Context: an optimization exercise on an open-source flow, tuned for a short achievable clock period and few clock cycles. The choices shown serve that exercise and are no tape-out recipe. RTL that was checked went through simulation tests only; none was proved equivalent to the original. Not every run is shown, and edits may drop behaviour that the tests do not exercise. The RTL of runs 3, 8 and 9 was laid out without a check of its function. Power and IR drop assume default switching activity.

File: flow/run.sh
#!/bin/bash
# synth_recipe.tcl (not shown) runs the flow's synth.tcl, then flattens the netlist and writes it again
# the make line also repeats each setting of config.mk as NAME=value (left out here)
make -C /OpenROAD-flow-scripts/flow DESIGN_CONFIG=/design/flow/config.mk WORK_HOME=/design/flow/orfs CLKGATE_MAP_FILE= SYNTH_SCRIPT=/design/flow/synth_recipe.tcl finish
File: flow/config.mk
export PLATFORM = sky130hd
export DESIGN_NAME = fp_add
export DESIGN_NICKNAME = fp_add
export VERILOG_FILES = /design/flow/design.v
export SDC_FILE = /design/flow/constraint.sdc
export NUM_CORES = 4
export LEC_CHECK = 0
export CAP_MARGIN = 20
export CORE_MARGIN = 2
export CORE_UTILIZATION = 40
export PLACE_DENSITY = 0.6
export SETUP_SLACK_MARGIN = 5
export SLEW_MARGIN = 20
File: flow/constraint.sdc
create_clock -name core_clock -period 10.0 [get_ports {clk}]
set_input_delay 2.0000 -clock core_clock [delete_from_list [all_inputs] [get_ports {clk}]]
set_output_delay 2.0000 -clock core_clock [all_outputs]
set_load 0.01 [all_outputs]
File: flow/design.v
module fp_add (
  input  logic        clk,
  input  logic        rst,
  input  logic        in_vld,
  input  logic [31:0] a,
  input  logic [31:0] b,
  output logic        sum_vld,
  output logic [31:0] sum
);
  function automatic logic [4:0] lzc24(input logic [23:0] x);
    logic [31:0] p;
    logic [15:0] c1, v1;
    logic [15:0] c2;
    logic [7:0]  v2;
    logic [11:0] c3;
    logic [3:0]  v3;
    logic [7:0]  c4;
    logic [1:0]  v4;
    p = {x, 8'h80};
    for (int i = 0; i < 16; i++) begin
      v1[i] = p[2*i+1] | p[2*i];
      c1[i] = ~p[2*i+1];
    end
    for (int i = 0; i < 8; i++) begin
      v2[i] = v1[2*i+1] | v1[2*i];
      c2[2*i +: 2] = v1[2*i+1] ? {1'b0, c1[2*i+1]} : {1'b1, c1[2*i]};
    end
    for (int i = 0; i < 4; i++) begin
      v3[i] = v2[2*i+1] | v2[2*i];
      c3[3*i +: 3] = v2[2*i+1] ? {1'b0, c2[2*(2*i+1) +: 2]} : {1'b1, c2[2*(2*i) +: 2]};
    end
    for (int i = 0; i < 2; i++) begin
      v4[i] = v3[2*i+1] | v3[2*i];
      c4[4*i +: 4] = v3[2*i+1] ? {1'b0, c3[3*(2*i+1) +: 3]} : {1'b1, c3[3*(2*i) +: 3]};
    end
    lzc24 = v4[1] ? {1'b0, c4[7:4]} : {1'b1, c4[3:0]};
  endfunction
  logic        sa, sb, eff_sub;
  logic [7:0]  ea, eb;
  logic [23:0] ma, mb;
  logic [8:0]  dab, dba;
  logic        a_ge;
  assign sa = a[31];
  assign sb = b[31];
  assign ea = a[30:23];
  assign eb = b[30:23];
  assign ma = {1'b1, a[22:0]};
  assign mb = {1'b1, b[22:0]};
  assign eff_sub = sa ^ sb;
  assign dab = {1'b0, ea} - {1'b0, eb};
  assign dba = {1'b0, eb} - {1'b0, ea};
  assign a_ge = ~dab[8];
  logic [23:0] b_sh, a_sh;
  assign b_sh = (dab[7:5] != 3'd0 || dab[4:3] == 2'b11) ? 24'd0 : (mb >> dab[4:0]);
  assign a_sh = (dba[7:5] != 3'd0 || dba[4:3] == 2'b11) ? 24'd0 : (ma >> dba[4:0]);
  logic        e_eq, a_p1, b_p1, close;
  logic [24:0] d_ab, d_ba;
  logic [23:0] d1a, d1b;
  logic [4:0]  lz_ab, lz_ba, lz_1a, lz_1b;
  assign e_eq = (ea == eb);
  assign a_p1 = (dab == 9'd1);
  assign b_p1 = (dba == 9'd1);
  assign close = eff_sub & (e_eq | a_p1 | b_p1);
  assign d_ab = {1'b0, ma} - {1'b0, mb};
  assign d_ba = {1'b0, mb} - {1'b0, ma};
  assign d1a  = ma - {1'b0, mb[23:1]};
  assign d1b  = mb - {1'b0, ma[23:1]};
  assign lz_ab = lzc24(d_ab[23:0]);
  assign lz_ba = lzc24(d_ba[23:0]);
  assign lz_1a = lzc24(d1a);
  assign lz_1b = lzc24(d1b);
  logic        vld_q, close_q, eff_sub_q, f_s_q, c_s_q, c_zero_q;
  logic [23:0] f_big_q, f_sml_q, c_u_q;
  logic [7:0]  f_e_q, f_ep_q, f_em_q, c_e_q;
  logic [4:0]  c_lz_q;
  always_ff @(posedge clk) begin
    vld_q     <= in_vld & ~rst;
    close_q   <= close;
    eff_sub_q <= eff_sub;
    f_big_q   <= a_ge ? ma : mb;
    f_sml_q   <= a_ge ? b_sh : a_sh;
    f_s_q     <= a_ge ? sa : sb;
    f_e_q     <= a_ge ? ea : eb;
    f_ep_q    <= a_ge ? ea + 8'd1 : eb + 8'd1;
    f_em_q    <= a_ge ? ea - 8'd1 : eb - 8'd1;
    if (a_p1) begin
      c_u_q <= d1a;  c_lz_q <= lz_1a; c_e_q <= ea; c_s_q <= sa; c_zero_q <= 1'b0;
    end else if (b_p1) begin
      c_u_q <= d1b;  c_lz_q <= lz_1b; c_e_q <= eb; c_s_q <= sb; c_zero_q <= 1'b0;
    end else if (!d_ab[24]) begin
      c_u_q <= d_ab[23:0]; c_lz_q <= lz_ab; c_e_q <= ea; c_s_q <= sa; c_zero_q <= (d_ab[23:0] == 24'd0);
    end else begin
      c_u_q <= d_ba[23:0]; c_lz_q <= lz_ba; c_e_q <= ea; c_s_q <= sb; c_zero_q <= 1'b0;
    end
  end
  assign sum_vld = vld_q;
  logic [24:0] f_add;
  logic [23:0] f_sub;
  logic [22:0] f_mant;
  logic [7:0]  f_exp;
  assign f_add = {1'b0, f_big_q} + {1'b0, f_sml_q};
  assign f_sub = f_big_q - f_sml_q;
  always_comb begin
    if (!eff_sub_q) begin
      if (f_add[24]) begin f_mant = f_add[23:1]; f_exp = f_ep_q; end
      else           begin f_mant = f_add[22:0]; f_exp = f_e_q;  end
    end else begin
      if (f_sub[23]) begin f_mant = f_sub[22:0];         f_exp = f_e_q;  end
      else           begin f_mant = {f_sub[21:0], 1'b0}; f_exp = f_em_q; end
    end
  end
  logic [23:0] c_n;
  logic [31:0] c_res, f_res;
  assign c_n   = c_u_q << c_lz_q;
  assign c_res = c_zero_q ? 32'd0 : {c_s_q, c_e_q - {3'd0, c_lz_q}, c_n[22:0]};
  assign f_res = {f_s_q, f_exp, f_mant};
  assign sum = close_q ? c_res : f_res;
endmodule
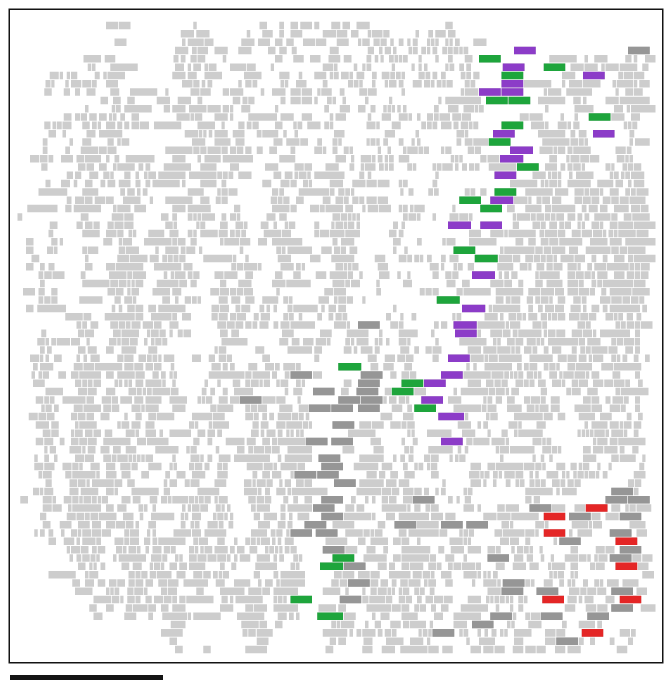
*Where the registers sit, run 1*
Scale bar: 50 um. Other sequential cells in the stronger grey, the rest of the logic in the fainter grey.
Red is f_e_q, flops 8, where lower right. Green is f_big_q, flops 23. Purple is f_sml_q, flops 24.
Another 57 sequential cells are not coloured.
Register Area: 2260 um^2
sequential share of cell area: 9.58%
final design utilization: 54.7%

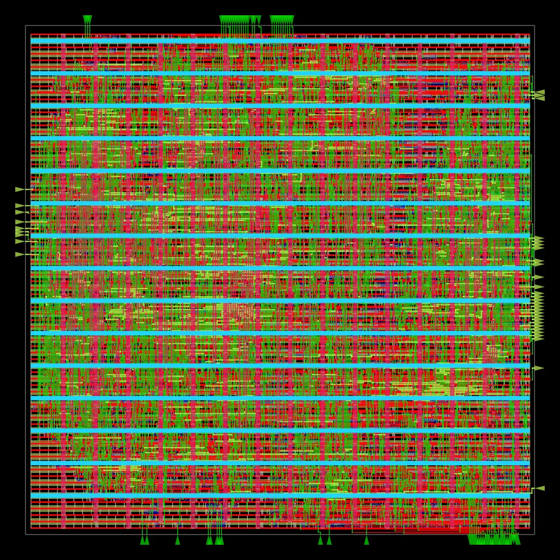
*Full-chip view from the flow's report step, run 1*
area of the die: 45,400 um^2
Final Cell Area: 23,600 um^2
# rows: 76

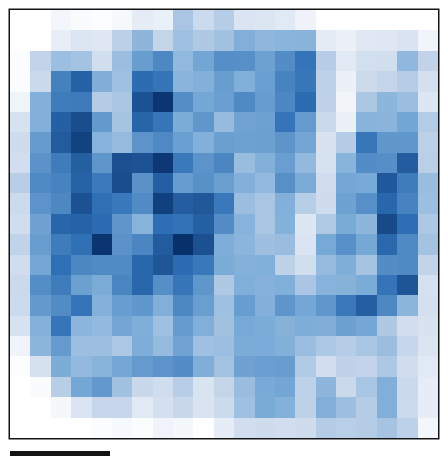
*Routed metal per tile, run 1*
Scale bar: 50 um. The die is cut into 21 by 21 equal tiles; white is low, dark blue is high, scaled to the fullest tile. Values are wire area over tile area, all layers added.
The fullest tile reaches 0.72. 5.4% of the tiles are nearly empty. The mean over all tiles is 0.31. 39% of the tiles are over half the peak.
DR WL/cell: 25.9 um
final WL: 84,600 um
Vias: 20,670
GRT Util Overall: 35.3%

==> impl_metrics.json, run 1 <==
{
  "synth.area.mux_share_pct": 9.54,
  "largest_reg_flops": 24,
  "grtUsageMet3_pct": 3.16,
  "rsz0062_at_grt": "true",
  "crit_chain": "inv_2, ha_4, or3_4, or3_4, o31ai_4, o41ai_4, buf_4, o31ai_4, a21oi_1, o21bai_1, xor2_2, nor3_4, a311oi_2, o21ai_1, buf_2",
  "cts_resized": 707,
  "crit_family": "compound AO/OA/AOI/OAI gates",
  "hold_class": "primary input to flop",
  "drt-pass1-iter-count": 9,
  "slew_viol_final": 0,
  "outcome": "timing/DRC/antenna clean",
  "nWellTaps": 585,
  "start_util_pct": 40.5,
  "root_buffer": "clkbuf_16",
  "worstSetupEndpoint": "sum[17]",
  "hold_buffers": 0,
  "io_pins": 100,
  "ys_seq_area_share_pct": 12.8,
  "fillerInstances": 4146,
  "netlist_instances": 2468,
  "seqPwrFrac_pct": 17.4,
  "max-vdd-ir-drop_uv": 90.7,
  "post_synth_and_or_nand_nor_area_fraction_pct": 21.6,
  "dr_wl_met3_um": 4730,
  "pg_seq_mw": 0.566,
  "setup.worst_path.class": "flop to output port",
  "fmax_mhz": 173,
  "instances_no_fill": 3262,
  "grtUsageMet1_pct": 42.1,
  "slowest_delay_ns": 0.38,
  "dieWidth_um": 213,
  "synth_edf_count": 0,
  "grt_pass1_vias": 19639,
  "synth_top_area_share_pct": 12.8,
  "worstHoldEndpoint": "c_e_q[0]",
  "p_leak_nw": 9.63,
  "finalNetCount": 2908,
  "synth_compound_area_share_pct": 29.8,
  "critPathBufInv": 3,
  "syn_to_final_growth_pct": 35.1,
  "top_regs": "f_sml_q x24, c_u_q x23, f_big_q x23",
  "cp-start-kind": "flop",
  "inverters": 154,
  "comb_power_mw": 2.33,
  "die_h_um": 213,
  "regMostFlops": "f_sml_q",
  "finalCriticalPeriod_ns": 5.78,
  "async_reset_ff_share_pct": 0,
  "slew_headroom_pct": 20.3,
  "gr-max-usage-layer": "met2",
  "yosysMostFrequentCell": "nand2_1",
  "ys_types": 92,
  "multi_input_area_share_pct": 70.9,
  "drive_gt1_share_pct": 28.4,
  "vias_per_cell": 6.34,
  "whs_ns": 1.94,
  "syn_area_um2": 17500,
  "met2_wirelength_um": 40000,
  "ys.flop_type": "dfxtp_1",
  "ys_seq_elements": 112,
  "buffers": 328,
  "synth_top_family_by_area": "compound AO/OA/AOI/OAI gates",
  "cts_tree": "yes",
  "powerClk_mw": 0.354,
  "placed_cells": 3034,
  "fin_crit_sh_pct": 57.8
}
Testbench counts for the RTL of run 1, summed over its fixed seeds: cycles 80,000.
## run 1: layout by cell type (no fill, tap or decap), drive strengths merged, types with 17 or more instances in the layout
master / Yosys / routed
a311oi: 20 / 20
ha: 159 / 159
nand2b: 44 / 44
buf: 33 / 277
a211oi: 42 / 42
xnor2: 97 / 97
clkdlybuf4s50: 0 / 17
o21bai: 31 / 31
nand2: 277 / 277
and3: 23 / 23
nor2b: 30 / 30
a21o: 42 / 43
mux2i: 109 / 109
o211ai: 31 / 31
o22ai: 30 / 30
nor3: 58 / 58
o21a: 23 / 23
nand4: 29 / 29
a21oi: 208 / 209
dfxtp: 112 / 112
and2: 21 / 21
o21ai: 210 / 210
a31oi: 30 / 30
inv: 152 / 153
nor2: 196 / 196
mux4: 18 / 18
nand3: 40 / 40
xor2: 53 / 53
clkbuf: 103 / 20
## run 1: through the flow
stage | cell area [um^2] | power [mW] | setup slack, ns
finish | 23600 | 3.25 | 4.22
global route | 23600 | 3.40 | 4.07
CTS | 22100 | 3.01 | 4.23
detailed placement | 19100 | 2.45 | 2.91
global placement | 19100 | 2.44 | 2.90
floorplan | 17700 | 1.81 | 4.96
## Run 2: what changed since run 1
==> flow/design.v (replaced) <==
module fp_add (
  input logic         clk,
  input logic         rst,
  input logic         in_vld,
  input logic [31:0]  a,
  input logic [31:0]  b,
  output logic        sum_vld,
  output logic [31:0] sum
);
  localparam OVFL_BIT_POS     = 24;
  localparam IMPLICIT_BIT_POS = 23;
  localparam PIPELINE_DLY     = 7;
  logic a_sign_q;
  logic a_sign_q2;
  logic b_sign_q;
  logic b_sign_q2;
  logic [7:0] a_exp;
  logic [7:0] b_exp;
  logic [7:0] exp_norm;
  logic [7:0] exp_norm_q;
  logic [7:0] exp_norm_q2;
  logic [7:0] exp_norm_q3;
  logic [7:0] exp_norm_q4;
  logic [7:0] exp_norm_adj;
  logic a_exp_larger;
  logic [7:0] exp_diff;
  logic [22:0] a_mant_q;
  logic [22:0] b_mant_q;
  logic [23:0] a_mant_norm;
  logic [23:0] b_mant_norm;
  logic [22:0] sum_mant_adj;
  logic signed [24:0] a_mant_norm_signed;
  logic signed [24:0] b_mant_norm_signed;
  logic signed [25:0] sum_mant_signed;
  logic        [24:0] sum_mant_unsigned;
  logic [PIPELINE_DLY-1:0] sum_vld_sr;
  logic final_sign;
  logic final_sign_q;
  logic imp_bit;
  logic [4:0] mant_msb;
  assign a_exp = a[30:23];
  assign b_exp = b[30:23];
  always_ff @(posedge clk) begin
    if (rst) begin
      sum_vld_sr <= '0;
    end else begin
      sum_vld_sr <= {sum_vld_sr[$size(sum_vld_sr)-2:0], in_vld};
    end
  end
  assign sum_vld = sum_vld_sr[$size(sum_vld_sr)-1];
  always_ff @(posedge clk) begin
    a_sign_q <= a[31];
    b_sign_q <= b[31];
    a_mant_q <= a[22:0];
    b_mant_q <= b[22:0];
    if (a_exp >= b_exp) begin
      a_exp_larger <= 1;
      exp_norm     <= a_exp;
      exp_diff     <= a_exp - b_exp;
    end else begin
      a_exp_larger <= 0;
      exp_norm     <= b_exp;
      exp_diff     <= b_exp - a_exp;
    end
    a_sign_q2   <= a_sign_q;
    b_sign_q2   <= b_sign_q;
    exp_norm_q  <= exp_norm;
    a_mant_norm <= (a_exp_larger ) ? {1'b1, a_mant_q} : {1'b1, a_mant_q} >> exp_diff;
    b_mant_norm <= (!a_exp_larger) ? {1'b1, b_mant_q} : {1'b1, b_mant_q} >> exp_diff;
    exp_norm_q2        <= exp_norm_q;
    a_mant_norm_signed <= a_sign_q2 ? -a_mant_norm : a_mant_norm;
    b_mant_norm_signed <= b_sign_q2 ? -b_mant_norm : b_mant_norm;
    exp_norm_q3     <= exp_norm_q2;
    final_sign      <= sum_mant_signed[$size(sum_mant_signed)-1];
    sum_mant_signed <= a_mant_norm_signed + b_mant_norm_signed;
    final_sign_q      <= final_sign;
    exp_norm_q4       <= exp_norm_q3;
    sum_mant_unsigned <= sum_mant_signed[$size(sum_mant_signed)-1] ? -sum_mant_signed : sum_mant_signed[$size(sum_mant_signed)-2:0];
    if (!sum_mant_unsigned[OVFL_BIT_POS] && !sum_mant_unsigned[IMPLICIT_BIT_POS]) begin
      if (sum_mant_unsigned[$size(sum_mant_adj)-1:0] == '0) begin
        sum_mant_adj <= '0;
        exp_norm_adj <= '0;
      end else begin
        sum_mant_adj <= sum_mant_unsigned[$size(sum_mant_adj)-1:0] << ($size(sum_mant_adj) - mant_msb);
        exp_norm_adj <= exp_norm_q4 - ($size(sum_mant_adj) - mant_msb);
      end
    end else if (sum_mant_unsigned[OVFL_BIT_POS]) begin
      exp_norm_adj <= exp_norm_q4 + 1;
      sum_mant_adj <= sum_mant_unsigned[OVFL_BIT_POS-1:1];
    end else begin
      exp_norm_adj <= exp_norm_q4;
      sum_mant_adj <= sum_mant_unsigned[$size(sum_mant_adj)-1:0];
    end
    sum <= {final_sign_q, exp_norm_adj, sum_mant_adj};
  end
  always_comb begin
    mant_msb = 0;
    for (int i = 0; i < $size(sum_mant_adj); i++) begin
      if (sum_mant_unsigned[i]) begin
        mant_msb = i;
      end
    end
  end
endmodule
--- a/flow/config.mk
+++ b/flow/config.mk
@@ -11,3 +11,2 @@
 export PLACE_DENSITY = 0.6
-export SETUP_SLACK_MARGIN = 5
 export SLEW_MARGIN = 20
==> run 2 against run 1 <==
Worst setup slack better by 0.91 ns; core utilization down 7.1 points; sequential cell count up 208; largest cell class unchanged; count of clock-buffer cells in the layout up 38.
==> impl_metrics.json, run 2 <==
{
  "drive_gt1_share_pct": 8.93,
  "gr-max-usage-layer": "met2",
  "multi_input_area_share_pct": 44.5,
  "cp-start-kind": "primary input",
  "dpl-instance-area_um2": 16100,
  "p_switching_mw": 2.13,
  "netlist_instances": 1573,
  "timing.final.ws_setup_ns": 5.13,
  "clk_latency_ns": 0.55,
  "power_density_nw_per_um2": 323,
  "grt_pass1_vias": 11172,
  "fmax_mhz": 205,
  "final_common_cell": "dfxtp_1",
  "nWellTaps": 468,
  "crit_fanout": 26,
  "hold_class": "flop to flop",
  "ys.flop_type": "dfxtp_1",
  "synth_edf_count": 0,
  "dieWidth_um": 196,
  "synth_top_area_share_pct": 43.3,
  "synth.area.top_cells": "dfxtp_1 43%, mux4_2 5.5%, xnor2_1 5.1%",
  "buffers": 111,
  "n_antenna_cell": 0,
  "inverters": 76,
  "start_util_pct": 40.5,
  "end_kind": "flop",
  "async_reset_ff_share_pct": 0,
  "whs_ns": 0.315,
  "syn_area_um2": 14800,
  "multi_input_area_um2": 7730,
  "worstMarginPinSlew_ns": 1.03,
  "slew_viol_final": 0,
  "p_clk_share_pct": 25.2,
  "hold_buffers": 0,
  "largestClassByArea": "multi-input gates",
  "place.detailed.hpwl_um": 27100,
  "track_usage_pct": 18.8,
  "outcome": "timing/DRC/antenna clean",
  "yosysMostFrequentCell": "dfxtp_1",
  "cts_resized": 0,
  "vias_per_cell": 5.49,
  "fillerInstances": 3483,
  "seqPwrFrac_pct": 35.1,
  "met1_length_um": 16500,
  "worstHoldStart": "exp_norm_adj[1]",
  "cts_tree": "yes",
  "routabilityCongestion": 0.931,
  "ys_seq_area_share_pct": 43.3,
  "use_met2_pct": 29.8,
  "pg_seq_mw": 1.98,
  "max-vdd-ir-drop_uv": 132,
  "syn_to_final_growth_pct": 17.5,
  "finalCriticalPeriod_ns": 4.87,
  "post-synth-top-area-cell": "dfxtp_1",
  "regMostFlops": "sum",
  "drt-pass1-iter-count": 7,
  "reg2reg_from": "sum_mant_unsigned[16]",
  "ys_seq_elements": 320,
  "powerClk_mw": 1.42,
  "tns_ns": 0,
  "comb_power_mw": 2.23,
  "r2r_slack_ns": 5.97,
  "top_power_group": "combinational logic",
  "instances_no_fill": 2125,
  "met2_wirelength_um": 16700,
  "slew_headroom_pct": 31.5,
  "seq_area_um2": 6410,
  "p_leak_nw": 6.82,
  "total_power_mw": 5.62,
  "rsz0062_at_grt": "false",
  "grtUsageMet3_pct": 3.34,
  "antenna_found_initial": 0,
  "top_regs": "sum x32, sum_mant_signed x26",
  "path_clk_slew_ns": 0.06,
  "yosys-top-cells-count": "320 x dfxtp_1, 157 x nand2_1, 112 x o21ai_0, 97 x nor2_1, 87 x xnor2_1",
  "reg2reg_depth": 10,
  "grt_first_pass_wirelength_um": 58800,
  "wl_per_cell_um": 17.2,
  "dr_wl_met3_um": 2180,
  "ys_types": 76,
  "final_cell_mix": "318 x dfxtp_1, 157 x nand2_1, 112 x o21ai_0",
  "placed_cells": 2062,
  "setup.worst_path.class": "primary input to flop",
  "largest_reg_flops": 32,
  "fin_crit_sh_pct": 48.7,
  "pre_cts_ws_ns": 4.57,
  "setup_viol": 0,
  "ant_nets": 0,
  "cap_violations": 0,
  "p_comb_share_pct": 39.7,
  "finalNetCount": 1755,
  "io_buffers": 99,
  "grt_max_degree": 58,
  "root_buffer": "clkbuf_16",
  "worstHoldEndpoint": "sum[24]",
  "htree_levels": 2,
  "core.rowCount": 70
}
run 2: worst max path at each step:
stage / from / endpoint / slack, ns / depth (start not counted)
2_1_floorplan: a[23] / exp_diff[7] / 5.61 / 12
3_3_place_gp: a[23] / exp_diff[7] / 4.56 / 12
3_5_place_dp: a[23] / exp_diff[7] / 4.57 / 12
4_1_cts: a[23] / exp_diff[7] / 5.14 / 12
5_1_grt: a[23] / exp_diff[7] / 4.95 / 12
6_report: a[23] / exp_diff[7] / 5.13 / 12
run 2: cell families after synthesis:
family | synth area share [%]
buffers and inverters | 4.46
AO/OA/AOI/OAI | 19.7
flip-flops | 43.3
AND/OR/NAND/NOR | 13.4
XOR/XNOR | 6.04
multiplexers | 8.13
adder cells (fa/ha/maj) | 5.02
run 2: worst max-delay path: stages:
cell and delay [ns]:
clkdlybuf4s50_1 0.52, inv_1 0.09, ha_1 0.24, fa_1 0.40
o31ai_1 0.30, o22a_1 0.27, a31o_2 0.55, mux2_2 0.42
a2bb2oi_1 0.13, nand3b_1 0.10, a21oi_1 0.18, xnor2_1 0.13
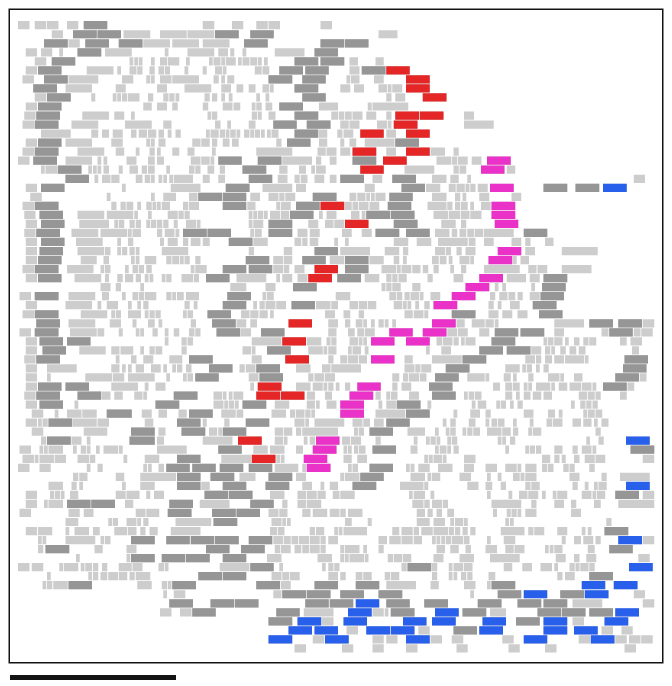
*Where the registers sit, run 2*
Scale bar: 50 um. Other sequential cells in the stronger grey, the rest of the logic in the fainter grey.
Red is b_mant_norm_signed, flops 25. Magenta is sum_mant_signed, flops 26. Blue is sum, flops 32.
final design utilization: 47.6%
sequential share of cell area: 36.9%

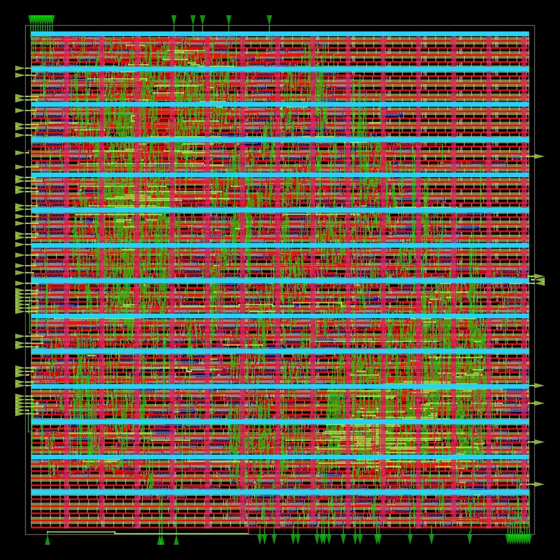
*Full-chip view from the flow's report step, run 2*
final WL: 36,600 um
area of the die: 38,500 um^2
Die Y: 196 um
Final Cell Area: 17,400 um^2
Ports: 100

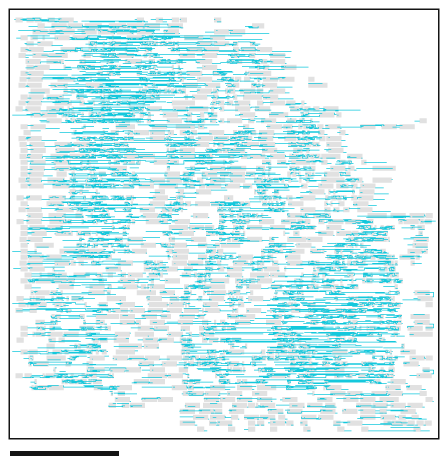
*The metal 1 layer, run 2*
Scale bar: 50 um.
1,629 nets have wire on it. The layer holds 45% of the routed length. The wires run mostly horizontal.
Vias: 11,668
GRT met1 Usage: 25.5%

==> run 3: a larger rewrite; changed files in full <==
==> flow/design.v <==
module fp_add (
  input  logic        clk,
  input  logic        rst,
  input  logic        in_vld,
  input  logic [31:0] a,
  input  logic [31:0] b,
  output logic        sum_vld,
  output logic [31:0] sum
);
  localparam int K = 2;
  function automatic logic [4:0] lzc24(input logic [23:0] x);
    logic [31:0] p;
    logic [15:0] c1, v1;
    logic [15:0] c2;
    logic [7:0]  v2;
    logic [11:0] c3;
    logic [3:0]  v3;
    logic [7:0]  c4;
    logic [1:0]  v4;
    p = {x, 8'h80};
    for (int i = 0; i < 16; i++) begin
      v1[i] = p[2*i+1] | p[2*i];
      c1[i] = ~p[2*i+1];
    end
    for (int i = 0; i < 8; i++) begin
      v2[i] = v1[2*i+1] | v1[2*i];
      c2[2*i +: 2] = v1[2*i+1] ? {1'b0, c1[2*i+1]} : {1'b1, c1[2*i]};
    end
    for (int i = 0; i < 4; i++) begin
      v3[i] = v2[2*i+1] | v2[2*i];
      c3[3*i +: 3] = v2[2*i+1] ? {1'b0, c2[2*(2*i+1) +: 2]} : {1'b1, c2[2*(2*i) +: 2]};
    end
    for (int i = 0; i < 2; i++) begin
      v4[i] = v3[2*i+1] | v3[2*i];
      c4[4*i +: 4] = v3[2*i+1] ? {1'b0, c3[3*(2*i+1) +: 3]} : {1'b1, c3[3*(2*i) +: 3]};
    end
    lzc24 = v4[1] ? {1'b0, c4[7:4]} : {1'b1, c4[3:0]};
  endfunction
  function automatic logic [23:0] lza(input logic [23:0] x, input logic [23:0] y);
    lza = (x ^ y) & ~({~x[22:0], 1'b0} & {y[22:0], 1'b0});
  endfunction
  function automatic logic [47:0] ks(input logic [23:0] g, input logic [23:0] p,
                                     input int lo, input int hi);
    logic [23:0] gn, pn;
    for (int l = 0; l < 5; l++) begin
      if (l >= lo && l < hi) begin
        for (int i = 0; i < 24; i++) begin
          if (i >= (1 << l)) begin
            gn[i] = g[i] | (p[i] & g[i - (1 << l)]);
            pn[i] = p[i] & p[i - (1 << l)];
          end else begin
            gn[i] = g[i];
            pn[i] = p[i];
          end
        end
        g = gn;
        p = pn;
      end
    end
    ks = {g, p};
  endfunction
  logic        sa, sb, eff_sub;
  logic [7:0]  ea, eb;
  logic [23:0] ma, mb, ma1, mb1;
  logic [8:0]  dab, dba;
  logic        a_ge;
  assign sa  = a[31];
  assign sb  = b[31];
  assign ea  = a[30:23];
  assign eb  = b[30:23];
  assign ma  = {1'b1, a[22:0]};
  assign mb  = {1'b1, b[22:0]};
  assign ma1 = {1'b0, ma[23:1]};
  assign mb1 = {1'b0, mb[23:1]};
  assign eff_sub = sa ^ sb;
  assign dab = {1'b0, ea} - {1'b0, eb};
  assign dba = {1'b0, eb} - {1'b0, ea};
  assign a_ge = ~dab[8];
  logic [7:0] nea, neb;
  logic       e_eq, a_p1, b_p1, close;
  assign nea  = ~ea;
  assign neb  = ~eb;
  assign e_eq = (ea == eb);
  assign a_p1 = ((ea[7:1] ^ neb[7:1]) == (ea[6:0] | neb[6:0])) & ~(ea[0] ^ neb[0]) & (eb != 8'hff);
  assign b_p1 = ((eb[7:1] ^ nea[7:1]) == (eb[6:0] | nea[6:0])) & ~(eb[0] ^ nea[0]) & (ea != 8'hff);
  assign close = eff_sub & (e_eq | a_p1 | b_p1);
  logic [23:0] b_sh, a_sh, f_b, f_s;
  assign b_sh = (dab[7:5] != 3'd0 || dab[4:3] == 2'b11) ? 24'd0 : (mb >> dab[4:0]);
  assign a_sh = (dba[7:5] != 3'd0 || dba[4:3] == 2'b11) ? 24'd0 : (ma >> dba[4:0]);
  assign f_b  = a_ge ? ma : mb;
  assign f_s  = a_ge ? b_sh : a_sh;
  logic [23:0] ap, ag, sp, sg;
  logic [47:0] ak, sk;
  assign ap = f_b ^ f_s;
  assign ag = f_b & f_s;
  assign sp = ~(f_b ^ f_s);
  assign sg = {f_b[23:1] & ~f_s[23:1], f_b[0] | ~f_s[0]};
  assign ak = ks(ag, ap, 0, K);
  assign sk = ks(sg, {sp[23:1], 1'b0}, 0, K);
  logic        m_eq;
  logic [24:0] d_ab;
  logic [23:0] d_ba, d1a, d1b;
  logic [4:0]  lz_ab, lz_ba, lz_1a, lz_1b;
  assign m_eq  = (a[22:0] == b[22:0]);
  assign d_ab  = {1'b0, ma} - {1'b0, mb};
  assign d_ba  = mb - ma;
  assign d1a   = ma - mb1;
  assign d1b   = mb - ma1;
  assign lz_ab = lzc24(lza(ma, mb));
  assign lz_ba = lzc24(lza(mb, ma));
  assign lz_1a = lzc24(lza(ma, mb1));
  assign lz_1b = lzc24(lza(mb, ma1));
  logic [23:0] c_u;
  logic [4:0]  c_lz;
  logic [7:0]  c_e;
  logic        c_s;
  always_comb begin
    if (a_p1) begin
      c_u = d1a;        c_lz = lz_1a; c_e = ea; c_s = sa;
    end else if (b_p1) begin
      c_u = d1b;        c_lz = lz_1b; c_e = eb; c_s = sb;
    end else if (!d_ab[24]) begin
      c_u = d_ab[23:0]; c_lz = lz_ab; c_e = ea; c_s = sa;
    end else begin
      c_u = d_ba;       c_lz = lz_ba; c_e = ea; c_s = sb;
    end
  end
  logic        vld_q, close_q, eff_sub_q, f_s_q, c_s_q, c_zero_q;
  logic [23:0] ap_q, ag_q, a0_q, sp_q, sg_q, s0_q, c_u_q;
  logic [7:0]  f_e_q, f_ep_q, f_em_q, c_e0_q, c_e1_q;
  logic [2:0]  c_lz_q;
  always_ff @(posedge clk) begin
    vld_q     <= in_vld & ~rst;
    close_q   <= close;
    eff_sub_q <= eff_sub;
    {ag_q, ap_q} <= ak;
    {sg_q, sp_q} <= sk;
    a0_q      <= ap;
    s0_q      <= sp;
    f_s_q     <= a_ge ? sa : sb;
    f_e_q     <= a_ge ? ea : eb;
    f_ep_q    <= a_ge ? ea + 8'd1 : eb + 8'd1;
    f_em_q    <= a_ge ? ea - 8'd1 : eb - 8'd1;
    c_zero_q  <= e_eq & m_eq;
    c_s_q     <= c_s;
    c_u_q     <= c_u << {c_lz[4:3], 3'd0};
    c_lz_q    <= c_lz[2:0];
    c_e0_q    <= c_e - {3'd0, c_lz};
    c_e1_q    <= c_e - {3'd0, c_lz} - 8'd1;
  end
  assign sum_vld = vld_q;
  logic [47:0] af, sf;
  logic [24:0] f_add;
  logic [23:0] f_sub;
  assign af    = ks(ag_q, ap_q, K, 5);
  assign sf    = ks(sg_q, sp_q, K, 5);
  assign f_add = {af[47], a0_q ^ {af[46:24], 1'b0}};
  assign f_sub = s0_q ^ {sf[46:24], 1'b1};
  logic [22:0] f_mant;
  logic [7:0]  f_exp;
  always_comb begin
    if (!eff_sub_q) begin
      if (f_add[24]) begin f_mant = f_add[23:1]; f_exp = f_ep_q; end
      else           begin f_mant = f_add[22:0]; f_exp = f_e_q;  end
    end else begin
      if (f_sub[23]) begin f_mant = f_sub[22:0];         f_exp = f_e_q;  end
      else           begin f_mant = {f_sub[21:0], 1'b0}; f_exp = f_em_q; end
    end
  end
  logic [23:0] c_n;
  logic [31:0] c_res, f_res;
  assign c_n   = c_u_q << c_lz_q;
  assign c_res = c_zero_q ? 32'd0 :
                 c_n[23]  ? {c_s_q, c_e0_q, c_n[22:0]} : {c_s_q, c_e1_q, c_n[21:0], 1'b0};
  assign f_res = {f_s_q, f_exp, f_mant};
  assign sum = close_q ? c_res : f_res;
endmodule
==> flow/config.mk <==
export PLATFORM = sky130hd
export DESIGN_NAME = fp_add
export DESIGN_NICKNAME = fp_add
export VERILOG_FILES = /design/flow/design.v
export SDC_FILE = /design/flow/constraint.sdc
export NUM_CORES = 4
export LEC_CHECK = 0
export CAP_MARGIN = 20
export CORE_MARGIN = 2
export CORE_UTILIZATION = 40
export PLACE_DENSITY = 0.6
export SETUP_SLACK_MARGIN = 5
export SLEW_MARGIN = 20
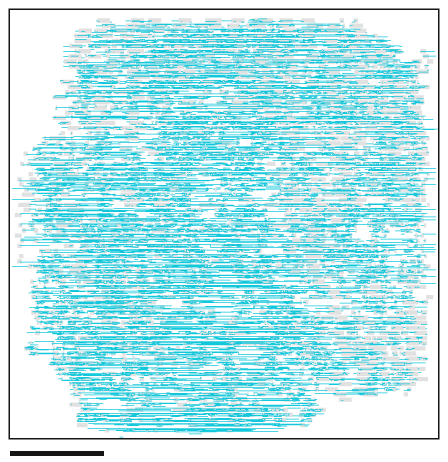
*The metal 1 layer, run 3*
Scale bar: 50 um.
The layer holds 43% of the routed length. The wires run mostly horizontal. The longest straight run is 104 um.
Vias: 21,919
GRT met1 Usage: 48.0%

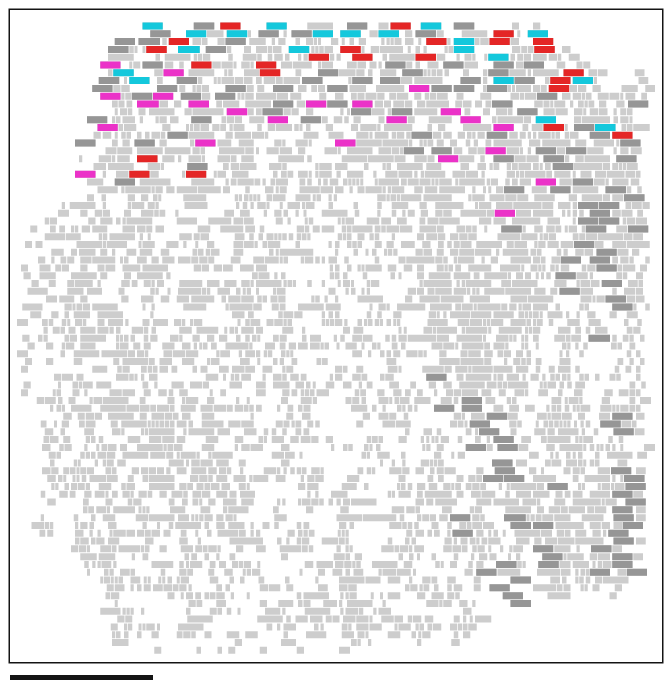
*Where the registers sit, run 3*
Scale bar: 50 um. Other sequential cells in the stronger grey, the rest of the logic in the fainter grey.
Cyan is ap_q, flops 20. Magenta is sg_q, flops 23. Red is a0_q, flops 24.
Another 139 sequential cells are not coloured.
sequential share of cell area: 15.2%
sequential power: 1.06 mW

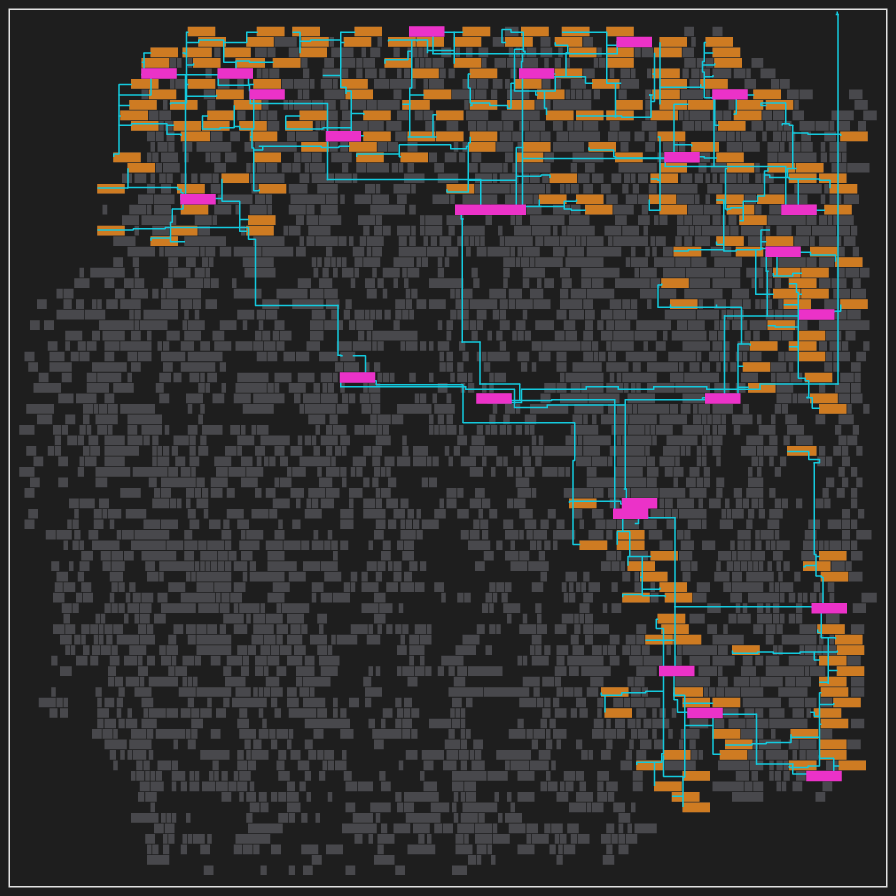
*Clock network drawn from the DEF, run 3*
Cyan is clock wires, length 3,020 um. Orange is flip-flops, count 206. Magenta is cells driving clock nets, count 24.
Position of the flops: widely spread. There are 25 routed clock nets.
clock share of power: 19.2%
Clk. pwr: 0.917 mW

==> run 3 against run 2 <==
Final cell count grew 65%; first-iteration DRC count grew 140%; clock power shrank 35%; still clean on timing, DRC and antenna; highest routed layer unchanged; sequential share of layout area shrank 22 points; non-clock buffer count grew 200; routed wire length grew to 2.6 times the previous value; synthesized cell count grew 68%; largest power group unchanged; critical endpoint is now c_e1_q[7]; combinational power grew 25%; via count grew 88%.
==> impl_metrics.json, run 3 <==
{
  "grt_max_degree": 64,
  "dieWidth_um": 227,
  "synth_edf_count": 0,
  "ant_nets": 0,
  "final_cell_mix": "213 x nand2_1, 213 x nor2_1, 207 x a21oi_1",
  "worstHoldStart": "a[23]",
  "fmax_mhz": 180,
  "whs_ns": 1.79,
  "slew_headroom_pct": 20.3,
  "met1_length_um": 40100,
  "crit_slowest_cell": "ha_1",
  "fillerInstances": 4591,
  "hold_class": "primary input to flop",
  "htree_levels": 1,
  "crit_chain": "buf_4, inv_4, ha_1, o22ai_1, nor2_1, o211ai_1, a31oi_1, a21o_1, ha_2, fa_2, inv_2, a21o_1, maj3_2, xor2_4, nor3b_2, nor3b_2, xor2_1",
  "synth.area.top_cells": "dfxtp_1 21%, ha_1 13%, a21oi_1 6.6%",
  "timing.final.ws_setup_ns": 4.43,
  "end_kind": "flop",
  "setup_viol": 0,
  "setup.worst_path.class": "primary input to flop",
  "cap_violations": 0,
  "worstSetupEndpoint": "c_e1_q[7]",
  "ys_seq_area_share_pct": 20.7,
  "syn_to_final_growth_pct": 36.0,
  "slew_viol_final": 0,
  "met2_wirelength_um": 41100,
  "ys_types": 86,
  "vias_per_cell": 6.24,
  "finalNetCount": 3113,
  "synth-xor-area-share_pct": 6.22,
  "die_h_um": 227,
  "cp-start-kind": "primary input",
  "yosys-top-cells-count": "261 x a21oi_1, 245 x nand2_1, 239 x nor2_1, 206 x dfxtp_1, 200 x ha_1",
  "slowest_delay_ns": 0.47,
  "routabilityCongestion": 1.03,
  "dpl-instance-area_um2": 21700,
  "startpoint": "a[7]",
  "critPathBufInv": 3,
  "total_power_mw": 4.77,
  "die_area_um2": 51600,
  "worstMarginPinSlew_ns": 1.19,
  "path_clk_slew_ns": 0.05,
  "crit_family": "adder cells",
  "worstHoldEndpoint": "f_em_q[0]",
  "power_density_nw_per_um2": 176,
  "wl_per_cell_um": 26.9,
  "worstSetupPathDepth": 17,
  "ys_seq_elements": 206,
  "post_synth_and_or_nand_nor_area_fraction_pct": 17.4,
  "start_util_pct": 40.6,
  "pre_cts_ws_ns": 2.45,
  "fin_util_pct": 55.3,
  "p_switching_mw": 2.13,
  "crit_fanout": 8,
  "tns_ns": 0,
  "track_usage_pct": 35.1,
  "seqPwrFrac_pct": 22.2,
  "p_comb_share_pct": 58.6,
  "outcome": "timing/DRC/antenna clean",
  "max-vdd-ir-drop_uv": 146,
  "fin_crit_sh_pct": 55.7,
  "grtUsageMet3_pct": 5.99,
  "cts_tree": "yes",
  "synth_top_area_share_pct": 20.7,
  "async_reset_ff_share_pct": 0,
  "netlist_instances": 2640,
  "root_buffer": "clkbuf_16",
  "synth.area.mux_share_pct": 8.64,
  "finalCriticalPeriod_ns": 5.57,
  "drive_gt1_share_pct": 31.4,
  "io_buffers": 99,
  "synth_top_family_by_area": "compound AO/OA/AOI/OAI gates",
  "instances_no_fill": 3512,
  "placed_cells": 3270,
  "use_met2_pct": 55.0,
  "dr_wl_met3_um": 8780
}
[run 3: cell type report]
cell class,count,area [um^2],area share [%]
antenna,3,7.51,0.0277
tap,664,831,3.06
multi-input combinational,2108,17600,65.0
clock inverter,8,111,0.411
clock buffer,35,702,2.59
inverter,177,741,2.73
timing repair buffer,311,2960,10.9
sequential,206,4130,15.2
[run 3: power groups by stage]
stage	clock (mW)	sequential (mW)	combinational, mW
2_1_floorplan	0	1.04	1.39
3_3_place_gp	0	1.06	2.12
3_5_place_dp	0	1.07	2.11
4_1_cts	0.922	1.05	2.47
5_1_grt	0.954	1.07	2.93
6_report	0.917	1.06	2.79
[run 3: what timing repair did]
item                       in CTS  in global routing
gates resized for setup       945                257
setup buffers                 113                 68
hold buffers                    0                  0
pin swaps                     134                118
setup endpoints to repair     224                129
gates cloned                   12                  3
[run 3: logic make-up after synthesis]
family                     count (synthesis)
AOI/OAI and AO/OA                        845
DFF                                      206
buffers and inverters                    331
adders and majority gates                220
muxes                                    147
and+or+nand+nor                          752
xor gates and xnor gates                 139
--- run 4 (changed files replaced; the others as in run 3) ---
==> flow/design.v <==
module fp_add (
  input  logic        clk,
  input  logic        rst,
  input  logic        in_vld,
  input  logic [31:0] a,
  input  logic [31:0] b,
  output logic        sum_vld,
  output logic [31:0] sum
);
  localparam int K = 2;
  logic        close, eff_sub, f_s, c_zero, c_s;
  logic [23:0] ap, ag, a0, sp, sg, s0, c_u;
  logic [7:0]  f_e, f_ep, f_em, c_e;
  logic [4:0]  c_lz;
  fp_add_s1 #(.K(K)) s1 (
    .a(a), .b(b), .close(close), .eff_sub(eff_sub),
    .ap(ap), .ag(ag), .a0(a0), .sp(sp), .sg(sg), .s0(s0),
    .f_s(f_s), .f_e(f_e), .f_ep(f_ep), .f_em(f_em),
    .c_zero(c_zero), .c_s(c_s), .c_u(c_u), .c_lz(c_lz), .c_e(c_e)
  );
  logic        vld_q, close_q, eff_sub_q, f_s_q, c_s_q, c_zero_q;
  logic [23:0] ap_q, ag_q, a0_q, sp_q, sg_q, s0_q, c_u_q;
  logic [7:0]  f_e_q, f_ep_q, f_em_q, c_e_q;
  logic [4:0]  c_lz_q;
  always_ff @(posedge clk) begin
    vld_q     <= in_vld & ~rst;
    close_q   <= close;
    eff_sub_q <= eff_sub;
    ap_q      <= ap;
    ag_q      <= ag;
    a0_q      <= a0;
    sp_q      <= sp;
    sg_q      <= sg;
    s0_q      <= s0;
    f_s_q     <= f_s;
    f_e_q     <= f_e;
    f_ep_q    <= f_ep;
    f_em_q    <= f_em;
    c_zero_q  <= c_zero;
    c_s_q     <= c_s;
    c_u_q     <= c_u;
    c_lz_q    <= c_lz;
    c_e_q     <= c_e;
  end
  assign sum_vld = vld_q;
  fp_add_s2 #(.K(K)) s2 (
    .close(close_q), .eff_sub(eff_sub_q),
    .ap(ap_q), .ag(ag_q), .a0(a0_q), .sp(sp_q), .sg(sg_q), .s0(s0_q),
    .f_s(f_s_q), .f_e(f_e_q), .f_ep(f_ep_q), .f_em(f_em_q),
    .c_zero(c_zero_q), .c_s(c_s_q), .c_u(c_u_q), .c_lz(c_lz_q), .c_e(c_e_q),
    .sum(sum)
  );
endmodule
module fp_add_s1 #(parameter int K = 2) (
  input  logic [31:0] a,
  input  logic [31:0] b,
  output logic        close,
  output logic        eff_sub,
  output logic [23:0] ap, ag, a0, sp, sg, s0,
  output logic        f_s,
  output logic [7:0]  f_e, f_ep, f_em,
  output logic        c_zero,
  output logic        c_s,
  output logic [23:0] c_u,
  output logic [4:0]  c_lz,
  output logic [7:0]  c_e
);
  function automatic logic [4:0] lzc24(input logic [23:0] x);
    logic [31:0] p;
    logic [15:0] c1, v1;
    logic [15:0] c2;
    logic [7:0]  v2;
    logic [11:0] c3;
    logic [3:0]  v3;
    logic [7:0]  c4;
    logic [1:0]  v4;
    p = {x, 8'h80};
    for (int i = 0; i < 16; i++) begin
      v1[i] = p[2*i+1] | p[2*i];
      c1[i] = ~p[2*i+1];
    end
    for (int i = 0; i < 8; i++) begin
      v2[i] = v1[2*i+1] | v1[2*i];
      c2[2*i +: 2] = v1[2*i+1] ? {1'b0, c1[2*i+1]} : {1'b1, c1[2*i]};
    end
    for (int i = 0; i < 4; i++) begin
      v3[i] = v2[2*i+1] | v2[2*i];
      c3[3*i +: 3] = v2[2*i+1] ? {1'b0, c2[2*(2*i+1) +: 2]} : {1'b1, c2[2*(2*i) +: 2]};
    end
    for (int i = 0; i < 2; i++) begin
      v4[i] = v3[2*i+1] | v3[2*i];
      c4[4*i +: 4] = v3[2*i+1] ? {1'b0, c3[3*(2*i+1) +: 3]} : {1'b1, c3[3*(2*i) +: 3]};
    end
    lzc24 = v4[1] ? {1'b0, c4[7:4]} : {1'b1, c4[3:0]};
  endfunction
  function automatic logic [23:0] lza(input logic [23:0] x, input logic [23:0] y);
    lza = (x ^ y) & ~({~x[22:0], 1'b0} & {y[22:0], 1'b0});
  endfunction
  function automatic logic [47:0] ks(input logic [23:0] g, input logic [23:0] p,
                                     input int lo, input int hi);
    logic [23:0] gn, pn;
    for (int l = 0; l < 5; l++) begin
      if (l >= lo && l < hi) begin
        for (int i = 0; i < 24; i++) begin
          if (i >= (1 << l)) begin
            gn[i] = g[i] | (p[i] & g[i - (1 << l)]);
            pn[i] = p[i] & p[i - (1 << l)];
          end else begin
            gn[i] = g[i];
            pn[i] = p[i];
          end
        end
        g = gn;
        p = pn;
      end
    end
    ks = {g, p};
  endfunction
  logic        sa, sb;
  logic [7:0]  ea, eb;
  logic [23:0] ma, mb, ma1, mb1;
  logic [8:0]  dab, dba;
  logic        a_ge;
  assign sa  = a[31];
  assign sb  = b[31];
  assign ea  = a[30:23];
  assign eb  = b[30:23];
  assign ma  = {1'b1, a[22:0]};
  assign mb  = {1'b1, b[22:0]};
  assign ma1 = {1'b0, ma[23:1]};
  assign mb1 = {1'b0, mb[23:1]};
  assign eff_sub = sa ^ sb;
  assign dab = {1'b0, ea} - {1'b0, eb};
  assign dba = {1'b0, eb} - {1'b0, ea};
  assign a_ge = ~dab[8];
  logic [7:0] nea, neb;
  logic       e_eq, a_p1, b_p1;
  assign nea  = ~ea;
  assign neb  = ~eb;
  assign e_eq = (ea == eb);
  assign a_p1 = ((ea[7:1] ^ neb[7:1]) == (ea[6:0] | neb[6:0])) & ~(ea[0] ^ neb[0]) & (eb != 8'hff);
  assign b_p1 = ((eb[7:1] ^ nea[7:1]) == (eb[6:0] | nea[6:0])) & ~(eb[0] ^ nea[0]) & (ea != 8'hff);
  assign close = eff_sub & (e_eq | a_p1 | b_p1);
  logic [23:0] b_sh, a_sh, f_b, f_m;
  assign b_sh = (dab[7:5] != 3'd0 || dab[4:3] == 2'b11) ? 24'd0 : (mb >> dab[4:0]);
  assign a_sh = (dba[7:5] != 3'd0 || dba[4:3] == 2'b11) ? 24'd0 : (ma >> dba[4:0]);
  assign f_b  = a_ge ? ma : mb;
  assign f_m  = a_ge ? b_sh : a_sh;
  logic [23:0] pa, ga, ps, gs;
  assign pa = f_b ^ f_m;
  assign ga = f_b & f_m;
  assign ps = ~(f_b ^ f_m);
  assign gs = {f_b[23:1] & ~f_m[23:1], f_b[0] | ~f_m[0]};
  assign {ag, ap} = ks(ga, pa, 0, K);
  assign {sg, sp} = ks(gs, {ps[23:1], 1'b0}, 0, K);
  assign a0 = pa;
  assign s0 = ps;
  assign f_s  = a_ge ? sa : sb;
  assign f_e  = a_ge ? ea : eb;
  assign f_ep = a_ge ? ea + 8'd1 : eb + 8'd1;
  assign f_em = a_ge ? ea - 8'd1 : eb - 8'd1;
  logic        m_eq;
  logic [24:0] d_ab;
  logic [23:0] d_ba, d1a, d1b;
  logic [4:0]  lz_ab, lz_ba, lz_1a, lz_1b;
  assign m_eq  = (a[22:0] == b[22:0]);
  assign d_ab  = {1'b0, ma} - {1'b0, mb};
  assign d_ba  = mb - ma;
  assign d1a   = ma - mb1;
  assign d1b   = mb - ma1;
  assign lz_ab = lzc24(lza(ma, mb));
  assign lz_ba = lzc24(lza(mb, ma));
  assign lz_1a = lzc24(lza(ma, mb1));
  assign lz_1b = lzc24(lza(mb, ma1));
  assign c_zero = e_eq & m_eq;
  always_comb begin
    if (a_p1) begin
      c_u = d1a;        c_lz = lz_1a; c_e = ea; c_s = sa;
    end else if (b_p1) begin
      c_u = d1b;        c_lz = lz_1b; c_e = eb; c_s = sb;
    end else if (!d_ab[24]) begin
      c_u = d_ab[23:0]; c_lz = lz_ab; c_e = ea; c_s = sa;
    end else begin
      c_u = d_ba;       c_lz = lz_ba; c_e = ea; c_s = sb;
    end
  end
endmodule
module fp_add_s2 #(parameter int K = 2) (
  input  logic        close,
  input  logic        eff_sub,
  input  logic [23:0] ap, ag, a0, sp, sg, s0,
  input  logic        f_s,
  input  logic [7:0]  f_e, f_ep, f_em,
  input  logic        c_zero,
  input  logic        c_s,
  input  logic [23:0] c_u,
  input  logic [4:0]  c_lz,
  input  logic [7:0]  c_e,
  output logic [31:0] sum
);
  function automatic logic [47:0] ks(input logic [23:0] g, input logic [23:0] p,
                                     input int lo, input int hi);
    logic [23:0] gn, pn;
    for (int l = 0; l < 5; l++) begin
      if (l >= lo && l < hi) begin
        for (int i = 0; i < 24; i++) begin
          if (i >= (1 << l)) begin
            gn[i] = g[i] | (p[i] & g[i - (1 << l)]);
            pn[i] = p[i] & p[i - (1 << l)];
          end else begin
            gn[i] = g[i];
            pn[i] = p[i];
          end
        end
        g = gn;
        p = pn;
      end
    end
    ks = {g, p};
  endfunction
  logic [47:0] af, sf;
  logic [24:0] f_add;
  logic [23:0] f_sub;
  assign af    = ks(ag, ap, K, 5);
  assign sf    = ks(sg, sp, K, 5);
  assign f_add = {af[47], a0 ^ {af[46:24], 1'b0}};
  assign f_sub = s0 ^ {sf[46:24], 1'b1};
  logic [22:0] f_mant;
  logic [7:0]  f_exp;
  always_comb begin
    if (!eff_sub) begin
      if (f_add[24]) begin f_mant = f_add[23:1]; f_exp = f_ep; end
      else           begin f_mant = f_add[22:0]; f_exp = f_e;  end
    end else begin
      if (f_sub[23]) begin f_mant = f_sub[22:0];         f_exp = f_e;  end
      else           begin f_mant = {f_sub[21:0], 1'b0}; f_exp = f_em; end
    end
  end
  logic [23:0] c_n;
  logic [7:0]  c_e0, c_e1;
  logic [31:0] c_res, f_res;
  assign c_n   = c_u << c_lz;
  assign c_e0  = c_e - {3'd0, c_lz};
  assign c_e1  = c_e - {3'd0, c_lz} - 8'd1;
  assign c_res = c_zero ? 32'd0 :
                 c_n[23] ? {c_s, c_e0, c_n[22:0]} : {c_s, c_e1, c_n[21:0], 1'b0};
  assign f_res = {f_s, f_exp, f_mant};
  assign sum = close ? c_res : f_res;
endmodule
==> run 4 against run 3 <==
Still clean; sequential power shrank 6%; combinational power shrank 7.2%; clock power shrank 23%; synthesized cell count shrank 4.2%; non-clock buffer count shrank 9; count of clock-buffer cells in the layout shrank 16; worst hold slack gained 0.038 ns; synthesized area shrank 1.8%; largest power group unchanged.
==> impl_metrics.json, run 4 <==
{
  "outcome": "timing/DRC/antenna clean",
  "crit_fanout": 7,
  "p_switching_mw": 1.89,
  "synth-xor-area-share_pct": 6.21,
  "worstHoldEndpoint": "c_e_q[0]",
  "post_synth_and_or_nand_nor_area_fraction_pct": 16.5,
  "cts.sinks": 200,
  "ys_types": 75,
  "top_layer_used": "met4",
  "synth.area.top_cells": "dfxtp_1 20%, ha_1 13%, a21oi_1 5.8%",
  "crit_chain": "buf_12, mux4_2, mux4_2, nand2_1, o31a_1, buf_4, buf_6, nand3_4, or3_4, a21oi_4, a21o_1, buf_2",
  "final_common_cell": "nand2_1",
  "crit_slowest_cell": "mux4_2",
  "finalNetCount": 2984,
  "end_kind": "output port",
  "netSwitchingFraction_pct": 44.0,
  "routabilityCongestion": 0.985,
  "fin_crit_sh_pct": 54.6,
  "internal_power_mw": 2.40,
  "cp.required_ns": 8.00,
  "syn_to_final_growth_pct": 26.5,
  "finalCriticalPeriod_ns": 5.46,
  "instances_no_fill": 3333,
  "async_reset_ff_share_pct": 0,
  "hold_class": "primary input to flop",
  "io_pins": 100,
  "grt_overflow_total": 0,
  "ant_nets": 0,
  "cap_violations": 0,
  "hold_buffers": 0,
  "drt_iter0_drc": 1639,
  "hold_viol": 0,
  "p_leak_nw": 10.5,
  "drt-pass1-iter-count": 5,
  "worstSetupPathDepth": 12,
  "slowest_delay_ns": 0.55,
  "dpl-instance-area_um2": 21100,
  "synth_edf_count": 0,
  "pre_cts_ws_ns": 2.80,
  "placed_cells": 3129,
  "ys_seq_area_share_pct": 20.5,
  "met1_length_um": 33600,
  "worstMarginPinSlew_ns": 0.978,
  "worstHoldStart": "b[23]",
  "total_power_mw": 4.29,
  "crit_family": "multiplexers",
  "vias_per_cell": 6.20,
  "tns_ns": 0,
  "final_cell_mix": "253 x nand2_1, 212 x nor2_1, 197 x dfxtp_1",
  "synth_top_family_by_area": "compound AO/OA/AOI/OAI gates",
  "netlist_instances": 2528,
  "io_buffers": 99,
  "synth_fa_ha_area_share_pct": 14.8,
  "grt_first_pass_wirelength_um": 122000,
  "setup_viol": 0,
  "cts_buffers": 17,
  "grt_pass1_vias": 20118,
  "drive_gt1_share_pct": 23.3,
  "startpoint": "c_lz_q[0]",
  "grtUsageMet3_pct": 3.29,
  "timing.final.ws_setup_ns": 4.54,
  "yosysMostFrequentCell": "nand2_1",
  "ys.flop_type": "dfxtp_1",
  "slew_headroom_pct": 34.3,
  "die_area_um2": 50700,
  "yosys_warnings": 3,
  "synth_compound_area_share_pct": 25.5,
  "start_util_pct": 40.2,
  "track_usage_pct": 31.8,
  "critPathMostFrequentCell": "mux4_2",
  "grt_max_degree": 40,
  "whs_ns": 1.83,
  "htree_levels": 4,
  "slew_viol_final": 0,
  "die_h_um": 225,
  "cp.arrival_ns": 3.46,
  "antenna_found_initial": 0,
  "path_clk_slew_ns": 0.07,
  "gr-max-usage-layer": "met2",
  "synth.area.mux_share_pct": 10.4,
  "use_met2_pct": 52.6,
  "met2_wirelength_um": 38400,
  "synth_top_area_share_pct": 20.5,
  "ys_seq_elements": 200,
  "hold_depth": 3,
  "wl_per_cell_um": 25.0,
  "root_buffer": "clkbuf_16",
  "power_density_nw_per_um2": 173,
  "max-vdd-ir-drop_uv": 150,
  "dieWidth_um": 225,
  "core.rowCount": 81,
  "setup.worst_path.class": "flop to output port",
  "cp-start-kind": "flop",
  "worstSetupEndpoint": "sum[27]",
  "clk_path_buf_depth": 2,
  "core_um2": 48600,
  "place.detailed.hpwl_um": 61000,
  "cts_tree": "yes",
  "dr_wl_met3_um": 6010,
  "yosys-top-cells-count": "259 x nand2_1, 228 x a21oi_1, 218 x nor2_1, 203 x ha_1, 200 x dfxtp_1",
  "critPathBufInv": 4,
  "post-synth-top-area-cell": "dfxtp_1",
  "fmax_mhz": 183,
  "fin_area_um2": 24700,
  "rsz0062_at_grt": "true",
  "drc": 0,
  "p_comb_share_pct": 60.3,
  "seqPwrFrac_pct": 23.3
}
Testbench counts for the RTL of run 4, summed over its fixed seeds: cycles 80,000.
## run 4: changes by cell type after synthesis, moves of 15 or more
cell,delta
inv_1,-23
o21ai_0,-15
a21oi_1,-33
mux2_2,-16
mux4_2,+26
nor2_1,-21
clkbuf_1,+15
## run 4: area by class of cell
type                       instances  area, um^2
antenna                            2        5.00
clock buffer                      19         443
clock inverter                    13         155
fill                            4657       23900
inverter                         151         601
multi-input combinational       2024       16000
sequential                       200        4010
tap                              622         778
timing repair buffer             302        2710
## run 4: cell families after synthesis
family,Yosys count
adder cells (fa/ha/maj),221
buffers and inverters,304
flip-flops,200
multiplexers,148
AO/OA/AOI/OAI,800
AND/OR/NAND/NOR,717
XOR/XNOR,138
## run 4: power groups by stage
| stage | clock network, mW | logic, mW | registers, mW |
|---|---|---|---|
| finish | 0.705 | 2.59 | 0.999 |
| global route | 0.745 | 2.73 | 1.01 |
| CTS | 0.710 | 2.39 | 0.999 |
| detailed placement | 0 | 1.98 | 1.01 |
| global placement | 0 | 1.97 | 1.01 |
| floorplan | 0 | 1.35 | 0.980 |
## run 4: repair_timing
item / CTS / global route
setup buffers: 121 / 38
pin swaps: 69 / 42
gates resized for setup: 485 / 211
setup endpoints to repair: 208 / 129
cloned: 9 / 2
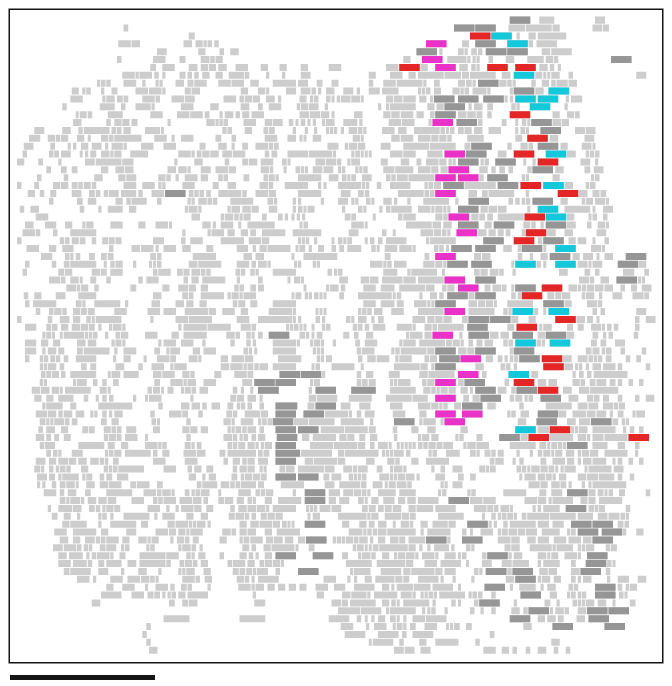
*Where the registers sit, run 4*
Scale bar: 50 um. Other sequential cells in the stronger grey, the rest of the logic in the fainter grey.
Red is a0_q, flops 24. Cyan is ap_q, flops 20. Magenta is sg_q, flops 23.
Another 133 sequential cells are not coloured.
sequential share of cell area: 16.2%
Register Area: 4010 um^2
final design utilization: 50.9%
sequential power: 0.999 mW

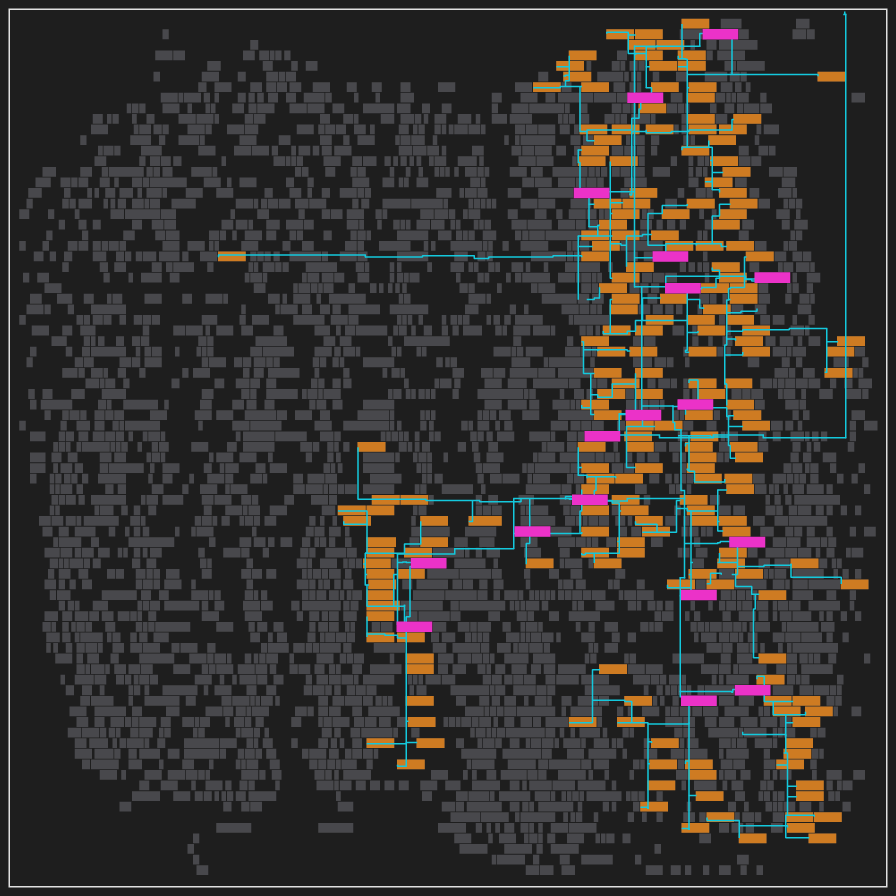
*Clock network drawn from the DEF, run 4*
Cyan is clock wires, length 2,290 um. Magenta is cells driving clock nets, count 17. Orange is flip-flops, count 200.
There are 18 routed clock nets.
Clk. pwr: 0.705 mW
clock share of power: 16.4%

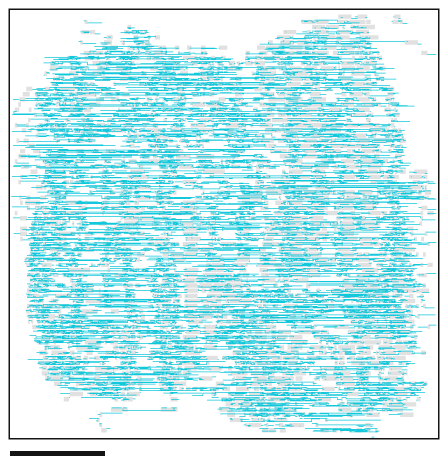
*The metal 1 layer, run 4*
Scale bar: 50 um.
2,737 nets have wire on it. The longest straight run is 55.7 um. The layer carries 33.6 mm of wire. The wires run mostly horizontal. The layer holds 40% of the routed length.
GRT met1 Usage: 40.6%
final WL: 83,200 um
Vias: 20,669

## Run 5: what changed since run 4
--- a/flow/config.mk
+++ b/flow/config.mk
@@ -13 +13,2 @@
 export SLEW_MARGIN = 20
+export SYNTH_HIERARCHICAL = 1
==> run 5 against run 4 <==
Clock power increased by 36%; first-iteration DRC count increased by 53%; sequential cell count increased by 1; synthesized area increased by 4.8%; global-route usage decreased by 0.60 points; die area increased by 4.7%; combinational power increased by 6%; routed wire length increased by 5.7%; final cell count increased by 5.0%; via count increased by 7.5%; sequential share of layout area decreased by 0.76 points; critical path type unchanged; largest cell class unchanged.
==> impl_metrics.json, run 5 <==
{
  "outcome": "timing/DRC/antenna clean",
  "crit_chain": "buf_12, mux4_2, mux2_2, a222oi_1, o21ai_1, buf_4, o211ai_1, o211ai_1, buf_2",
  "vias_per_cell": 6.35,
  "cts_tree": "yes",
  "setup_viol": 0,
  "cap_violations": 0,
  "routabilityCongestion": 0.976,
  "drc": 0,
  "crit_slowest_cell": "mux4_2",
  "postCtsSetupBuffers": 95,
  "dieWidth_um": 230,
  "clk_path_buf_depth": 3,
  "postSynthAreaPerCell_um2": 7.76,
  "slowest_delay_ns": 0.53,
  "slew_headroom_pct": 38.3,
  "cts.sinks": 201,
  "hold_viol": 0,
  "timing.final.ws_setup_ns": 4.76,
  "grt_max_degree": 38,
  "fin_area_um2": 26100,
  "worstHoldStart": "b[30]",
  "htree_levels": 1,
  "wl_per_cell_um": 25.2,
  "whs_ns": 1.81,
  "worstSetupEndpoint": "sum[17]",
  "worstHoldEndpoint": "c_e_q[7]",
  "instances_no_fill": 3498,
  "worstMarginPinSlew_ns": 0.926,
  "dpl-instance-area_um2": 22100,
  "cp-start-kind": "flop",
  "grt_pass1_vias": 20656,
  "root_buffer": "clkbuf_16",
  "antenna_found_initial": 1,
  "die_area_um2": 53100,
  "path_clk_slew_ns": 0.07,
  "yosys_warnings": 9,
  "ant_nets": 0,
  "grt_first_pass_wirelength_um": 128000,
  "start_util_pct": 40.7,
  "setup.worst_path.class": "flop to output port",
  "end_kind": "output port",
  "core_um2": 50400,
  "finalNetCount": 3094,
  "netlist_instances": 2644,
  "track_usage_pct": 31.2,
  "place.detailed.hpwl_um": 64500,
  "startpoint": "c_lz_q[0]",
  "p_leak_nw": 10.7,
  "final_common_cell": "nand2_1",
  "max-vdd-ir-drop_uv": 139,
  "pre_cts_ws_ns": 2.98,
  "cp.arrival_ns": 3.24,
  "die_h_um": 230,
  "drt_iter0_drc": 2503,
  "hold_depth": 3,
  "core.rowCount": 82,
  "io_pins": 100,
  "cts_buffers": 23,
  "final_cell_mix": "253 x nand2_1, 223 x nor2_1, 196 x dfxtp_1",
  "finalCriticalPeriod_ns": 5.24,
  "fin_crit_sh_pct": 52.4,
  "cp.required_ns": 8.00,
  "critPathMostFrequentCell": "o211ai_1",
  "hold_buffers": 0,
  "rsz0062_at_grt": "true",
  "placed_cells": 3293,
  "power_density_nw_per_um2": 182,
  "grt_overflow_total": 0,
  "fillerInstances": 4732,
  "syn_to_final_growth_pct": 27.4,
  "total_power_mw": 4.75,
  "tns_ns": 0,
  "fmax_mhz": 191,
  "syn_area_um2": 20500,
  "hold_class": "primary input to flop",
  "slew_viol_final": 0,
  "cts_resized": 388,
  "crit_fanout": 8,
  "io_buffers": 99,
  "drive_gt1_share_pct": 23.2,
  "drt-pass1-iter-count": 6
}
## run 5: cell type report
class | count | area (um^2) | area share [%]
multi-input cells | 2133 | 17000 | 65.0
flip-flops and latches | 201 | 4040 | 15.5
repair buffers | 289 | 2750 | 10.5
well taps | 672 | 841 | 3.22
inverters | 156 | 623 | 2.38
clock buffers | 25 | 603 | 2.31
clock inverters | 17 | 256 | 0.982
repair inverters | 2 | 12.5 | 0.0479
diodes | 3 | 7.51 | 0.0287
## run 5: per-layer routing
| metal | share of wire [%] | GRT usage, % |
|---|---|---|
| met1 | 43 | 43.6 |
| met2 | 44 | 48.3 |
| met3 | 10 | 5.34 |
| met4 | 3.6 | 10.8 |
| met5 | 0 | 0 |
## run 5: report_power, final
part / switching (mW) / total [mW] / internal, mW
Combinational: 1.55 / 2.74 / 1.19
Clock: 0.387 / 0.962 / 0.575
Sequential: 0.115 / 1.05 / 0.935
Total: 2.05 / 4.75 / 2.70
## run 5: worst max-delay path, delay by kind of cell, from the launching register on
kind | cells | cell delay, ns
AOI/OAI and AO/OA | 4 | 1.04
DFF | 1 | 0.38
muxes | 2 | 0.82
buffers and inverters | 3 | 0.48
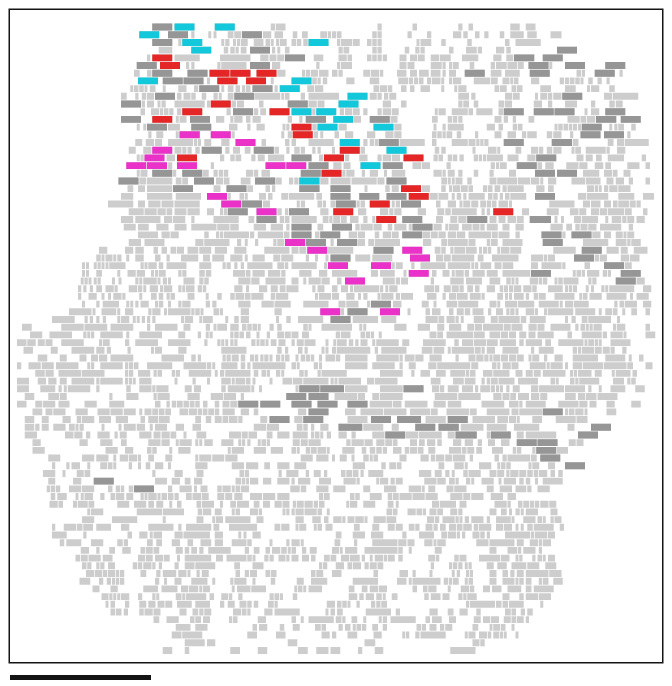
*Where the registers sit, run 5*
Scale bar: 50 um. Other sequential cells in the stronger grey, the rest of the logic in the fainter grey.
Red is a0_q, flops 24. Magenta is sg_q, flops 23. Cyan is ap_q, flops 20, where top centre.
Another 134 sequential cells are not coloured.
final design utilization: 51.9%
Register Area: 4040 um^2

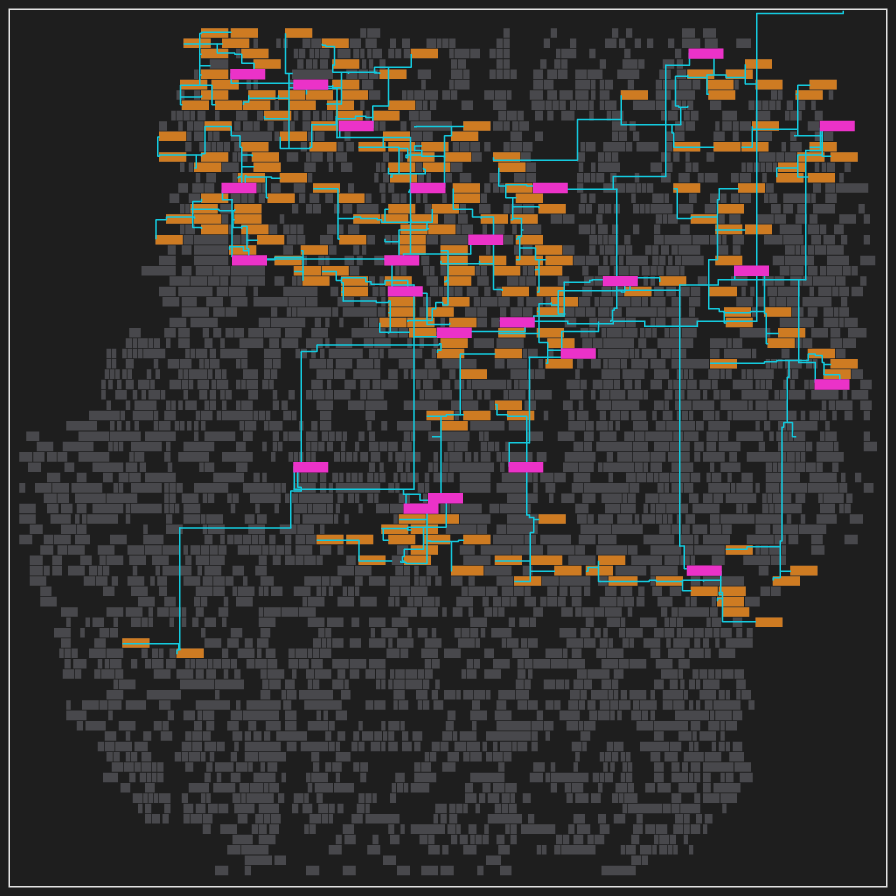
*Clock network drawn from the DEF, run 5*
Orange is flip-flops, count 201. Cyan is clock wires, length 2,860 um. Magenta is cells driving clock nets, count 23.
There are 24 routed clock nets.
clock share of power: 20.2%
Clk. pwr: 0.962 mW

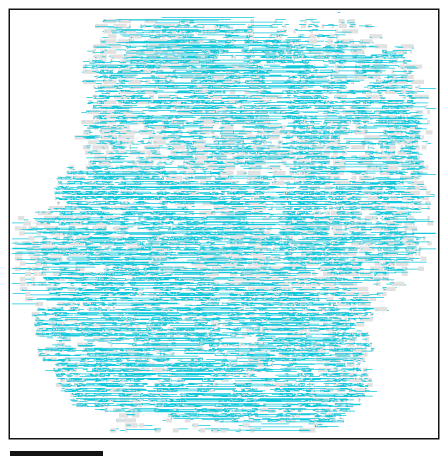
*The metal 1 layer, run 5*
Scale bar: 50 um.
The wires run mostly horizontal. 2,858 nets have wire on it. The longest straight run is 72.2 um. The layer holds 43% of the routed length. The layer carries 37.4 mm of wire.
final WL: 88,000 um
GRT met1 Usage: 43.6%
Vias: 22,227

## Run 6: what changed since run 5
==> flow/flow/run.sh (new file) <==
#!/bin/bash
# Standard layout, with the port buffers made from a plain buffer cell
# (sky130_fd_sc_hd__buf_4) instead of the delay cell buffer_ports picks by
# default. The make output is kept in flow.log.
set -euo pipefail
export BUFFER_PORTS_ARGS="-buffer_cell sky130_fd_sc_hd__buf_4"
bash standard.sh > flow.log 2>&1
==> flow/standard.sh (new file) <==
#!/bin/bash
# synth_recipe.tcl (not shown) runs the flow's synth.tcl, then flattens the netlist and writes it again
# the make line also repeats each setting of config.mk as NAME=value (left out here)
make -C /OpenROAD-flow-scripts/flow DESIGN_CONFIG=/design/flow/config.mk WORK_HOME=/design/flow/orfs CLKGATE_MAP_FILE= SYNTH_SCRIPT=/design/flow/synth_recipe.tcl "${@:-finish}"
removed: flow/run.sh
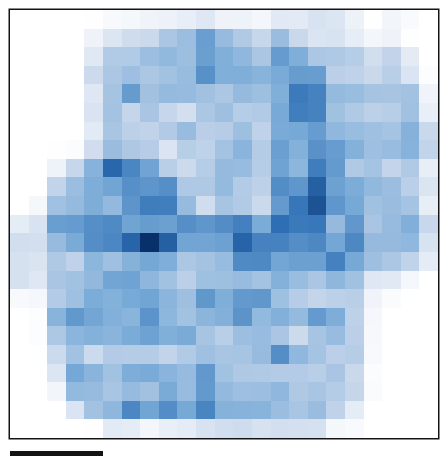
*Routed metal per tile, run 6*
Scale bar: 50 um. The die is cut into 23 by 23 equal tiles; white is low, dark blue is high, scaled to the fullest tile. Values are wire area over tile area, all layers added.
The densest ninth of the die: centre. 18% of the tiles are over half the peak. The emptiest ninth of the die: upper left. 17% of the tiles are nearly empty. The fullest tile reaches 0.84.
Vias: 21,424
DR WL/cell: 24.4 um

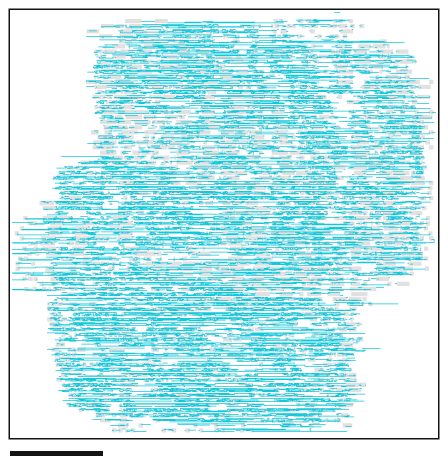
*The metal 1 layer, run 6*
Scale bar: 50 um.
2,793 nets have wire on it. The longest straight run is 72.2 um. The layer holds 43% of the routed length.
GRT met1 Usage: 41.8%
final WL: 83,300 um

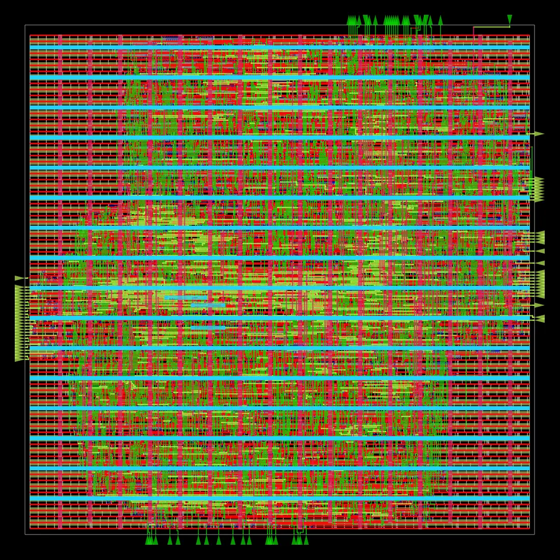
*Full-chip view from the flow's report step, run 6*
Die Width: 230 um
# rows: 82
area of the die: 53,100 um^2
Final Cell Area: 24,500 um^2
Final Instance Count excl. Fillers: 3,415

==> run 6 against run 5 <==
Largest cell class unchanged; highest routed layer is now met5; sequential cell count stayed put; still clean; critical path depth is 1 lower; largest power group unchanged; critical path type unchanged; synthesized cell count stayed put.
==> impl_metrics.json, run 6 <==
{
  "outcome": "timing/DRC/antenna clean",
  "hold_viol": 0,
  "slew_viol_final": 0,
  "grt_max_degree": 41,
  "slowest_delay_ns": 0.54,
  "critPathBufInv": 2,
  "top_layer_used": "met5",
  "io_buffers": 99,
  "grt_overflow_total": 0,
  "cts_resized": 119,
  "met2_wirelength_um": 36400,
  "critPathMostFrequentCell": "o211ai_1",
  "dpl-instance-area_um2": 21700,
  "yosys_warnings": 9,
  "core_um2": 50400,
  "vias_per_cell": 6.27,
  "cp.arrival_ns": 3.11,
  "drt-pass1-iter-count": 8,
  "end_kind": "output port",
  "grtUsageMet3_pct": 4.95,
  "p_leak_nw": 10.1,
  "place.detailed.hpwl_um": 63400,
  "worstMarginPinSlew_ns": 0.816,
  "crit_chain": "buf_12, mux4_2, mux2_2, a222oi_1, o21ai_1, o211ai_1, o211ai_1, buf_4",
  "tns_ns": 0,
  "cts_buffers": 23,
  "track_usage_pct": 29.9,
  "cp.required_ns": 8.00,
  "hold_class": "primary input to flop",
  "drc": 0,
  "drive_gt1_share_pct": 19.3,
  "syn_to_final_growth_pct": 19.4,
  "setup_viol": 0,
  "finalNetCount": 3015,
  "root_buffer": "clkbuf_16",
  "crit_family": "compound AO/OA/AOI/OAI gates",
  "drt_iter0_drc": 2217,
  "whs_ns": 1.64,
  "crit_fanout": 9,
  "use_met2_pct": 46.7,
  "finalCriticalPeriod_ns": 5.11,
  "placed_cells": 3279,
  "start_util_pct": 40.7,
  "worstSetupPathDepth": 8,
  "timing.final.ws_setup_ns": 4.89,
  "clk_path_buf_depth": 3,
  "cts_tree": "yes",
  "dr_wl_met3_um": 7770,
  "routabilityCongestion": 0.972,
  "postSynthAreaPerCell_um2": 7.76,
  "netlist_instances": 2644,
  "hold_buffers": 0,
  "syn_area_um2": 20500,
  "power_density_nw_per_um2": 178,
  "io_pins": 100,
  "final_cell_mix": "256 x nand2_1, 228 x nor2_1, 198 x a21oi_1",
  "fmax_mhz": 196,
  "gr-max-usage-layer": "met2",
  "postCtsSetupBuffers": 43,
  "grt_pass1_vias": 20095,
  "met1_length_um": 35800,
  "path_clk_slew_ns": 0.06,
  "pre_cts_ws_ns": 3.45,
  "grt_first_pass_wirelength_um": 124000,
  "fin_crit_sh_pct": 51.1,
  "slew_headroom_pct": 45.0,
  "setup.worst_path.class": "flop to output port",
  "hold_depth": 2,
  "final_common_cell": "nand2_1",
  "cts.sinks": 201,
  "ant_nets": 0,
  "htree_levels": 1,
  "total_power_mw": 4.36,
  "max-vdd-ir-drop_uv": 171,
  "rsz0062_at_grt": "true",
  "cp-start-kind": "flop",
  "cap_violations": 0,
  "crit_slowest_cell": "mux4_2",
  "antenna_found_initial": 5,
  "fin_util_pct": 48.6
}
[run 6: cell count changes in the layout (fill, tap and decap cells not counted), moves of 14 or more]
| cell | before | now |
|---|---|---|
| clkdlybuf4s50_1 | 23 | 0 |
| ha_4 | 40 | 22 |
| clkbuf_2 | 14 | 0 |
| buf_4 | 131 | 185 |
| buf_2 | 25 | 1 |
| buf_6 | 30 | 6 |
| a21oi_2 | 34 | 18 |
| dlygate4sd2_1 | 18 | 0 |
| a21oi_1 | 182 | 198 |
| ha_1 | 146 | 165 |
[run 6: report_power, final]
part           switching [mW]  total, mW  internal (mW)
Sequential              0.109       1.04          0.935
Clock                   0.351      0.857          0.506
Combinational            1.44       2.46           1.02
Total                    1.90       4.36           2.46
[run 6: final cells by class]
cell class                      count  area (um^2)
Fill cell                        4913        25900
Multi-Input combinational cell   2134        16400
Sequential cell                   201         4040
Timing Repair Buffer              209         1830
Tap cell                          672          841
Clock buffer                       33          683
Inverter                          156          604
Clock inverter                      7         98.8
Timing Repair inverter              2         12.5
Antenna cell                        1         2.50
[run 6: final timing paths]
path	startpoint	to	slack, ns
setup / recovery	c_lz_q[0]	sum[17]	4.89
hold / removal	rst	vld_q	1.64
## Run 7: what changed since run 6
==> flow/flow/run.sh (replaced) <==
#!/bin/bash
# Standard layout with two changes: the port buffers are a plain buffer cell
# (sky130_fd_sc_hd__buf_4) instead of the delay cell buffer_ports picks by
# default, and synthesis leaves adders to abc as plain gates instead of
# mapping them to the library's half- and full-adder cells. The make output
# is kept in flow.log.
set -euo pipefail
export BUFFER_PORTS_ARGS="-buffer_cell sky130_fd_sc_hd__buf_4"
export ADDER_MAP_FILE=
bash standard.sh > flow.log 2>&1
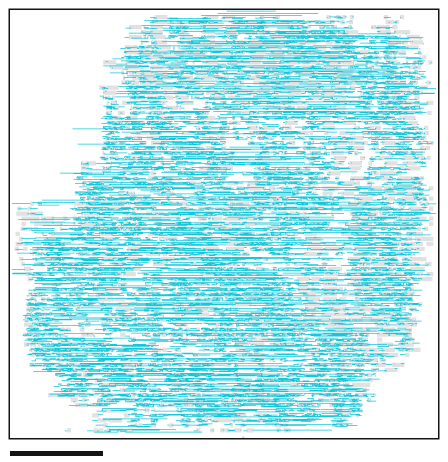
*The metal 1 layer, run 7*
Scale bar: 50 um.
The layer holds 43% of the routed length. The layer carries 39.6 mm of wire.
GRT met1 Usage: 45.4%
Vias: 22,780
final WL: 91,600 um

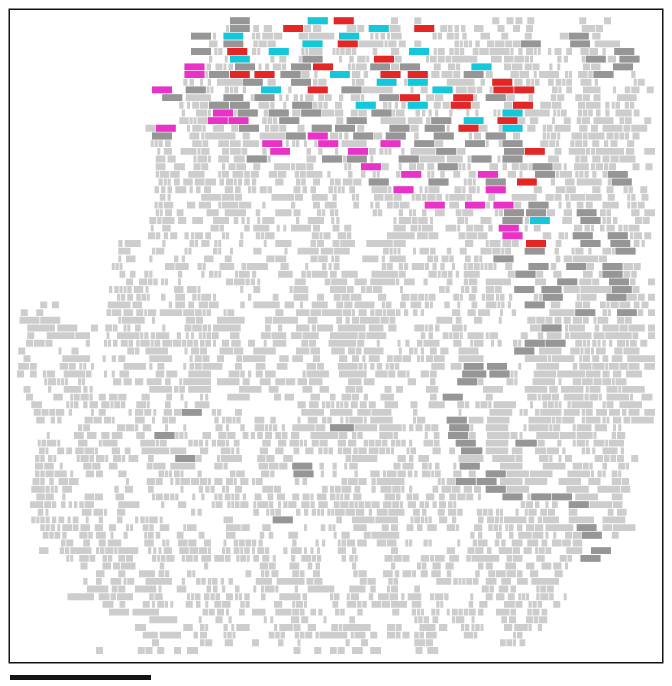
*Where the registers sit, run 7*
Scale bar: 50 um. Other sequential cells in the stronger grey, the rest of the logic in the fainter grey.
Cyan is ap_q, flops 20. Red is a0_q, flops 24. Magenta is sg_q, flops 23.
Another 134 sequential cells are not coloured.
sequential power: 0.998 mW
final design utilization: 50.7%
Register Area: 4030 um^2
sequential share of cell area: 15.6%

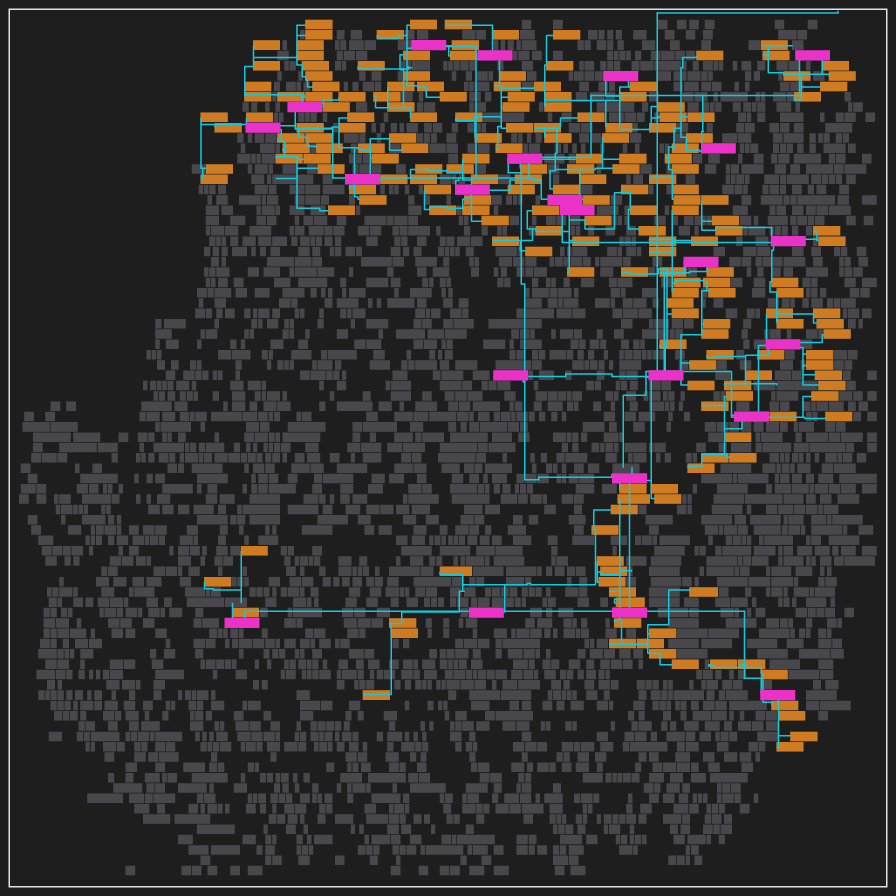
*Clock network drawn from the DEF, run 7*
Magenta is cells driving clock nets, count 23. Cyan is clock wires, length 2,700 um. Orange is flip-flops, count 201.
There are 24 routed clock nets.
clock share of power: 20.9%
Clk. pwr: 0.903 mW

==> run 7 against run 6 <==
Worst setup slack worse by 0.19 ns; clock power increased by 5.4%; critical path depth rose by 1; critical path type unchanged; critical endpoint is now sum[29]; largest cell class unchanged.
==> impl_metrics.json, run 7 <==
{
  "dieWidth_um": 231,
  "slew_headroom_pct": 27.4,
  "cts_buffers": 23,
  "seqPwrFrac_pct": 23.1,
  "grt_max_degree": 66,
  "startpoint": "c_lz_q[0]",
  "crit_fanout": 6,
  "die_area_um2": 53300,
  "max-vdd-ir-drop_uv": 111,
  "finalCriticalPeriod_ns": 5.30,
  "postCtsSetupBuffers": 68,
  "syn_to_final_growth_pct": 25.8,
  "routabilityCongestion": 0.976,
  "io_buffers": 99,
  "finalNetCount": 2922,
  "hold_viol": 0,
  "drt-pass1-iter-count": 5,
  "hold_depth": 2,
  "worstSetupPathDepth": 9,
  "crit_chain": "mux4_2, mux4_2, a22oi_4, buf_12, a221oi_4, nor3_2, xor2_2, a22o_1, buf_4",
  "root_buffer": "clkbuf_16",
  "hold_class": "primary input to flop",
  "grt_overflow_total": 0,
  "yosys_warnings": 9,
  "use_met2_pct": 49.2,
  "cts.sinks": 201,
  "end_kind": "output port",
  "dr_wl_met3_um": 9240,
  "grtUsageMet3_pct": 6.47,
  "outcome": "timing/DRC/antenna clean",
  "p_leak_nw": 10.1,
  "internal_power_mw": 2.45,
  "rsz0062_at_grt": "true",
  "critPathBufInv": 2,
  "antenna_found_initial": 0,
  "wl_per_cell_um": 25.8,
  "dpl-instance-area_um2": 21600,
  "netlist_instances": 2741,
  "power_density_nw_per_um2": 167,
  "cts_resized": 205,
  "cts_tree": "yes"
}
[run 7: area by class of cell]
cell class | instances | area, um^2 | share of cell area [%]
multi-input cells | 2248 | 17200 | 66.6
clock buffers | 25 | 593 | 2.29
repair buffers | 264 | 2470 | 9.55
well taps | 680 | 851 | 3.28
clock inverters | 17 | 215 | 0.831
diodes | 1 | 2.50 | 0.00966
flip-flops and latches | 201 | 4030 | 15.6
inverters | 117 | 490 | 1.89
[run 7: through the flow]
step / std cells / setup slack, ns / hold WS (ns) / util, %
2_1_floorplan: 2741 / 4.98 / 2.06 / -
3_3_place_gp: 3356 / 3.65 / 2.17 / 42.4
3_5_place_dp: 3356 / 3.71 / 2.17 / 42.4
4_1_cts: 3473 / 4.71 / 1.61 / 47.5
5_1_grt: 3552 / 4.65 / 1.61 / 50.7
6_report: 3553 / 4.70 / 1.62 / 50.7
[run 7: worst min path at each step]
stage / start / endpoint / slack, ns
floorplan: rst / vld_q / 2.06
global placement: rst / vld_q / 2.17
detailed placement: rst / vld_q / 2.17
CTS: rst / vld_q / 1.61
global route: rst / vld_q / 1.61
finish: rst / vld_q / 1.62
--- run 8 (changed files replaced; the others as in run 7) ---
removed: flow/flow/run.sh
removed: flow/standard.sh
==> flow/design.v <==
module fp_add (
  input  logic        clk,
  input  logic        rst,
  input  logic        in_vld,
  input  logic [31:0] a,
  input  logic [31:0] b,
  output logic        sum_vld,
  output logic [31:0] sum
);
  localparam int K = 2;
  logic        sa, sb, eff_sub;
  logic [23:0] ma, mb;
  assign sa = a[31];
  assign sb = b[31];
  assign ma = {1'b1, a[22:0]};
  assign mb = {1'b1, b[22:0]};
  assign eff_sub = sa ^ sb;
  logic [8:0] dab, dba;
  logic       a_ge, e_eq, a_p1, b_p1;
  fp_add_exp ex (.ea(a[30:23]), .eb(b[30:23]), .dab(dab), .dba(dba), .a_ge(a_ge),
                 .e_eq(e_eq), .a_p1(a_p1), .b_p1(b_p1));
  logic [23:0] ap, ag, a0, sp, sg, s0;
  fp_add_far1 #(.K(K)) f1 (.ma(ma), .mb(mb), .dab(dab), .dba(dba), .a_ge(a_ge),
                           .ap(ap), .ag(ag), .a0(a0), .sp(sp), .sg(sg), .s0(s0));
  logic        c_zero, c_s;
  logic [23:0] c_u;
  logic [4:0]  c_lz;
  logic [7:0]  c_e;
  fp_add_close1 c1 (.sa(sa), .sb(sb), .ea(a[30:23]), .eb(b[30:23]), .ma(ma), .mb(mb),
                    .e_eq(e_eq), .a_p1(a_p1), .b_p1(b_p1),
                    .c_zero(c_zero), .c_s(c_s), .c_u(c_u), .c_lz(c_lz), .c_e(c_e));
  logic close;
  assign close = eff_sub & (e_eq | a_p1 | b_p1);
  logic        vld_q, c_sel_q, fa_sel_q, fs_sel_q, f_s_q, c_s_q;
  logic [23:0] ap_q, ag_q, a0_q, sp_q, sg_q, s0_q, c_u_q;
  logic [7:0]  f_e_q, f_ep_q, f_em_q, c_e_q;
  logic [4:0]  c_lz_q;
  always_ff @(posedge clk) begin
    vld_q    <= in_vld & ~rst;
    c_sel_q  <= close & ~c_zero;
    fa_sel_q <= ~close & ~eff_sub;
    fs_sel_q <= ~close & eff_sub;
    ap_q     <= ap;
    ag_q     <= ag;
    a0_q     <= a0;
    sp_q     <= sp;
    sg_q     <= sg;
    s0_q     <= s0;
    f_s_q    <= a_ge ? sa : sb;
    f_e_q    <= a_ge ? a[30:23] : b[30:23];
    f_ep_q   <= a_ge ? a[30:23] + 8'd1 : b[30:23] + 8'd1;
    f_em_q   <= a_ge ? a[30:23] - 8'd1 : b[30:23] - 8'd1;
    c_s_q    <= c_s;
    c_u_q    <= c_u;
    c_lz_q   <= c_lz;
    c_e_q    <= c_e;
  end
  assign sum_vld = vld_q;
  logic [30:0] fa_r, fs_r, c_r;
  fp_add_far2 #(.K(K)) f2 (.ap(ap_q), .ag(ag_q), .a0(a0_q), .sp(sp_q), .sg(sg_q), .s0(s0_q),
                           .f_e(f_e_q), .f_ep(f_ep_q), .f_em(f_em_q), .fa_r(fa_r), .fs_r(fs_r));
  fp_add_close2 c2 (.c_u(c_u_q), .c_lz(c_lz_q), .c_e(c_e_q), .c_r(c_r));
  assign sum = ({32{c_sel_q}}  & {c_s_q, c_r}) |
               ({32{fa_sel_q}} & {f_s_q, fa_r}) |
               ({32{fs_sel_q}} & {f_s_q, fs_r});
endmodule
module fp_add_exp (
  input  logic [7:0] ea,
  input  logic [7:0] eb,
  output logic [8:0] dab,
  output logic [8:0] dba,
  output logic       a_ge,
  output logic       e_eq,
  output logic       a_p1,
  output logic       b_p1
);
  logic [7:0] nea, neb;
  assign nea  = ~ea;
  assign neb  = ~eb;
  assign dab  = {1'b0, ea} - {1'b0, eb};
  assign dba  = {1'b0, eb} - {1'b0, ea};
  assign a_ge = ~dab[8];
  assign e_eq = (ea == eb);
  assign a_p1 = ((ea[7:1] ^ neb[7:1]) == (ea[6:0] | neb[6:0])) & ~(ea[0] ^ neb[0]) & (eb != 8'hff);
  assign b_p1 = ((eb[7:1] ^ nea[7:1]) == (eb[6:0] | nea[6:0])) & ~(eb[0] ^ nea[0]) & (ea != 8'hff);
endmodule
module fp_add_far1 #(parameter int K = 2) (
  input  logic [23:0] ma,
  input  logic [23:0] mb,
  input  logic [8:0]  dab,
  input  logic [8:0]  dba,
  input  logic        a_ge,
  output logic [23:0] ap, ag, a0, sp, sg, s0
);
  function automatic logic [47:0] ks(input logic [23:0] g, input logic [23:0] p,
                                     input int lo, input int hi);
    logic [23:0] gn, pn;
    for (int l = 0; l < 5; l++) begin
      if (l >= lo && l < hi) begin
        for (int i = 0; i < 24; i++) begin
          if (i >= (1 << l)) begin
            gn[i] = g[i] | (p[i] & g[i - (1 << l)]);
            pn[i] = p[i] & p[i - (1 << l)];
          end else begin
            gn[i] = g[i];
            pn[i] = p[i];
          end
        end
        g = gn;
        p = pn;
      end
    end
    ks = {g, p};
  endfunction
  logic [23:0] b_sh, a_sh, f_b, f_m;
  assign b_sh = (dab[7:5] != 3'd0 || dab[4:3] == 2'b11) ? 24'd0 : (mb >> dab[4:0]);
  assign a_sh = (dba[7:5] != 3'd0 || dba[4:3] == 2'b11) ? 24'd0 : (ma >> dba[4:0]);
  assign f_b  = a_ge ? ma : mb;
  assign f_m  = a_ge ? b_sh : a_sh;
  logic [23:0] pa, ga, ps, gs;
  assign pa = f_b ^ f_m;
  assign ga = f_b & f_m;
  assign ps = ~(f_b ^ f_m);
  assign gs = {f_b[23:1] & ~f_m[23:1], f_b[0] | ~f_m[0]};
  assign {ag, ap} = ks(ga, pa, 0, K);
  assign {sg, sp} = ks(gs, {ps[23:1], 1'b0}, 0, K);
  assign a0 = pa;
  assign s0 = ps;
endmodule
module fp_add_far2 #(parameter int K = 2) (
  input  logic [23:0] ap, ag, a0, sp, sg, s0,
  input  logic [7:0]  f_e, f_ep, f_em,
  output logic [30:0] fa_r,
  output logic [30:0] fs_r
);
  function automatic logic [47:0] ks(input logic [23:0] g, input logic [23:0] p,
                                     input int lo, input int hi);
    logic [23:0] gn, pn;
    for (int l = 0; l < 5; l++) begin
      if (l >= lo && l < hi) begin
        for (int i = 0; i < 24; i++) begin
          if (i >= (1 << l)) begin
            gn[i] = g[i] | (p[i] & g[i - (1 << l)]);
            pn[i] = p[i] & p[i - (1 << l)];
          end else begin
            gn[i] = g[i];
            pn[i] = p[i];
          end
        end
        g = gn;
        p = pn;
      end
    end
    ks = {g, p};
  endfunction
  logic [47:0] af, sf;
  logic [24:0] f_add;
  logic [23:0] f_sub;
  assign af    = ks(ag, ap, K, 5);
  assign sf    = ks(sg, sp, K, 5);
  assign f_add = {af[47], a0 ^ {af[46:24], 1'b0}};
  assign f_sub = s0 ^ {sf[46:24], 1'b1};
  assign fa_r  = f_add[24] ? {f_ep, f_add[23:1]} : {f_e, f_add[22:0]};
  assign fs_r  = f_sub[23] ? {f_e, f_sub[22:0]} : {f_em, f_sub[21:0], 1'b0};
endmodule
module fp_add_close1 (
  input  logic        sa,
  input  logic        sb,
  input  logic [7:0]  ea,
  input  logic [7:0]  eb,
  input  logic [23:0] ma,
  input  logic [23:0] mb,
  input  logic        e_eq,
  input  logic        a_p1,
  input  logic        b_p1,
  output logic        c_zero,
  output logic        c_s,
  output logic [23:0] c_u,
  output logic [4:0]  c_lz,
  output logic [7:0]  c_e
);
  function automatic logic [4:0] lzc24(input logic [23:0] x);
    logic [31:0] p;
    logic [15:0] c1, v1;
    logic [15:0] c2;
    logic [7:0]  v2;
    logic [11:0] c3;
    logic [3:0]  v3;
    logic [7:0]  c4;
    logic [1:0]  v4;
    p = {x, 8'h80};
    for (int i = 0; i < 16; i++) begin
      v1[i] = p[2*i+1] | p[2*i];
      c1[i] = ~p[2*i+1];
    end
    for (int i = 0; i < 8; i++) begin
      v2[i] = v1[2*i+1] | v1[2*i];
      c2[2*i +: 2] = v1[2*i+1] ? {1'b0, c1[2*i+1]} : {1'b1, c1[2*i]};
    end
    for (int i = 0; i < 4; i++) begin
      v3[i] = v2[2*i+1] | v2[2*i];
      c3[3*i +: 3] = v2[2*i+1] ? {1'b0, c2[2*(2*i+1) +: 2]} : {1'b1, c2[2*(2*i) +: 2]};
    end
    for (int i = 0; i < 2; i++) begin
      v4[i] = v3[2*i+1] | v3[2*i];
      c4[4*i +: 4] = v3[2*i+1] ? {1'b0, c3[3*(2*i+1) +: 3]} : {1'b1, c3[3*(2*i) +: 3]};
    end
    lzc24 = v4[1] ? {1'b0, c4[7:4]} : {1'b1, c4[3:0]};
  endfunction
  function automatic logic [23:0] lza(input logic [23:0] x, input logic [23:0] y);
    lza = (x ^ y) & ~({~x[22:0], 1'b0} & {y[22:0], 1'b0});
  endfunction
  logic [23:0] ma1, mb1, d_ba, d1a, d1b;
  logic [24:0] d_ab;
  logic [4:0]  lz_ab, lz_ba, lz_1a, lz_1b;
  assign ma1   = {1'b0, ma[23:1]};
  assign mb1   = {1'b0, mb[23:1]};
  assign c_zero = e_eq & (ma == mb);
  assign d_ab  = {1'b0, ma} - {1'b0, mb};
  assign d_ba  = mb - ma;
  assign d1a   = ma - mb1;
  assign d1b   = mb - ma1;
  assign lz_ab = lzc24(lza(ma, mb));
  assign lz_ba = lzc24(lza(mb, ma));
  assign lz_1a = lzc24(lza(ma, mb1));
  assign lz_1b = lzc24(lza(mb, ma1));
  logic [23:0] u;
  logic [4:0]  lz;
  always_comb begin
    if (a_p1) begin
      u = d1a;        lz = lz_1a; c_e = ea; c_s = sa;
    end else if (b_p1) begin
      u = d1b;        lz = lz_1b; c_e = eb; c_s = sb;
    end else if (!d_ab[24]) begin
      u = d_ab[23:0]; lz = lz_ab; c_e = ea; c_s = sa;
    end else begin
      u = d_ba;       lz = lz_ba; c_e = ea; c_s = sb;
    end
  end
  assign c_u  = u << {lz[4:3], 3'd0};
  assign c_lz = lz;
endmodule
module fp_add_close2 (
  input  logic [23:0] c_u,
  input  logic [4:0]  c_lz,
  input  logic [7:0]  c_e,
  output logic [30:0] c_r
);
  logic [23:0] n;
  logic [7:0]  e0, e1;
  assign n   = c_u << c_lz[2:0];
  assign e0  = c_e - {3'd0, c_lz};
  assign e1  = c_e - {3'd0, c_lz} - 8'd1;
  assign c_r = n[23] ? {e0, n[22:0]} : {e1, n[21:0], 1'b0};
endmodule
==> flow/run.sh <==
#!/bin/bash
# synth_recipe.tcl (not shown) runs the flow's synth.tcl, then flattens the netlist and writes it again
# the make line also repeats each setting of config.mk as NAME=value (left out here)
make -C /OpenROAD-flow-scripts/flow DESIGN_CONFIG=/design/flow/config.mk WORK_HOME=/design/flow/orfs CLKGATE_MAP_FILE= SYNTH_SCRIPT=/design/flow/synth_recipe.tcl finish
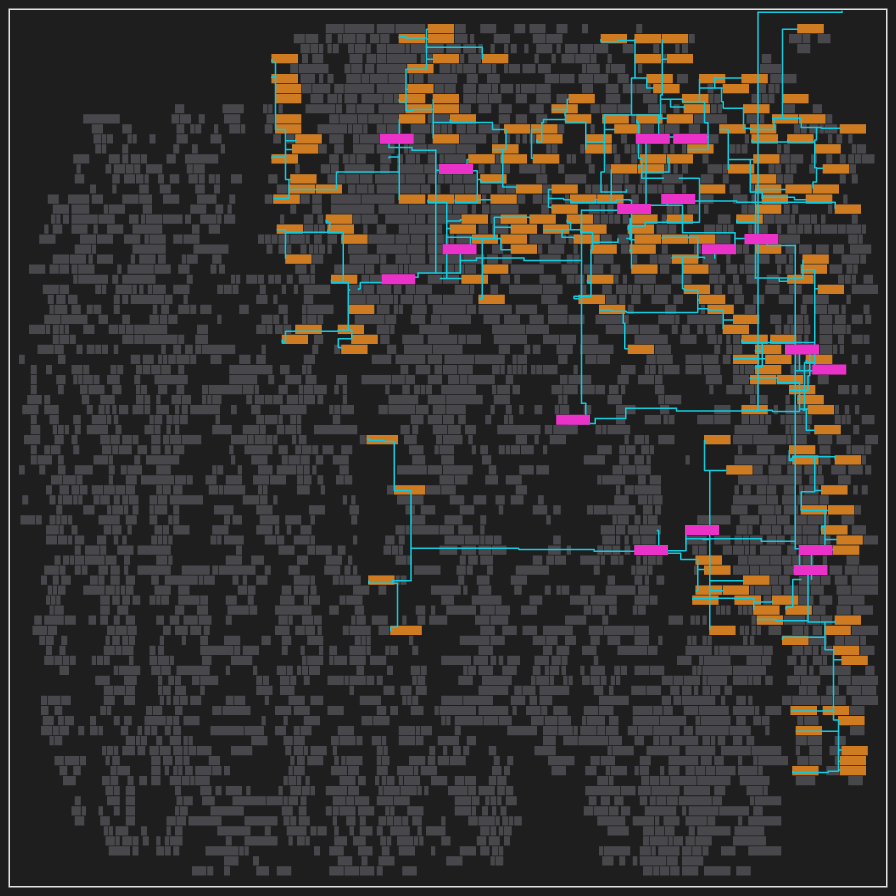
*Clock network drawn from the DEF, run 8*
Orange is flip-flops, count 200. Magenta is cells driving clock nets, count 17. Cyan is clock wires, length 2,600 um.
There are 18 routed clock nets.
clock share of power: 15.3%
Clk. pwr: 0.716 mW

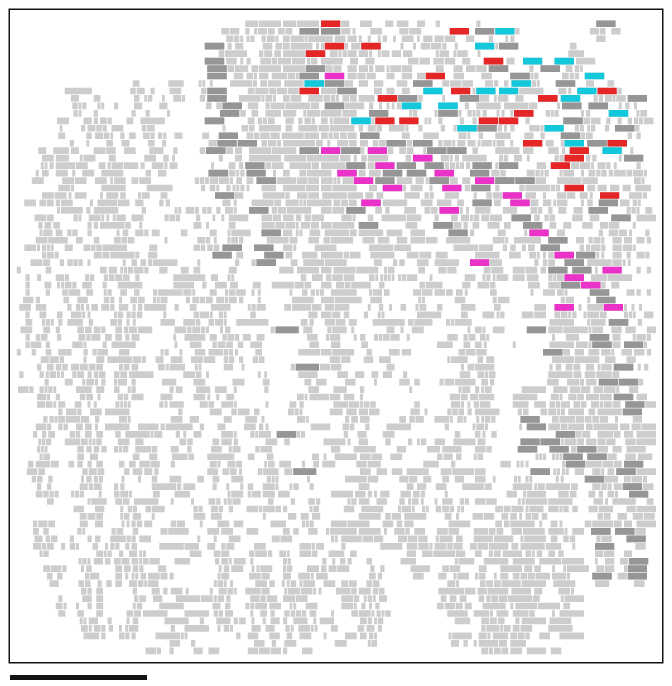
*Where the registers sit, run 8*
Scale bar: 50 um. Other sequential cells in the stronger grey, the rest of the logic in the fainter grey.
Magenta is sg_q, flops 23. Cyan is ap_q, flops 20, where upper right. Red is a0_q, flops 24.
sequential share of cell area: 14.1%
Register Area: 4020 um^2
final design utilization: 52.9%
sequential power: 1.01 mW

==> run 8 against run 7 <==
Die area is 5.8% higher; worst setup slack improved by 0.046 ns; sequential cell count fell by 1; sequential power about the same; total power grew 8.4%; combinational power rose by 22%; count of clock-buffer cells in the layout down 8; global-route usage grew 1.9 points; largest power group unchanged.
==> impl_metrics.json, run 8 <==
{
  "critPathMostFrequentCell": "buf_6",
  "instances_no_fill": 3624,
  "rsz0062_at_grt": "true",
  "critPathBufInv": 6,
  "pre_cts_ws_ns": 2.66,
  "root_buffer": "clkbuf_16",
  "outcome": "timing/DRC/antenna clean",
  "clk_path_buf_depth": 2,
  "grt_overflow_total": 0,
  "slowest_delay_ns": 0.47,
  "finalNetCount": 3226,
  "use_met2_pct": 60.7,
  "fin_area_um2": 28500,
  "met1_length_um": 39300,
  "timing.final.ws_setup_ns": 4.74,
  "finalCriticalPeriod_ns": 5.26,
  "io_buffers": 99,
  "max-vdd-ir-drop_uv": 129,
  "cp-start-kind": "flop",
  "dieWidth_um": 238,
  "ant_nets": 0,
  "gr-max-usage-layer": "met2",
  "fin_crit_sh_pct": 52.6,
  "setup.worst_path.class": "flop to output port",
  "core_um2": 53900,
  "crit_family": "buffers and inverters",
  "total_power_mw": 4.68,
  "routabilityCongestion": 1.05,
  "seqPwrFrac_pct": 21.6,
  "slew_headroom_pct": 23.6,
  "power_density_nw_per_um2": 164,
  "hold_class": "primary input to flop",
  "grt_first_pass_wirelength_um": 145000,
  "netlist_instances": 2687,
  "worstMarginPinSlew_ns": 1.13,
  "place.detailed.hpwl_um": 76000,
  "dpl-instance-area_um2": 23600,
  "yosys_warnings": 10,
  "final_cell_mix": "197 x dfxtp_1, 192 x nand2_1, 183 x a21oi_1",
  "syn_area_um2": 21800,
  "final_common_cell": "dfxtp_1",
  "postSynthAreaPerCell_um2": 8.12,
  "netSwitchingFraction_pct": 45.2,
  "die_area_um2": 56400,
  "crit_chain": "buf_12, ha_4, fa_2, nand2b_4, a21oi_4, buf_4, xor2_2, nor2_2, buf_6, buf_6, nand2_2, xor2_1, a222oi_1, inv_1, buf_2",
  "drc": 0,
  "antenna_found_initial": 3,
  "met2_wirelength_um": 49400,
  "whs_ns": 1.76,
  "grt_pass1_vias": 22517,
  "grt_max_degree": 65,
  "drt-pass1-iter-count": 8,
  "p_comb_share_pct": 63.1,
  "grtUsageMet1_pct": 40.1,
  "start_util_pct": 40.5,
  "fmax_mhz": 190,
  "vias_per_cell": 6.43,
  "cts_buffers": 17,
  "drive_gt1_share_pct": 30.7,
  "cap_violations": 0,
  "cp.required_ns": 8.00,
  "fillerInstances": 4925,
  "crit_slowest_cell": "a222oi_1",
  "multi_input_area_um2": 19100,
  "placed_cells": 3390,
  "path_clk_slew_ns": 0.09,
  "io_pins": 100,
  "end_kind": "output port",
  "internal_power_mw": 2.56,
  "dr_wl_met3_um": 7240,
  "die_h_um": 238,
  "setup_viol": 0,
  "hold_viol": 0,
  "core.rowCount": 85,
  "crit_fanout": 4,
  "cp.arrival_ns": 3.26,
  "p_leak_nw": 11.5,
  "syn_to_final_growth_pct": 30.7,
  "cts.sinks": 200,
  "cts_tree": "yes",
  "grtUsageMet3_pct": 4.73,
  "p_switching_mw": 2.11,
  "drt_iter0_drc": 2321,
  "htree_levels": 4,
  "slew_viol_final": 0,
  "tns_ns": 0,
  "top_layer_used": "met4"
}
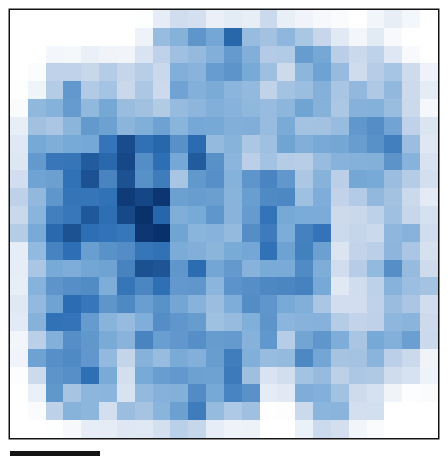
*Routed metal per tile, run 8*
Scale bar: 50 um. The die is cut into 24 by 24 equal tiles; white is low, dark blue is high, scaled to the fullest tile. Values are wire area over tile area, all layers added.
7.1% of the tiles are nearly empty. The emptiest ninth of the die: upper left. 33% of the tiles are over half the peak. The mean over all tiles is 0.30. The fullest tile reaches 0.76.
DR WL/cell: 28.2 um
GRT Util Overall: 34.3%
final WL: 102,000 um
Vias: 23,290

-- run 8: layout make-up --
| class | instances | area share [%] |
|---|---|---|
| inverter | 183 | 2.71 |
| timing repair buffer | 331 | 11.3 |
| tap | 696 | 3.05 |
| clock buffer | 17 | 1.49 |
| sequential | 200 | 14.1 |
| antenna | 2 | 0.0175 |
| clock inverter | 14 | 0.614 |
| multi-input combinational | 2181 | 66.8 |
-- run 8: power groups by stage --
stage	clock network (mW)	logic, mW	registers [mW]
after floorplan	0	1.44	0.992
after global placement	0	2.15	1.01
after detailed placement	0	2.15	1.01
after CTS	0.714	2.63	1.00
after global routing	0.749	3.09	1.02
final	0.716	2.95	1.01
-- run 8: tightest hold or removal path: stages --
cell and delay [ns]:
buf_12 0.10, nand2_1 0.05, nand2_1 0.05
-- run 8: worst paths after layout --
kind	startpoint	end	slack, ns	depth (start not counted)
worst min-delay path	a[25]	c_e_q[2]	1.76	3
worst max-delay path	c_lz_q[0]	sum[28]	4.74	15
-- run 8: repair_timing --
action                     4_1_cts  5_1_grt
resized for setup              571      323
gates cloned                     8        4
pin swaps                       86      134
setup endpoints to repair      205      112
setup buffers                   84      105
hold buffers                     0        0
## Run 9: what changed since run 8
--- a/flow/design.v
+++ b/flow/design.v
@@ -9,3 +9,3 @@
 );
-  localparam int K = 2;
+  localparam int K = 3;
   logic        sa, sb, eff_sub;
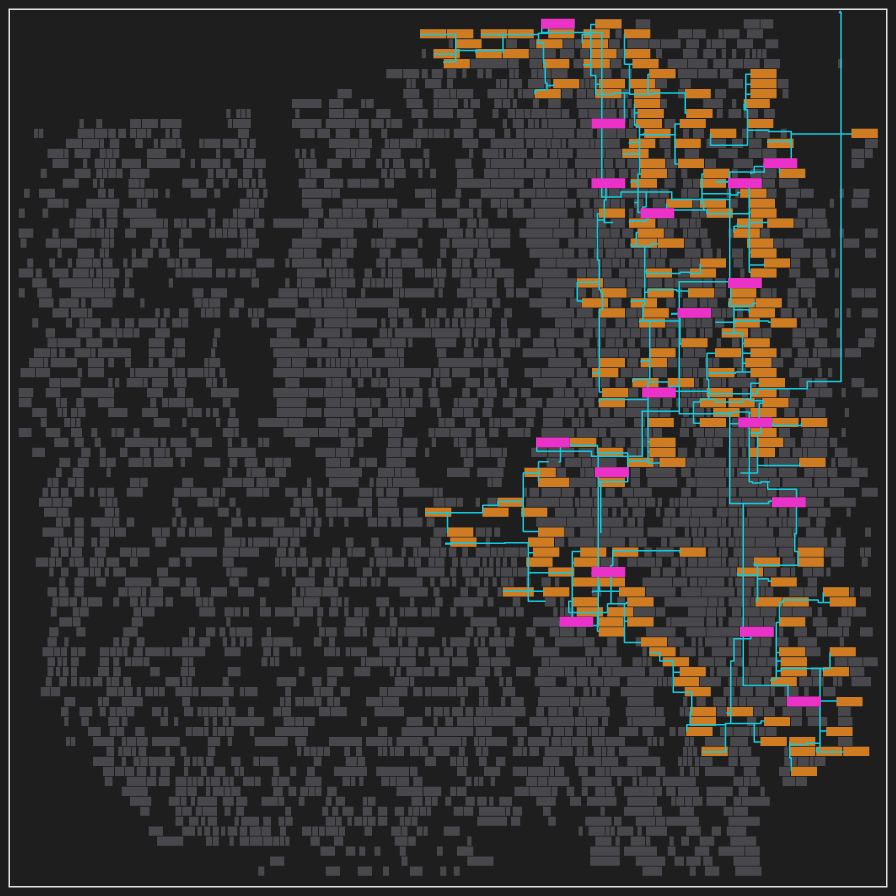
*Clock network drawn from the DEF, run 9*
Orange is flip-flops, count 192. Magenta is cells driving clock nets, count 17. Cyan is clock wires, length 2,190 um.
There are 18 routed clock nets.
clock share of power: 14.1%
Clk. pwr: 0.679 mW

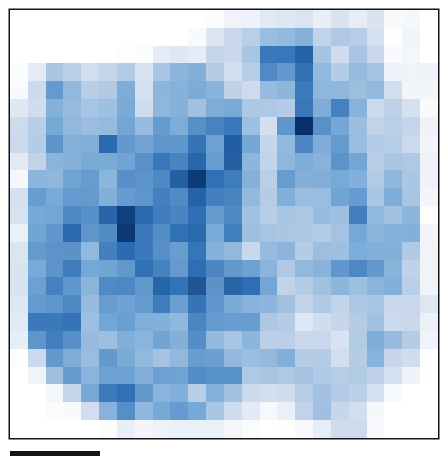
*Routed metal per tile, run 9*
Scale bar: 50 um. The die is cut into 24 by 24 equal tiles; white is low, dark blue is high, scaled to the fullest tile. Values are wire area over tile area, all layers added.
The densest ninth of the die: centre. 30% of the tiles are over half the peak. 10% of the tiles are nearly empty. The mean over all tiles is 0.30. The fullest tile reaches 0.82.
GRT Util Overall: 34.1%
DR WL/cell: 27.7 um

==> run 9 against run 8 <==
Still clean; die area increased by 1.2%; routed wire length decreased by 0.63%; clock power decreased by 5.2%; combinational power increased by 7.5%; synthesized cell count about the same; design area increased by 3.8%; count of clock-buffer cells in the layout increased by 3; core utilization increased by 1.1 points; worst setup slack got worse by 0.068 ns; total power increased by 2.7%; critical path type is now primary input to flop; largest power group unchanged.
==> impl_metrics.json, run 9 <==
{
  "outcome": "timing/DRC/antenna clean",
  "fmax_mhz": 188,
  "core.rowCount": 86,
  "fin_util_pct": 54.0,
  "crit_fanout": 7,
  "fillerInstances": 4971,
  "final_common_cell": "buf_4",
  "hold_class": "primary input to flop",
  "postSynthAreaPerCell_um2": 8.22,
  "vias": 23839,
  "crit_slowest_cell": "fa_2",
  "final_cell_mix": "207 x buf_4, 189 x dfxtp_1, 173 x nand2_1",
  "whs_ns": 1.77,
  "power_density_nw_per_um2": 162,
  "netlist_instances": 2688,
  "cts_buffers": 17,
  "drt-pass1-iter-count": 6,
  "top_power_group": "combinational logic",
  "critPathBufInv": 5,
  "drive_gt1_share_pct": 34.0,
  "critPathMostFrequentCell": "buf_12",
  "cp.required_ns": 10.38,
  "fin_crit_sh_pct": 53.3,
  "hold_buffers": 0,
  "cp-start-kind": "primary input",
  "crit_chain": "buf_12, ha_4, fa_2, clkinvlp_4, buf_12, buf_12, mux2_4, mux4_2, o211ai_1, o221ai_4, ha_4, inv_4, o31ai_2, a41o_1",
  "slowest_delay_ns": 0.57,
  "use_met2_pct": 56.3,
  "crit_family": "compound AO/OA/AOI/OAI gates",
  "path_clk_slew_ns": 0.07,
  "core_um2": 54900,
  "setup_viol": 0,
  "tns_ns": 0,
  "syn_area_um2": 22100,
  "finalNetCount": 3258,
  "comb_power_mw": 3.17,
  "start_util_pct": 40.3,
  "htree_levels": 4,
  "p_leak_nw": 12.2,
  "drc": 0,
  "io_buffers": 99,
  "ant_nets": 0,
  "grt_overflow_total": 0,
  "cap_violations": 0,
  "rsz0062_at_grt": "true",
  "multi_input_area_um2": 19900,
  "hold_viol": 0,
  "seq_area_um2": 3850,
  "worstMarginPinSlew_ns": 1.19,
  "cts.sinks": 192,
  "wirelength_um": 102000,
  "grt_first_pass_wirelength_um": 148000,
  "routabilityCongestion": 1.05,
  "antenna_found_initial": 2,
  "pg_seq_mw": 0.960,
  "instances_no_fill": 3666,
  "syn_to_final_growth_pct": 34.0,
  "grtUsageMet3_pct": 5.21,
  "grt_max_degree": 49,
  "cp.arrival_ns": 5.70,
  "n_antenna_cell": 0,
  "internal_power_mw": 2.66,
  "place.detailed.hpwl_um": 75900,
  "gr-max-usage-layer": "met2",
  "setup.worst_path.class": "primary input to flop",
  "drt_iter0_drc": 2628,
  "placed_cells": 3398,
  "yosys_warnings": 10,
  "grtUsageMet1_pct": 42.4,
  "finalCriticalPeriod_ns": 5.33,
  "clk_path_buf_depth": 2,
  "max-vdd-ir-drop_uv": 153,
  "root_buffer": "clkbuf_16",
  "grt_pass1_vias": 23112,
  "p_comb_share_pct": 65.9,
  "slew_viol_final": 0,
  "netSwitchingFraction_pct": 44.6,
  "end_kind": "flop"
}
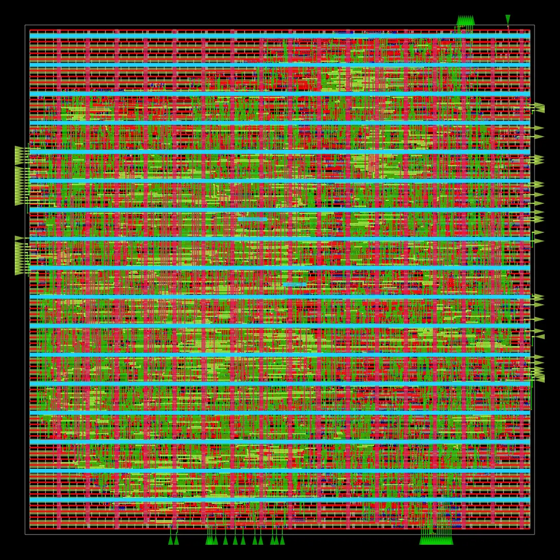
*Full-chip view from the flow's report step, run 9*
Die Width: 239 um
Final Cell Area: 29,600 um^2

run 9: repair_timing:
action / CTS / global route
buffers inserted: 155 / 67
setup endpoints to repair: 209 / 127
pin swaps: 140 / 97
cloned: 12 / 2
gates resized for setup: 695 / 256
run 9: through the flow:
stage          setup WS [ns]  area (um^2)  power, mW
2_1_floorplan           4.71        22700       2.49
3_3_place_gp            2.57        24000       3.19
3_5_place_dp            2.60        24000       3.20
4_1_cts                 4.77        28400       4.47
5_1_grt                 4.67        29600       4.97
6_report                4.67        29600       4.81
run 9: routing by layer:
metal	share of wire (%)	wire length (um)
met4	6.6	6720
met3	8.1	8260
met2	46	46500
met5	0.021	21
met1	40	40200
run 9: cell type report:
class | instances | area share (%)
flip-flops and latches | 192 | 13.0
repair inverters | 1 | 0.0253
inverters | 189 | 2.82
repair buffers | 361 | 11.9
multi-input cells | 2187 | 67.3
well taps | 704 | 2.97
clock buffers | 20 | 1.54
clock inverters | 12 | 0.414
run 9: worst paths after layout:
kind	from	endpoint	slack, ns	cells past startpoint
worst min-delay path	a[27]	c_e_q[4]	1.77	3
worst max-delay path	a[23]	ag_q[19]	4.67	14
## Run 10: what changed since run 9
--- a/flow/design.v
+++ b/flow/design.v
@@ -9,3 +9,3 @@
 );
-  localparam int K = 3;
+  localparam int K = 2;
   logic        sa, sb, eff_sub;
@@ -22,3 +22,3 @@
   logic [23:0] ap, ag, a0, sp, sg, s0;
-  fp_add_far1 #(.K(K)) f1 (.ma(ma), .mb(mb), .dab(dab), .dba(dba), .a_ge(a_ge),
+  fp_add_far1 #(.K(K)) f1 (.ea(a[30:23]), .eb(b[30:23]), .ma(ma), .mb(mb), .dab(dab), .dba(dba), .a_ge(a_ge),
                            .ap(ap), .ag(ag), .a0(a0), .sp(sp), .sg(sg), .s0(s0));
@@ -87,2 +87,4 @@
 module fp_add_far1 #(parameter int K = 2) (
+  input  logic [7:0]  ea,
+  input  logic [7:0]  eb,
   input  logic [23:0] ma,
@@ -114,5 +116,26 @@
   endfunction
-  logic [23:0] b_sh, a_sh, f_b, f_m;
-  assign b_sh = (dab[7:5] != 3'd0 || dab[4:3] == 2'b11) ? 24'd0 : (mb >> dab[4:0]);
-  assign a_sh = (dba[7:5] != 3'd0 || dba[4:3] == 2'b11) ? 24'd0 : (ma >> dba[4:0]);
+  function automatic logic sum_is(input logic [7:0] x, input logic [7:0] y, input logic [7:0] k);
+    logic ok;
+    ok = ((x[0] ^ y[0]) == k[0]);
+    for (int i = 0; i < 7; i++)
+      ok = ok & ((x[i+1] ^ y[i+1] ^ k[i+1]) == (k[i] ? (x[i] & y[i]) : (x[i] | y[i])));
+    sum_is = ok;
+  endfunction
+  logic [23:0] da, db, b_sh, a_sh, f_b, f_m;
+  always_comb begin
+    for (int k = 0; k < 24; k++) begin
+      da[k] = sum_is(ea, ~eb, 8'(k - 1));
+      db[k] = sum_is(eb, ~ea, 8'(k - 1));
+    end
+    for (int j = 0; j < 24; j++) begin
+      b_sh[j] = 1'b0;
+      a_sh[j] = 1'b0;
+      for (int k = 0; k < 24; k++) begin
+        if (j + k < 24) begin
+          b_sh[j] = b_sh[j] | (da[k] & mb[j+k]);
+          a_sh[j] = a_sh[j] | (db[k] & ma[j+k]);
+        end
+      end
+    end
+  end
   assign f_b  = a_ge ? ma : mb;
==> flow/flow/run.sh (new file) <==
#!/bin/bash
# Standard layout, with the port buffers made from a plain buffer cell
# (sky130_fd_sc_hd__buf_4) instead of the delay cell buffer_ports picks by
# default. The make output is kept in flow.log.
set -euo pipefail
export BUFFER_PORTS_ARGS="-buffer_cell sky130_fd_sc_hd__buf_4"
bash standard.sh > flow.log 2>&1
==> flow/standard.sh (new file) <==
#!/bin/bash
# synth_recipe.tcl (not shown) runs the flow's synth.tcl, then flattens the netlist and writes it again
# the make line also repeats each setting of config.mk as NAME=value (left out here)
make -C /OpenROAD-flow-scripts/flow DESIGN_CONFIG=/design/flow/config.mk WORK_HOME=/design/flow/orfs CLKGATE_MAP_FILE= SYNTH_SCRIPT=/design/flow/synth_recipe.tcl "${@:-finish}"
removed: flow/run.sh
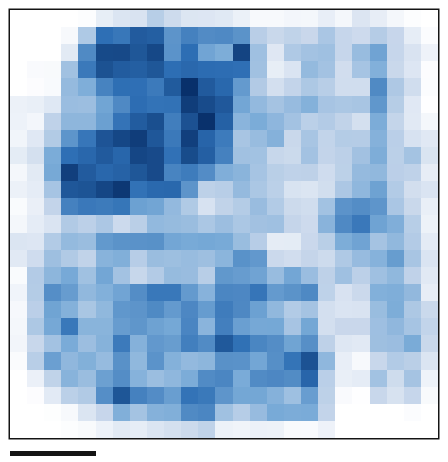
*Routed metal per tile, run 10*
Scale bar: 50 um. The die is cut into 25 by 25 equal tiles; white is low, dark blue is high, scaled to the fullest tile. Values are wire area over tile area, all layers added.
The fullest tile reaches 0.90. 6.9% of the tiles are nearly empty. The mean over all tiles is 0.35.
Vias: 27,962
DR WL/cell: 30.5 um
GRT Util Overall: 38.0%
final WL: 122,000 um

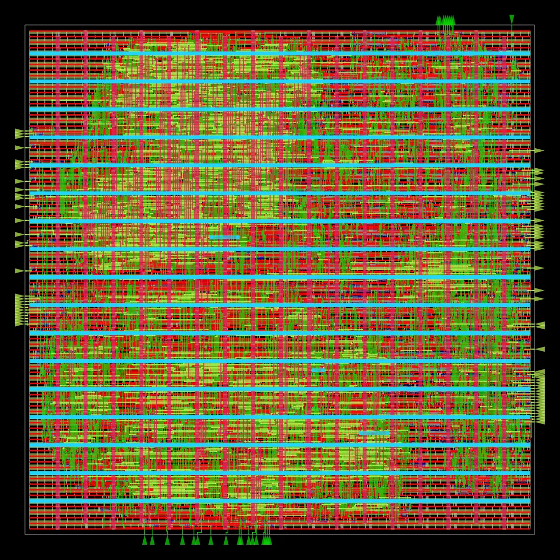
*Full-chip view from the flow's report step, run 10*
Final Cell Area: 29,800 um^2
final design utilization: 50.6%
area of the die: 61,400 um^2
Die Y: 248 um
Final Instance Count excl. Fillers: 4,013

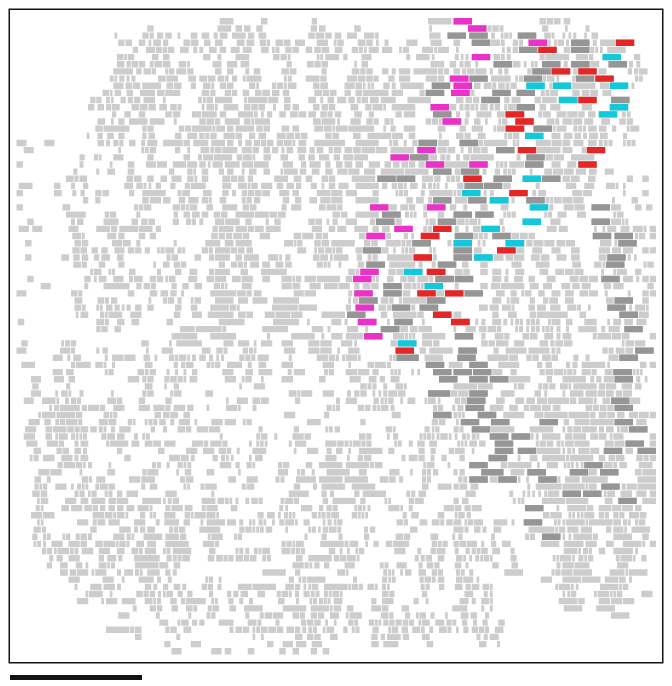
*Where the registers sit, run 10*
Scale bar: 50 um. Other sequential cells in the stronger grey, the rest of the logic in the fainter grey.
Red is a0_q, flops 24. Magenta is sg_q, flops 23. Cyan is ap_q, flops 20.
Another 133 sequential cells are not coloured.
sequential share of cell area: 13.5%
sequential power: 1.09 mW

==> run 10 against run 9 <==
Largest power group unchanged; total power fell by 2.0%; die area rose by 7.4%; still clean; critical path depth fell by 2; core utilization fell by 3.4 points; design area rose by 0.65%; global-route usage rose by 3.8 points; worst hold slack got worse by 0.070 ns; routed wire length rose by 20%; critical endpoint is now c_u_q[23]; clock power rose by 3.4%; sequential cell count rose by 8.
==> impl_metrics.json, run 10 <==
{
  "htree_levels": 4,
  "cts_buffers": 17,
  "met2_wirelength_um": 48500,
  "core_um2": 58900,
  "dieWidth_um": 248,
  "setup_viol": 0,
  "netlist_instances": 3076,
  "power_density_nw_per_um2": 158,
  "ant_nets": 0,
  "yosys_warnings": 10,
  "root_buffer": "clkbuf_16",
  "postSynthAreaPerCell_um2": 7.72,
  "drt_iter0_drc": 4104,
  "cp.arrival_ns": 5.30,
  "timing.final.ws_setup_ns": 4.99,
  "end_kind": "flop",
  "hold_buffers": 0,
  "drt-pass1-iter-count": 10,
  "gr-max-usage-layer": "met1",
  "fin_crit_sh_pct": 50.1,
  "cp-start-kind": "primary input",
  "startpoint": "a[8]",
  "finalNetCount": 3530,
  "path_clk_slew_ns": 0.07,
  "syn_area_um2": 23800,
  "cap_violations": 0,
  "worstMarginPinSlew_ns": 1.03,
  "worstHoldStart": "rst",
  "seq_area_um2": 4020,
  "routabilityCongestion": 1.01,
  "slew_viol_final": 0,
  "clk_path_buf_depth": 2,
  "comb_power_mw": 2.92,
  "p_leak_nw": 11.8,
  "drc": 0,
  "hold_class": "primary input to flop",
  "outcome": "timing/DRC/antenna clean",
  "postCtsSetupBuffers": 115,
  "dr_wl_met3_um": 16000,
  "p_clk_share_pct": 14.9,
  "worstHoldEndpoint": "vld_q"
}
Testbench counts for the RTL of run 10, summed over its fixed seeds: cycles 80,000.
## run 10: through the flow
step                      total power [mW]  std cells  util, %  instance area [um^2]  hold slack, ns
after detailed placement              3.47       3771     42.4                 25000            2.16
after CTS                             4.45       3927     47.9                 28200            1.69
after floorplan                       2.67       3089        -                 24000            2.07
after global routing                  4.92       4009     50.6                 29800            1.70
final                                 4.71       4013     50.6                 29800            1.70
after global placement                3.45       3771     42.4                 25000            2.16
## run 10: area by class of cell
| type | instances | area share, % |
|---|---|---|
| diodes | 4 | 0.0336 |
| clock buffers | 18 | 1.47 |
| clock inverters | 14 | 0.558 |
| inverters | 191 | 2.64 |
| multi-input cells | 2470 | 67.9 |
| flip-flops and latches | 200 | 13.5 |
| well taps | 773 | 3.24 |
| repair buffers | 342 | 10.6 |
| repair inverters | 1 | 0.0252 |
## run 10: worst max-delay path, cell delays in order
cell and delay, ns:
buf_6 0.22, clkinvlp_4 0.30, ha_1 0.47, nand3_1 0.12, a21boi_0 0.12, o311a_1 0.42
or3_1 0.43, o221ai_1 0.37, o211ai_1 0.24, mux2i_1 0.28, a221o_1 0.18, o221ai_1 0.13

==> re-timing with driven ports <==
No port has a modelled driver above. Below, the same layouts with a new extraction and two added sets of constraints. Step 1 sets driving cells, clkbuf_16 on the clock port and buf_2 on the other inputs (assumed; they add their load-dependent delay and slew). Step 2 moves the port delays by t, midway between the first and last clock arrival at a register: inputs arrive t later, outputs are due t later. That takes back most of the time a late clock gives input paths. Slacks: no drivers / after step 1 / after step 2; pairs: no drivers / after step 1.
| run | shift t [ns] | setup slack, ns | worst hold slack (ns) | worst setup path after step 2 | latest minus earliest clock arrival (ns) |
|---|---|---|---|---|---|
| run 1 | 0.410 | 4.221 / 4.171 / 4.364 | 1.938 / 1.926 / 2.336 | input to register | 0.019 / 0.018 |
| run 2 | 0.587 | 5.131 / 5.143 / 4.556 | 0.315 / 0.315 / 0.315 | input to register | 0.032 / 0.032 |
| run 3 | 0.606 | 4.431 / 4.430 / 3.824 | 1.788 / 1.781 / 2.387 | input to register | 0.026 / 0.026 |
| run 4 | 0.495 | 4.537 / 4.485 / 4.440 | 1.826 / 1.818 / 2.314 | input to register | 0.014 / 0.015 |
| run 5 | 0.589 | 4.759 / 4.705 / 4.360 | 1.812 / 1.782 / 2.371 | input to register | 0.026 / 0.026 |
| run 6 | 0.572 | 4.886 / 4.836 / 4.510 | 1.642 / 1.617 / 2.189 | input to register | 0.017 / 0.018 |
| run 7 | 0.598 | 4.696 / 4.642 / 4.271 | 1.621 / 1.593 / 2.191 | input to register | 0.014 / 0.014 |
| run 8 | 0.517 | 4.742 / 4.686 / 4.318 | 1.760 / 1.773 / 2.290 | input to register | 0.018 / 0.018 |
| run 9 | 0.506 | 4.673 / 4.645 / 4.140 | 1.772 / 1.780 / 2.286 | input to register | 0.007 / 0.007 |
| run 10 | 0.496 | 4.987 / 4.955 / 4.500 | 1.702 / 1.678 / 2.174 | input to register | 0.017 / 0.016 |
After both steps every run listed still meets setup and hold. For run 3, which loses most, drivers alone change the setup slack by -0.001 ns; drivers and shift together by -0.607 ns.
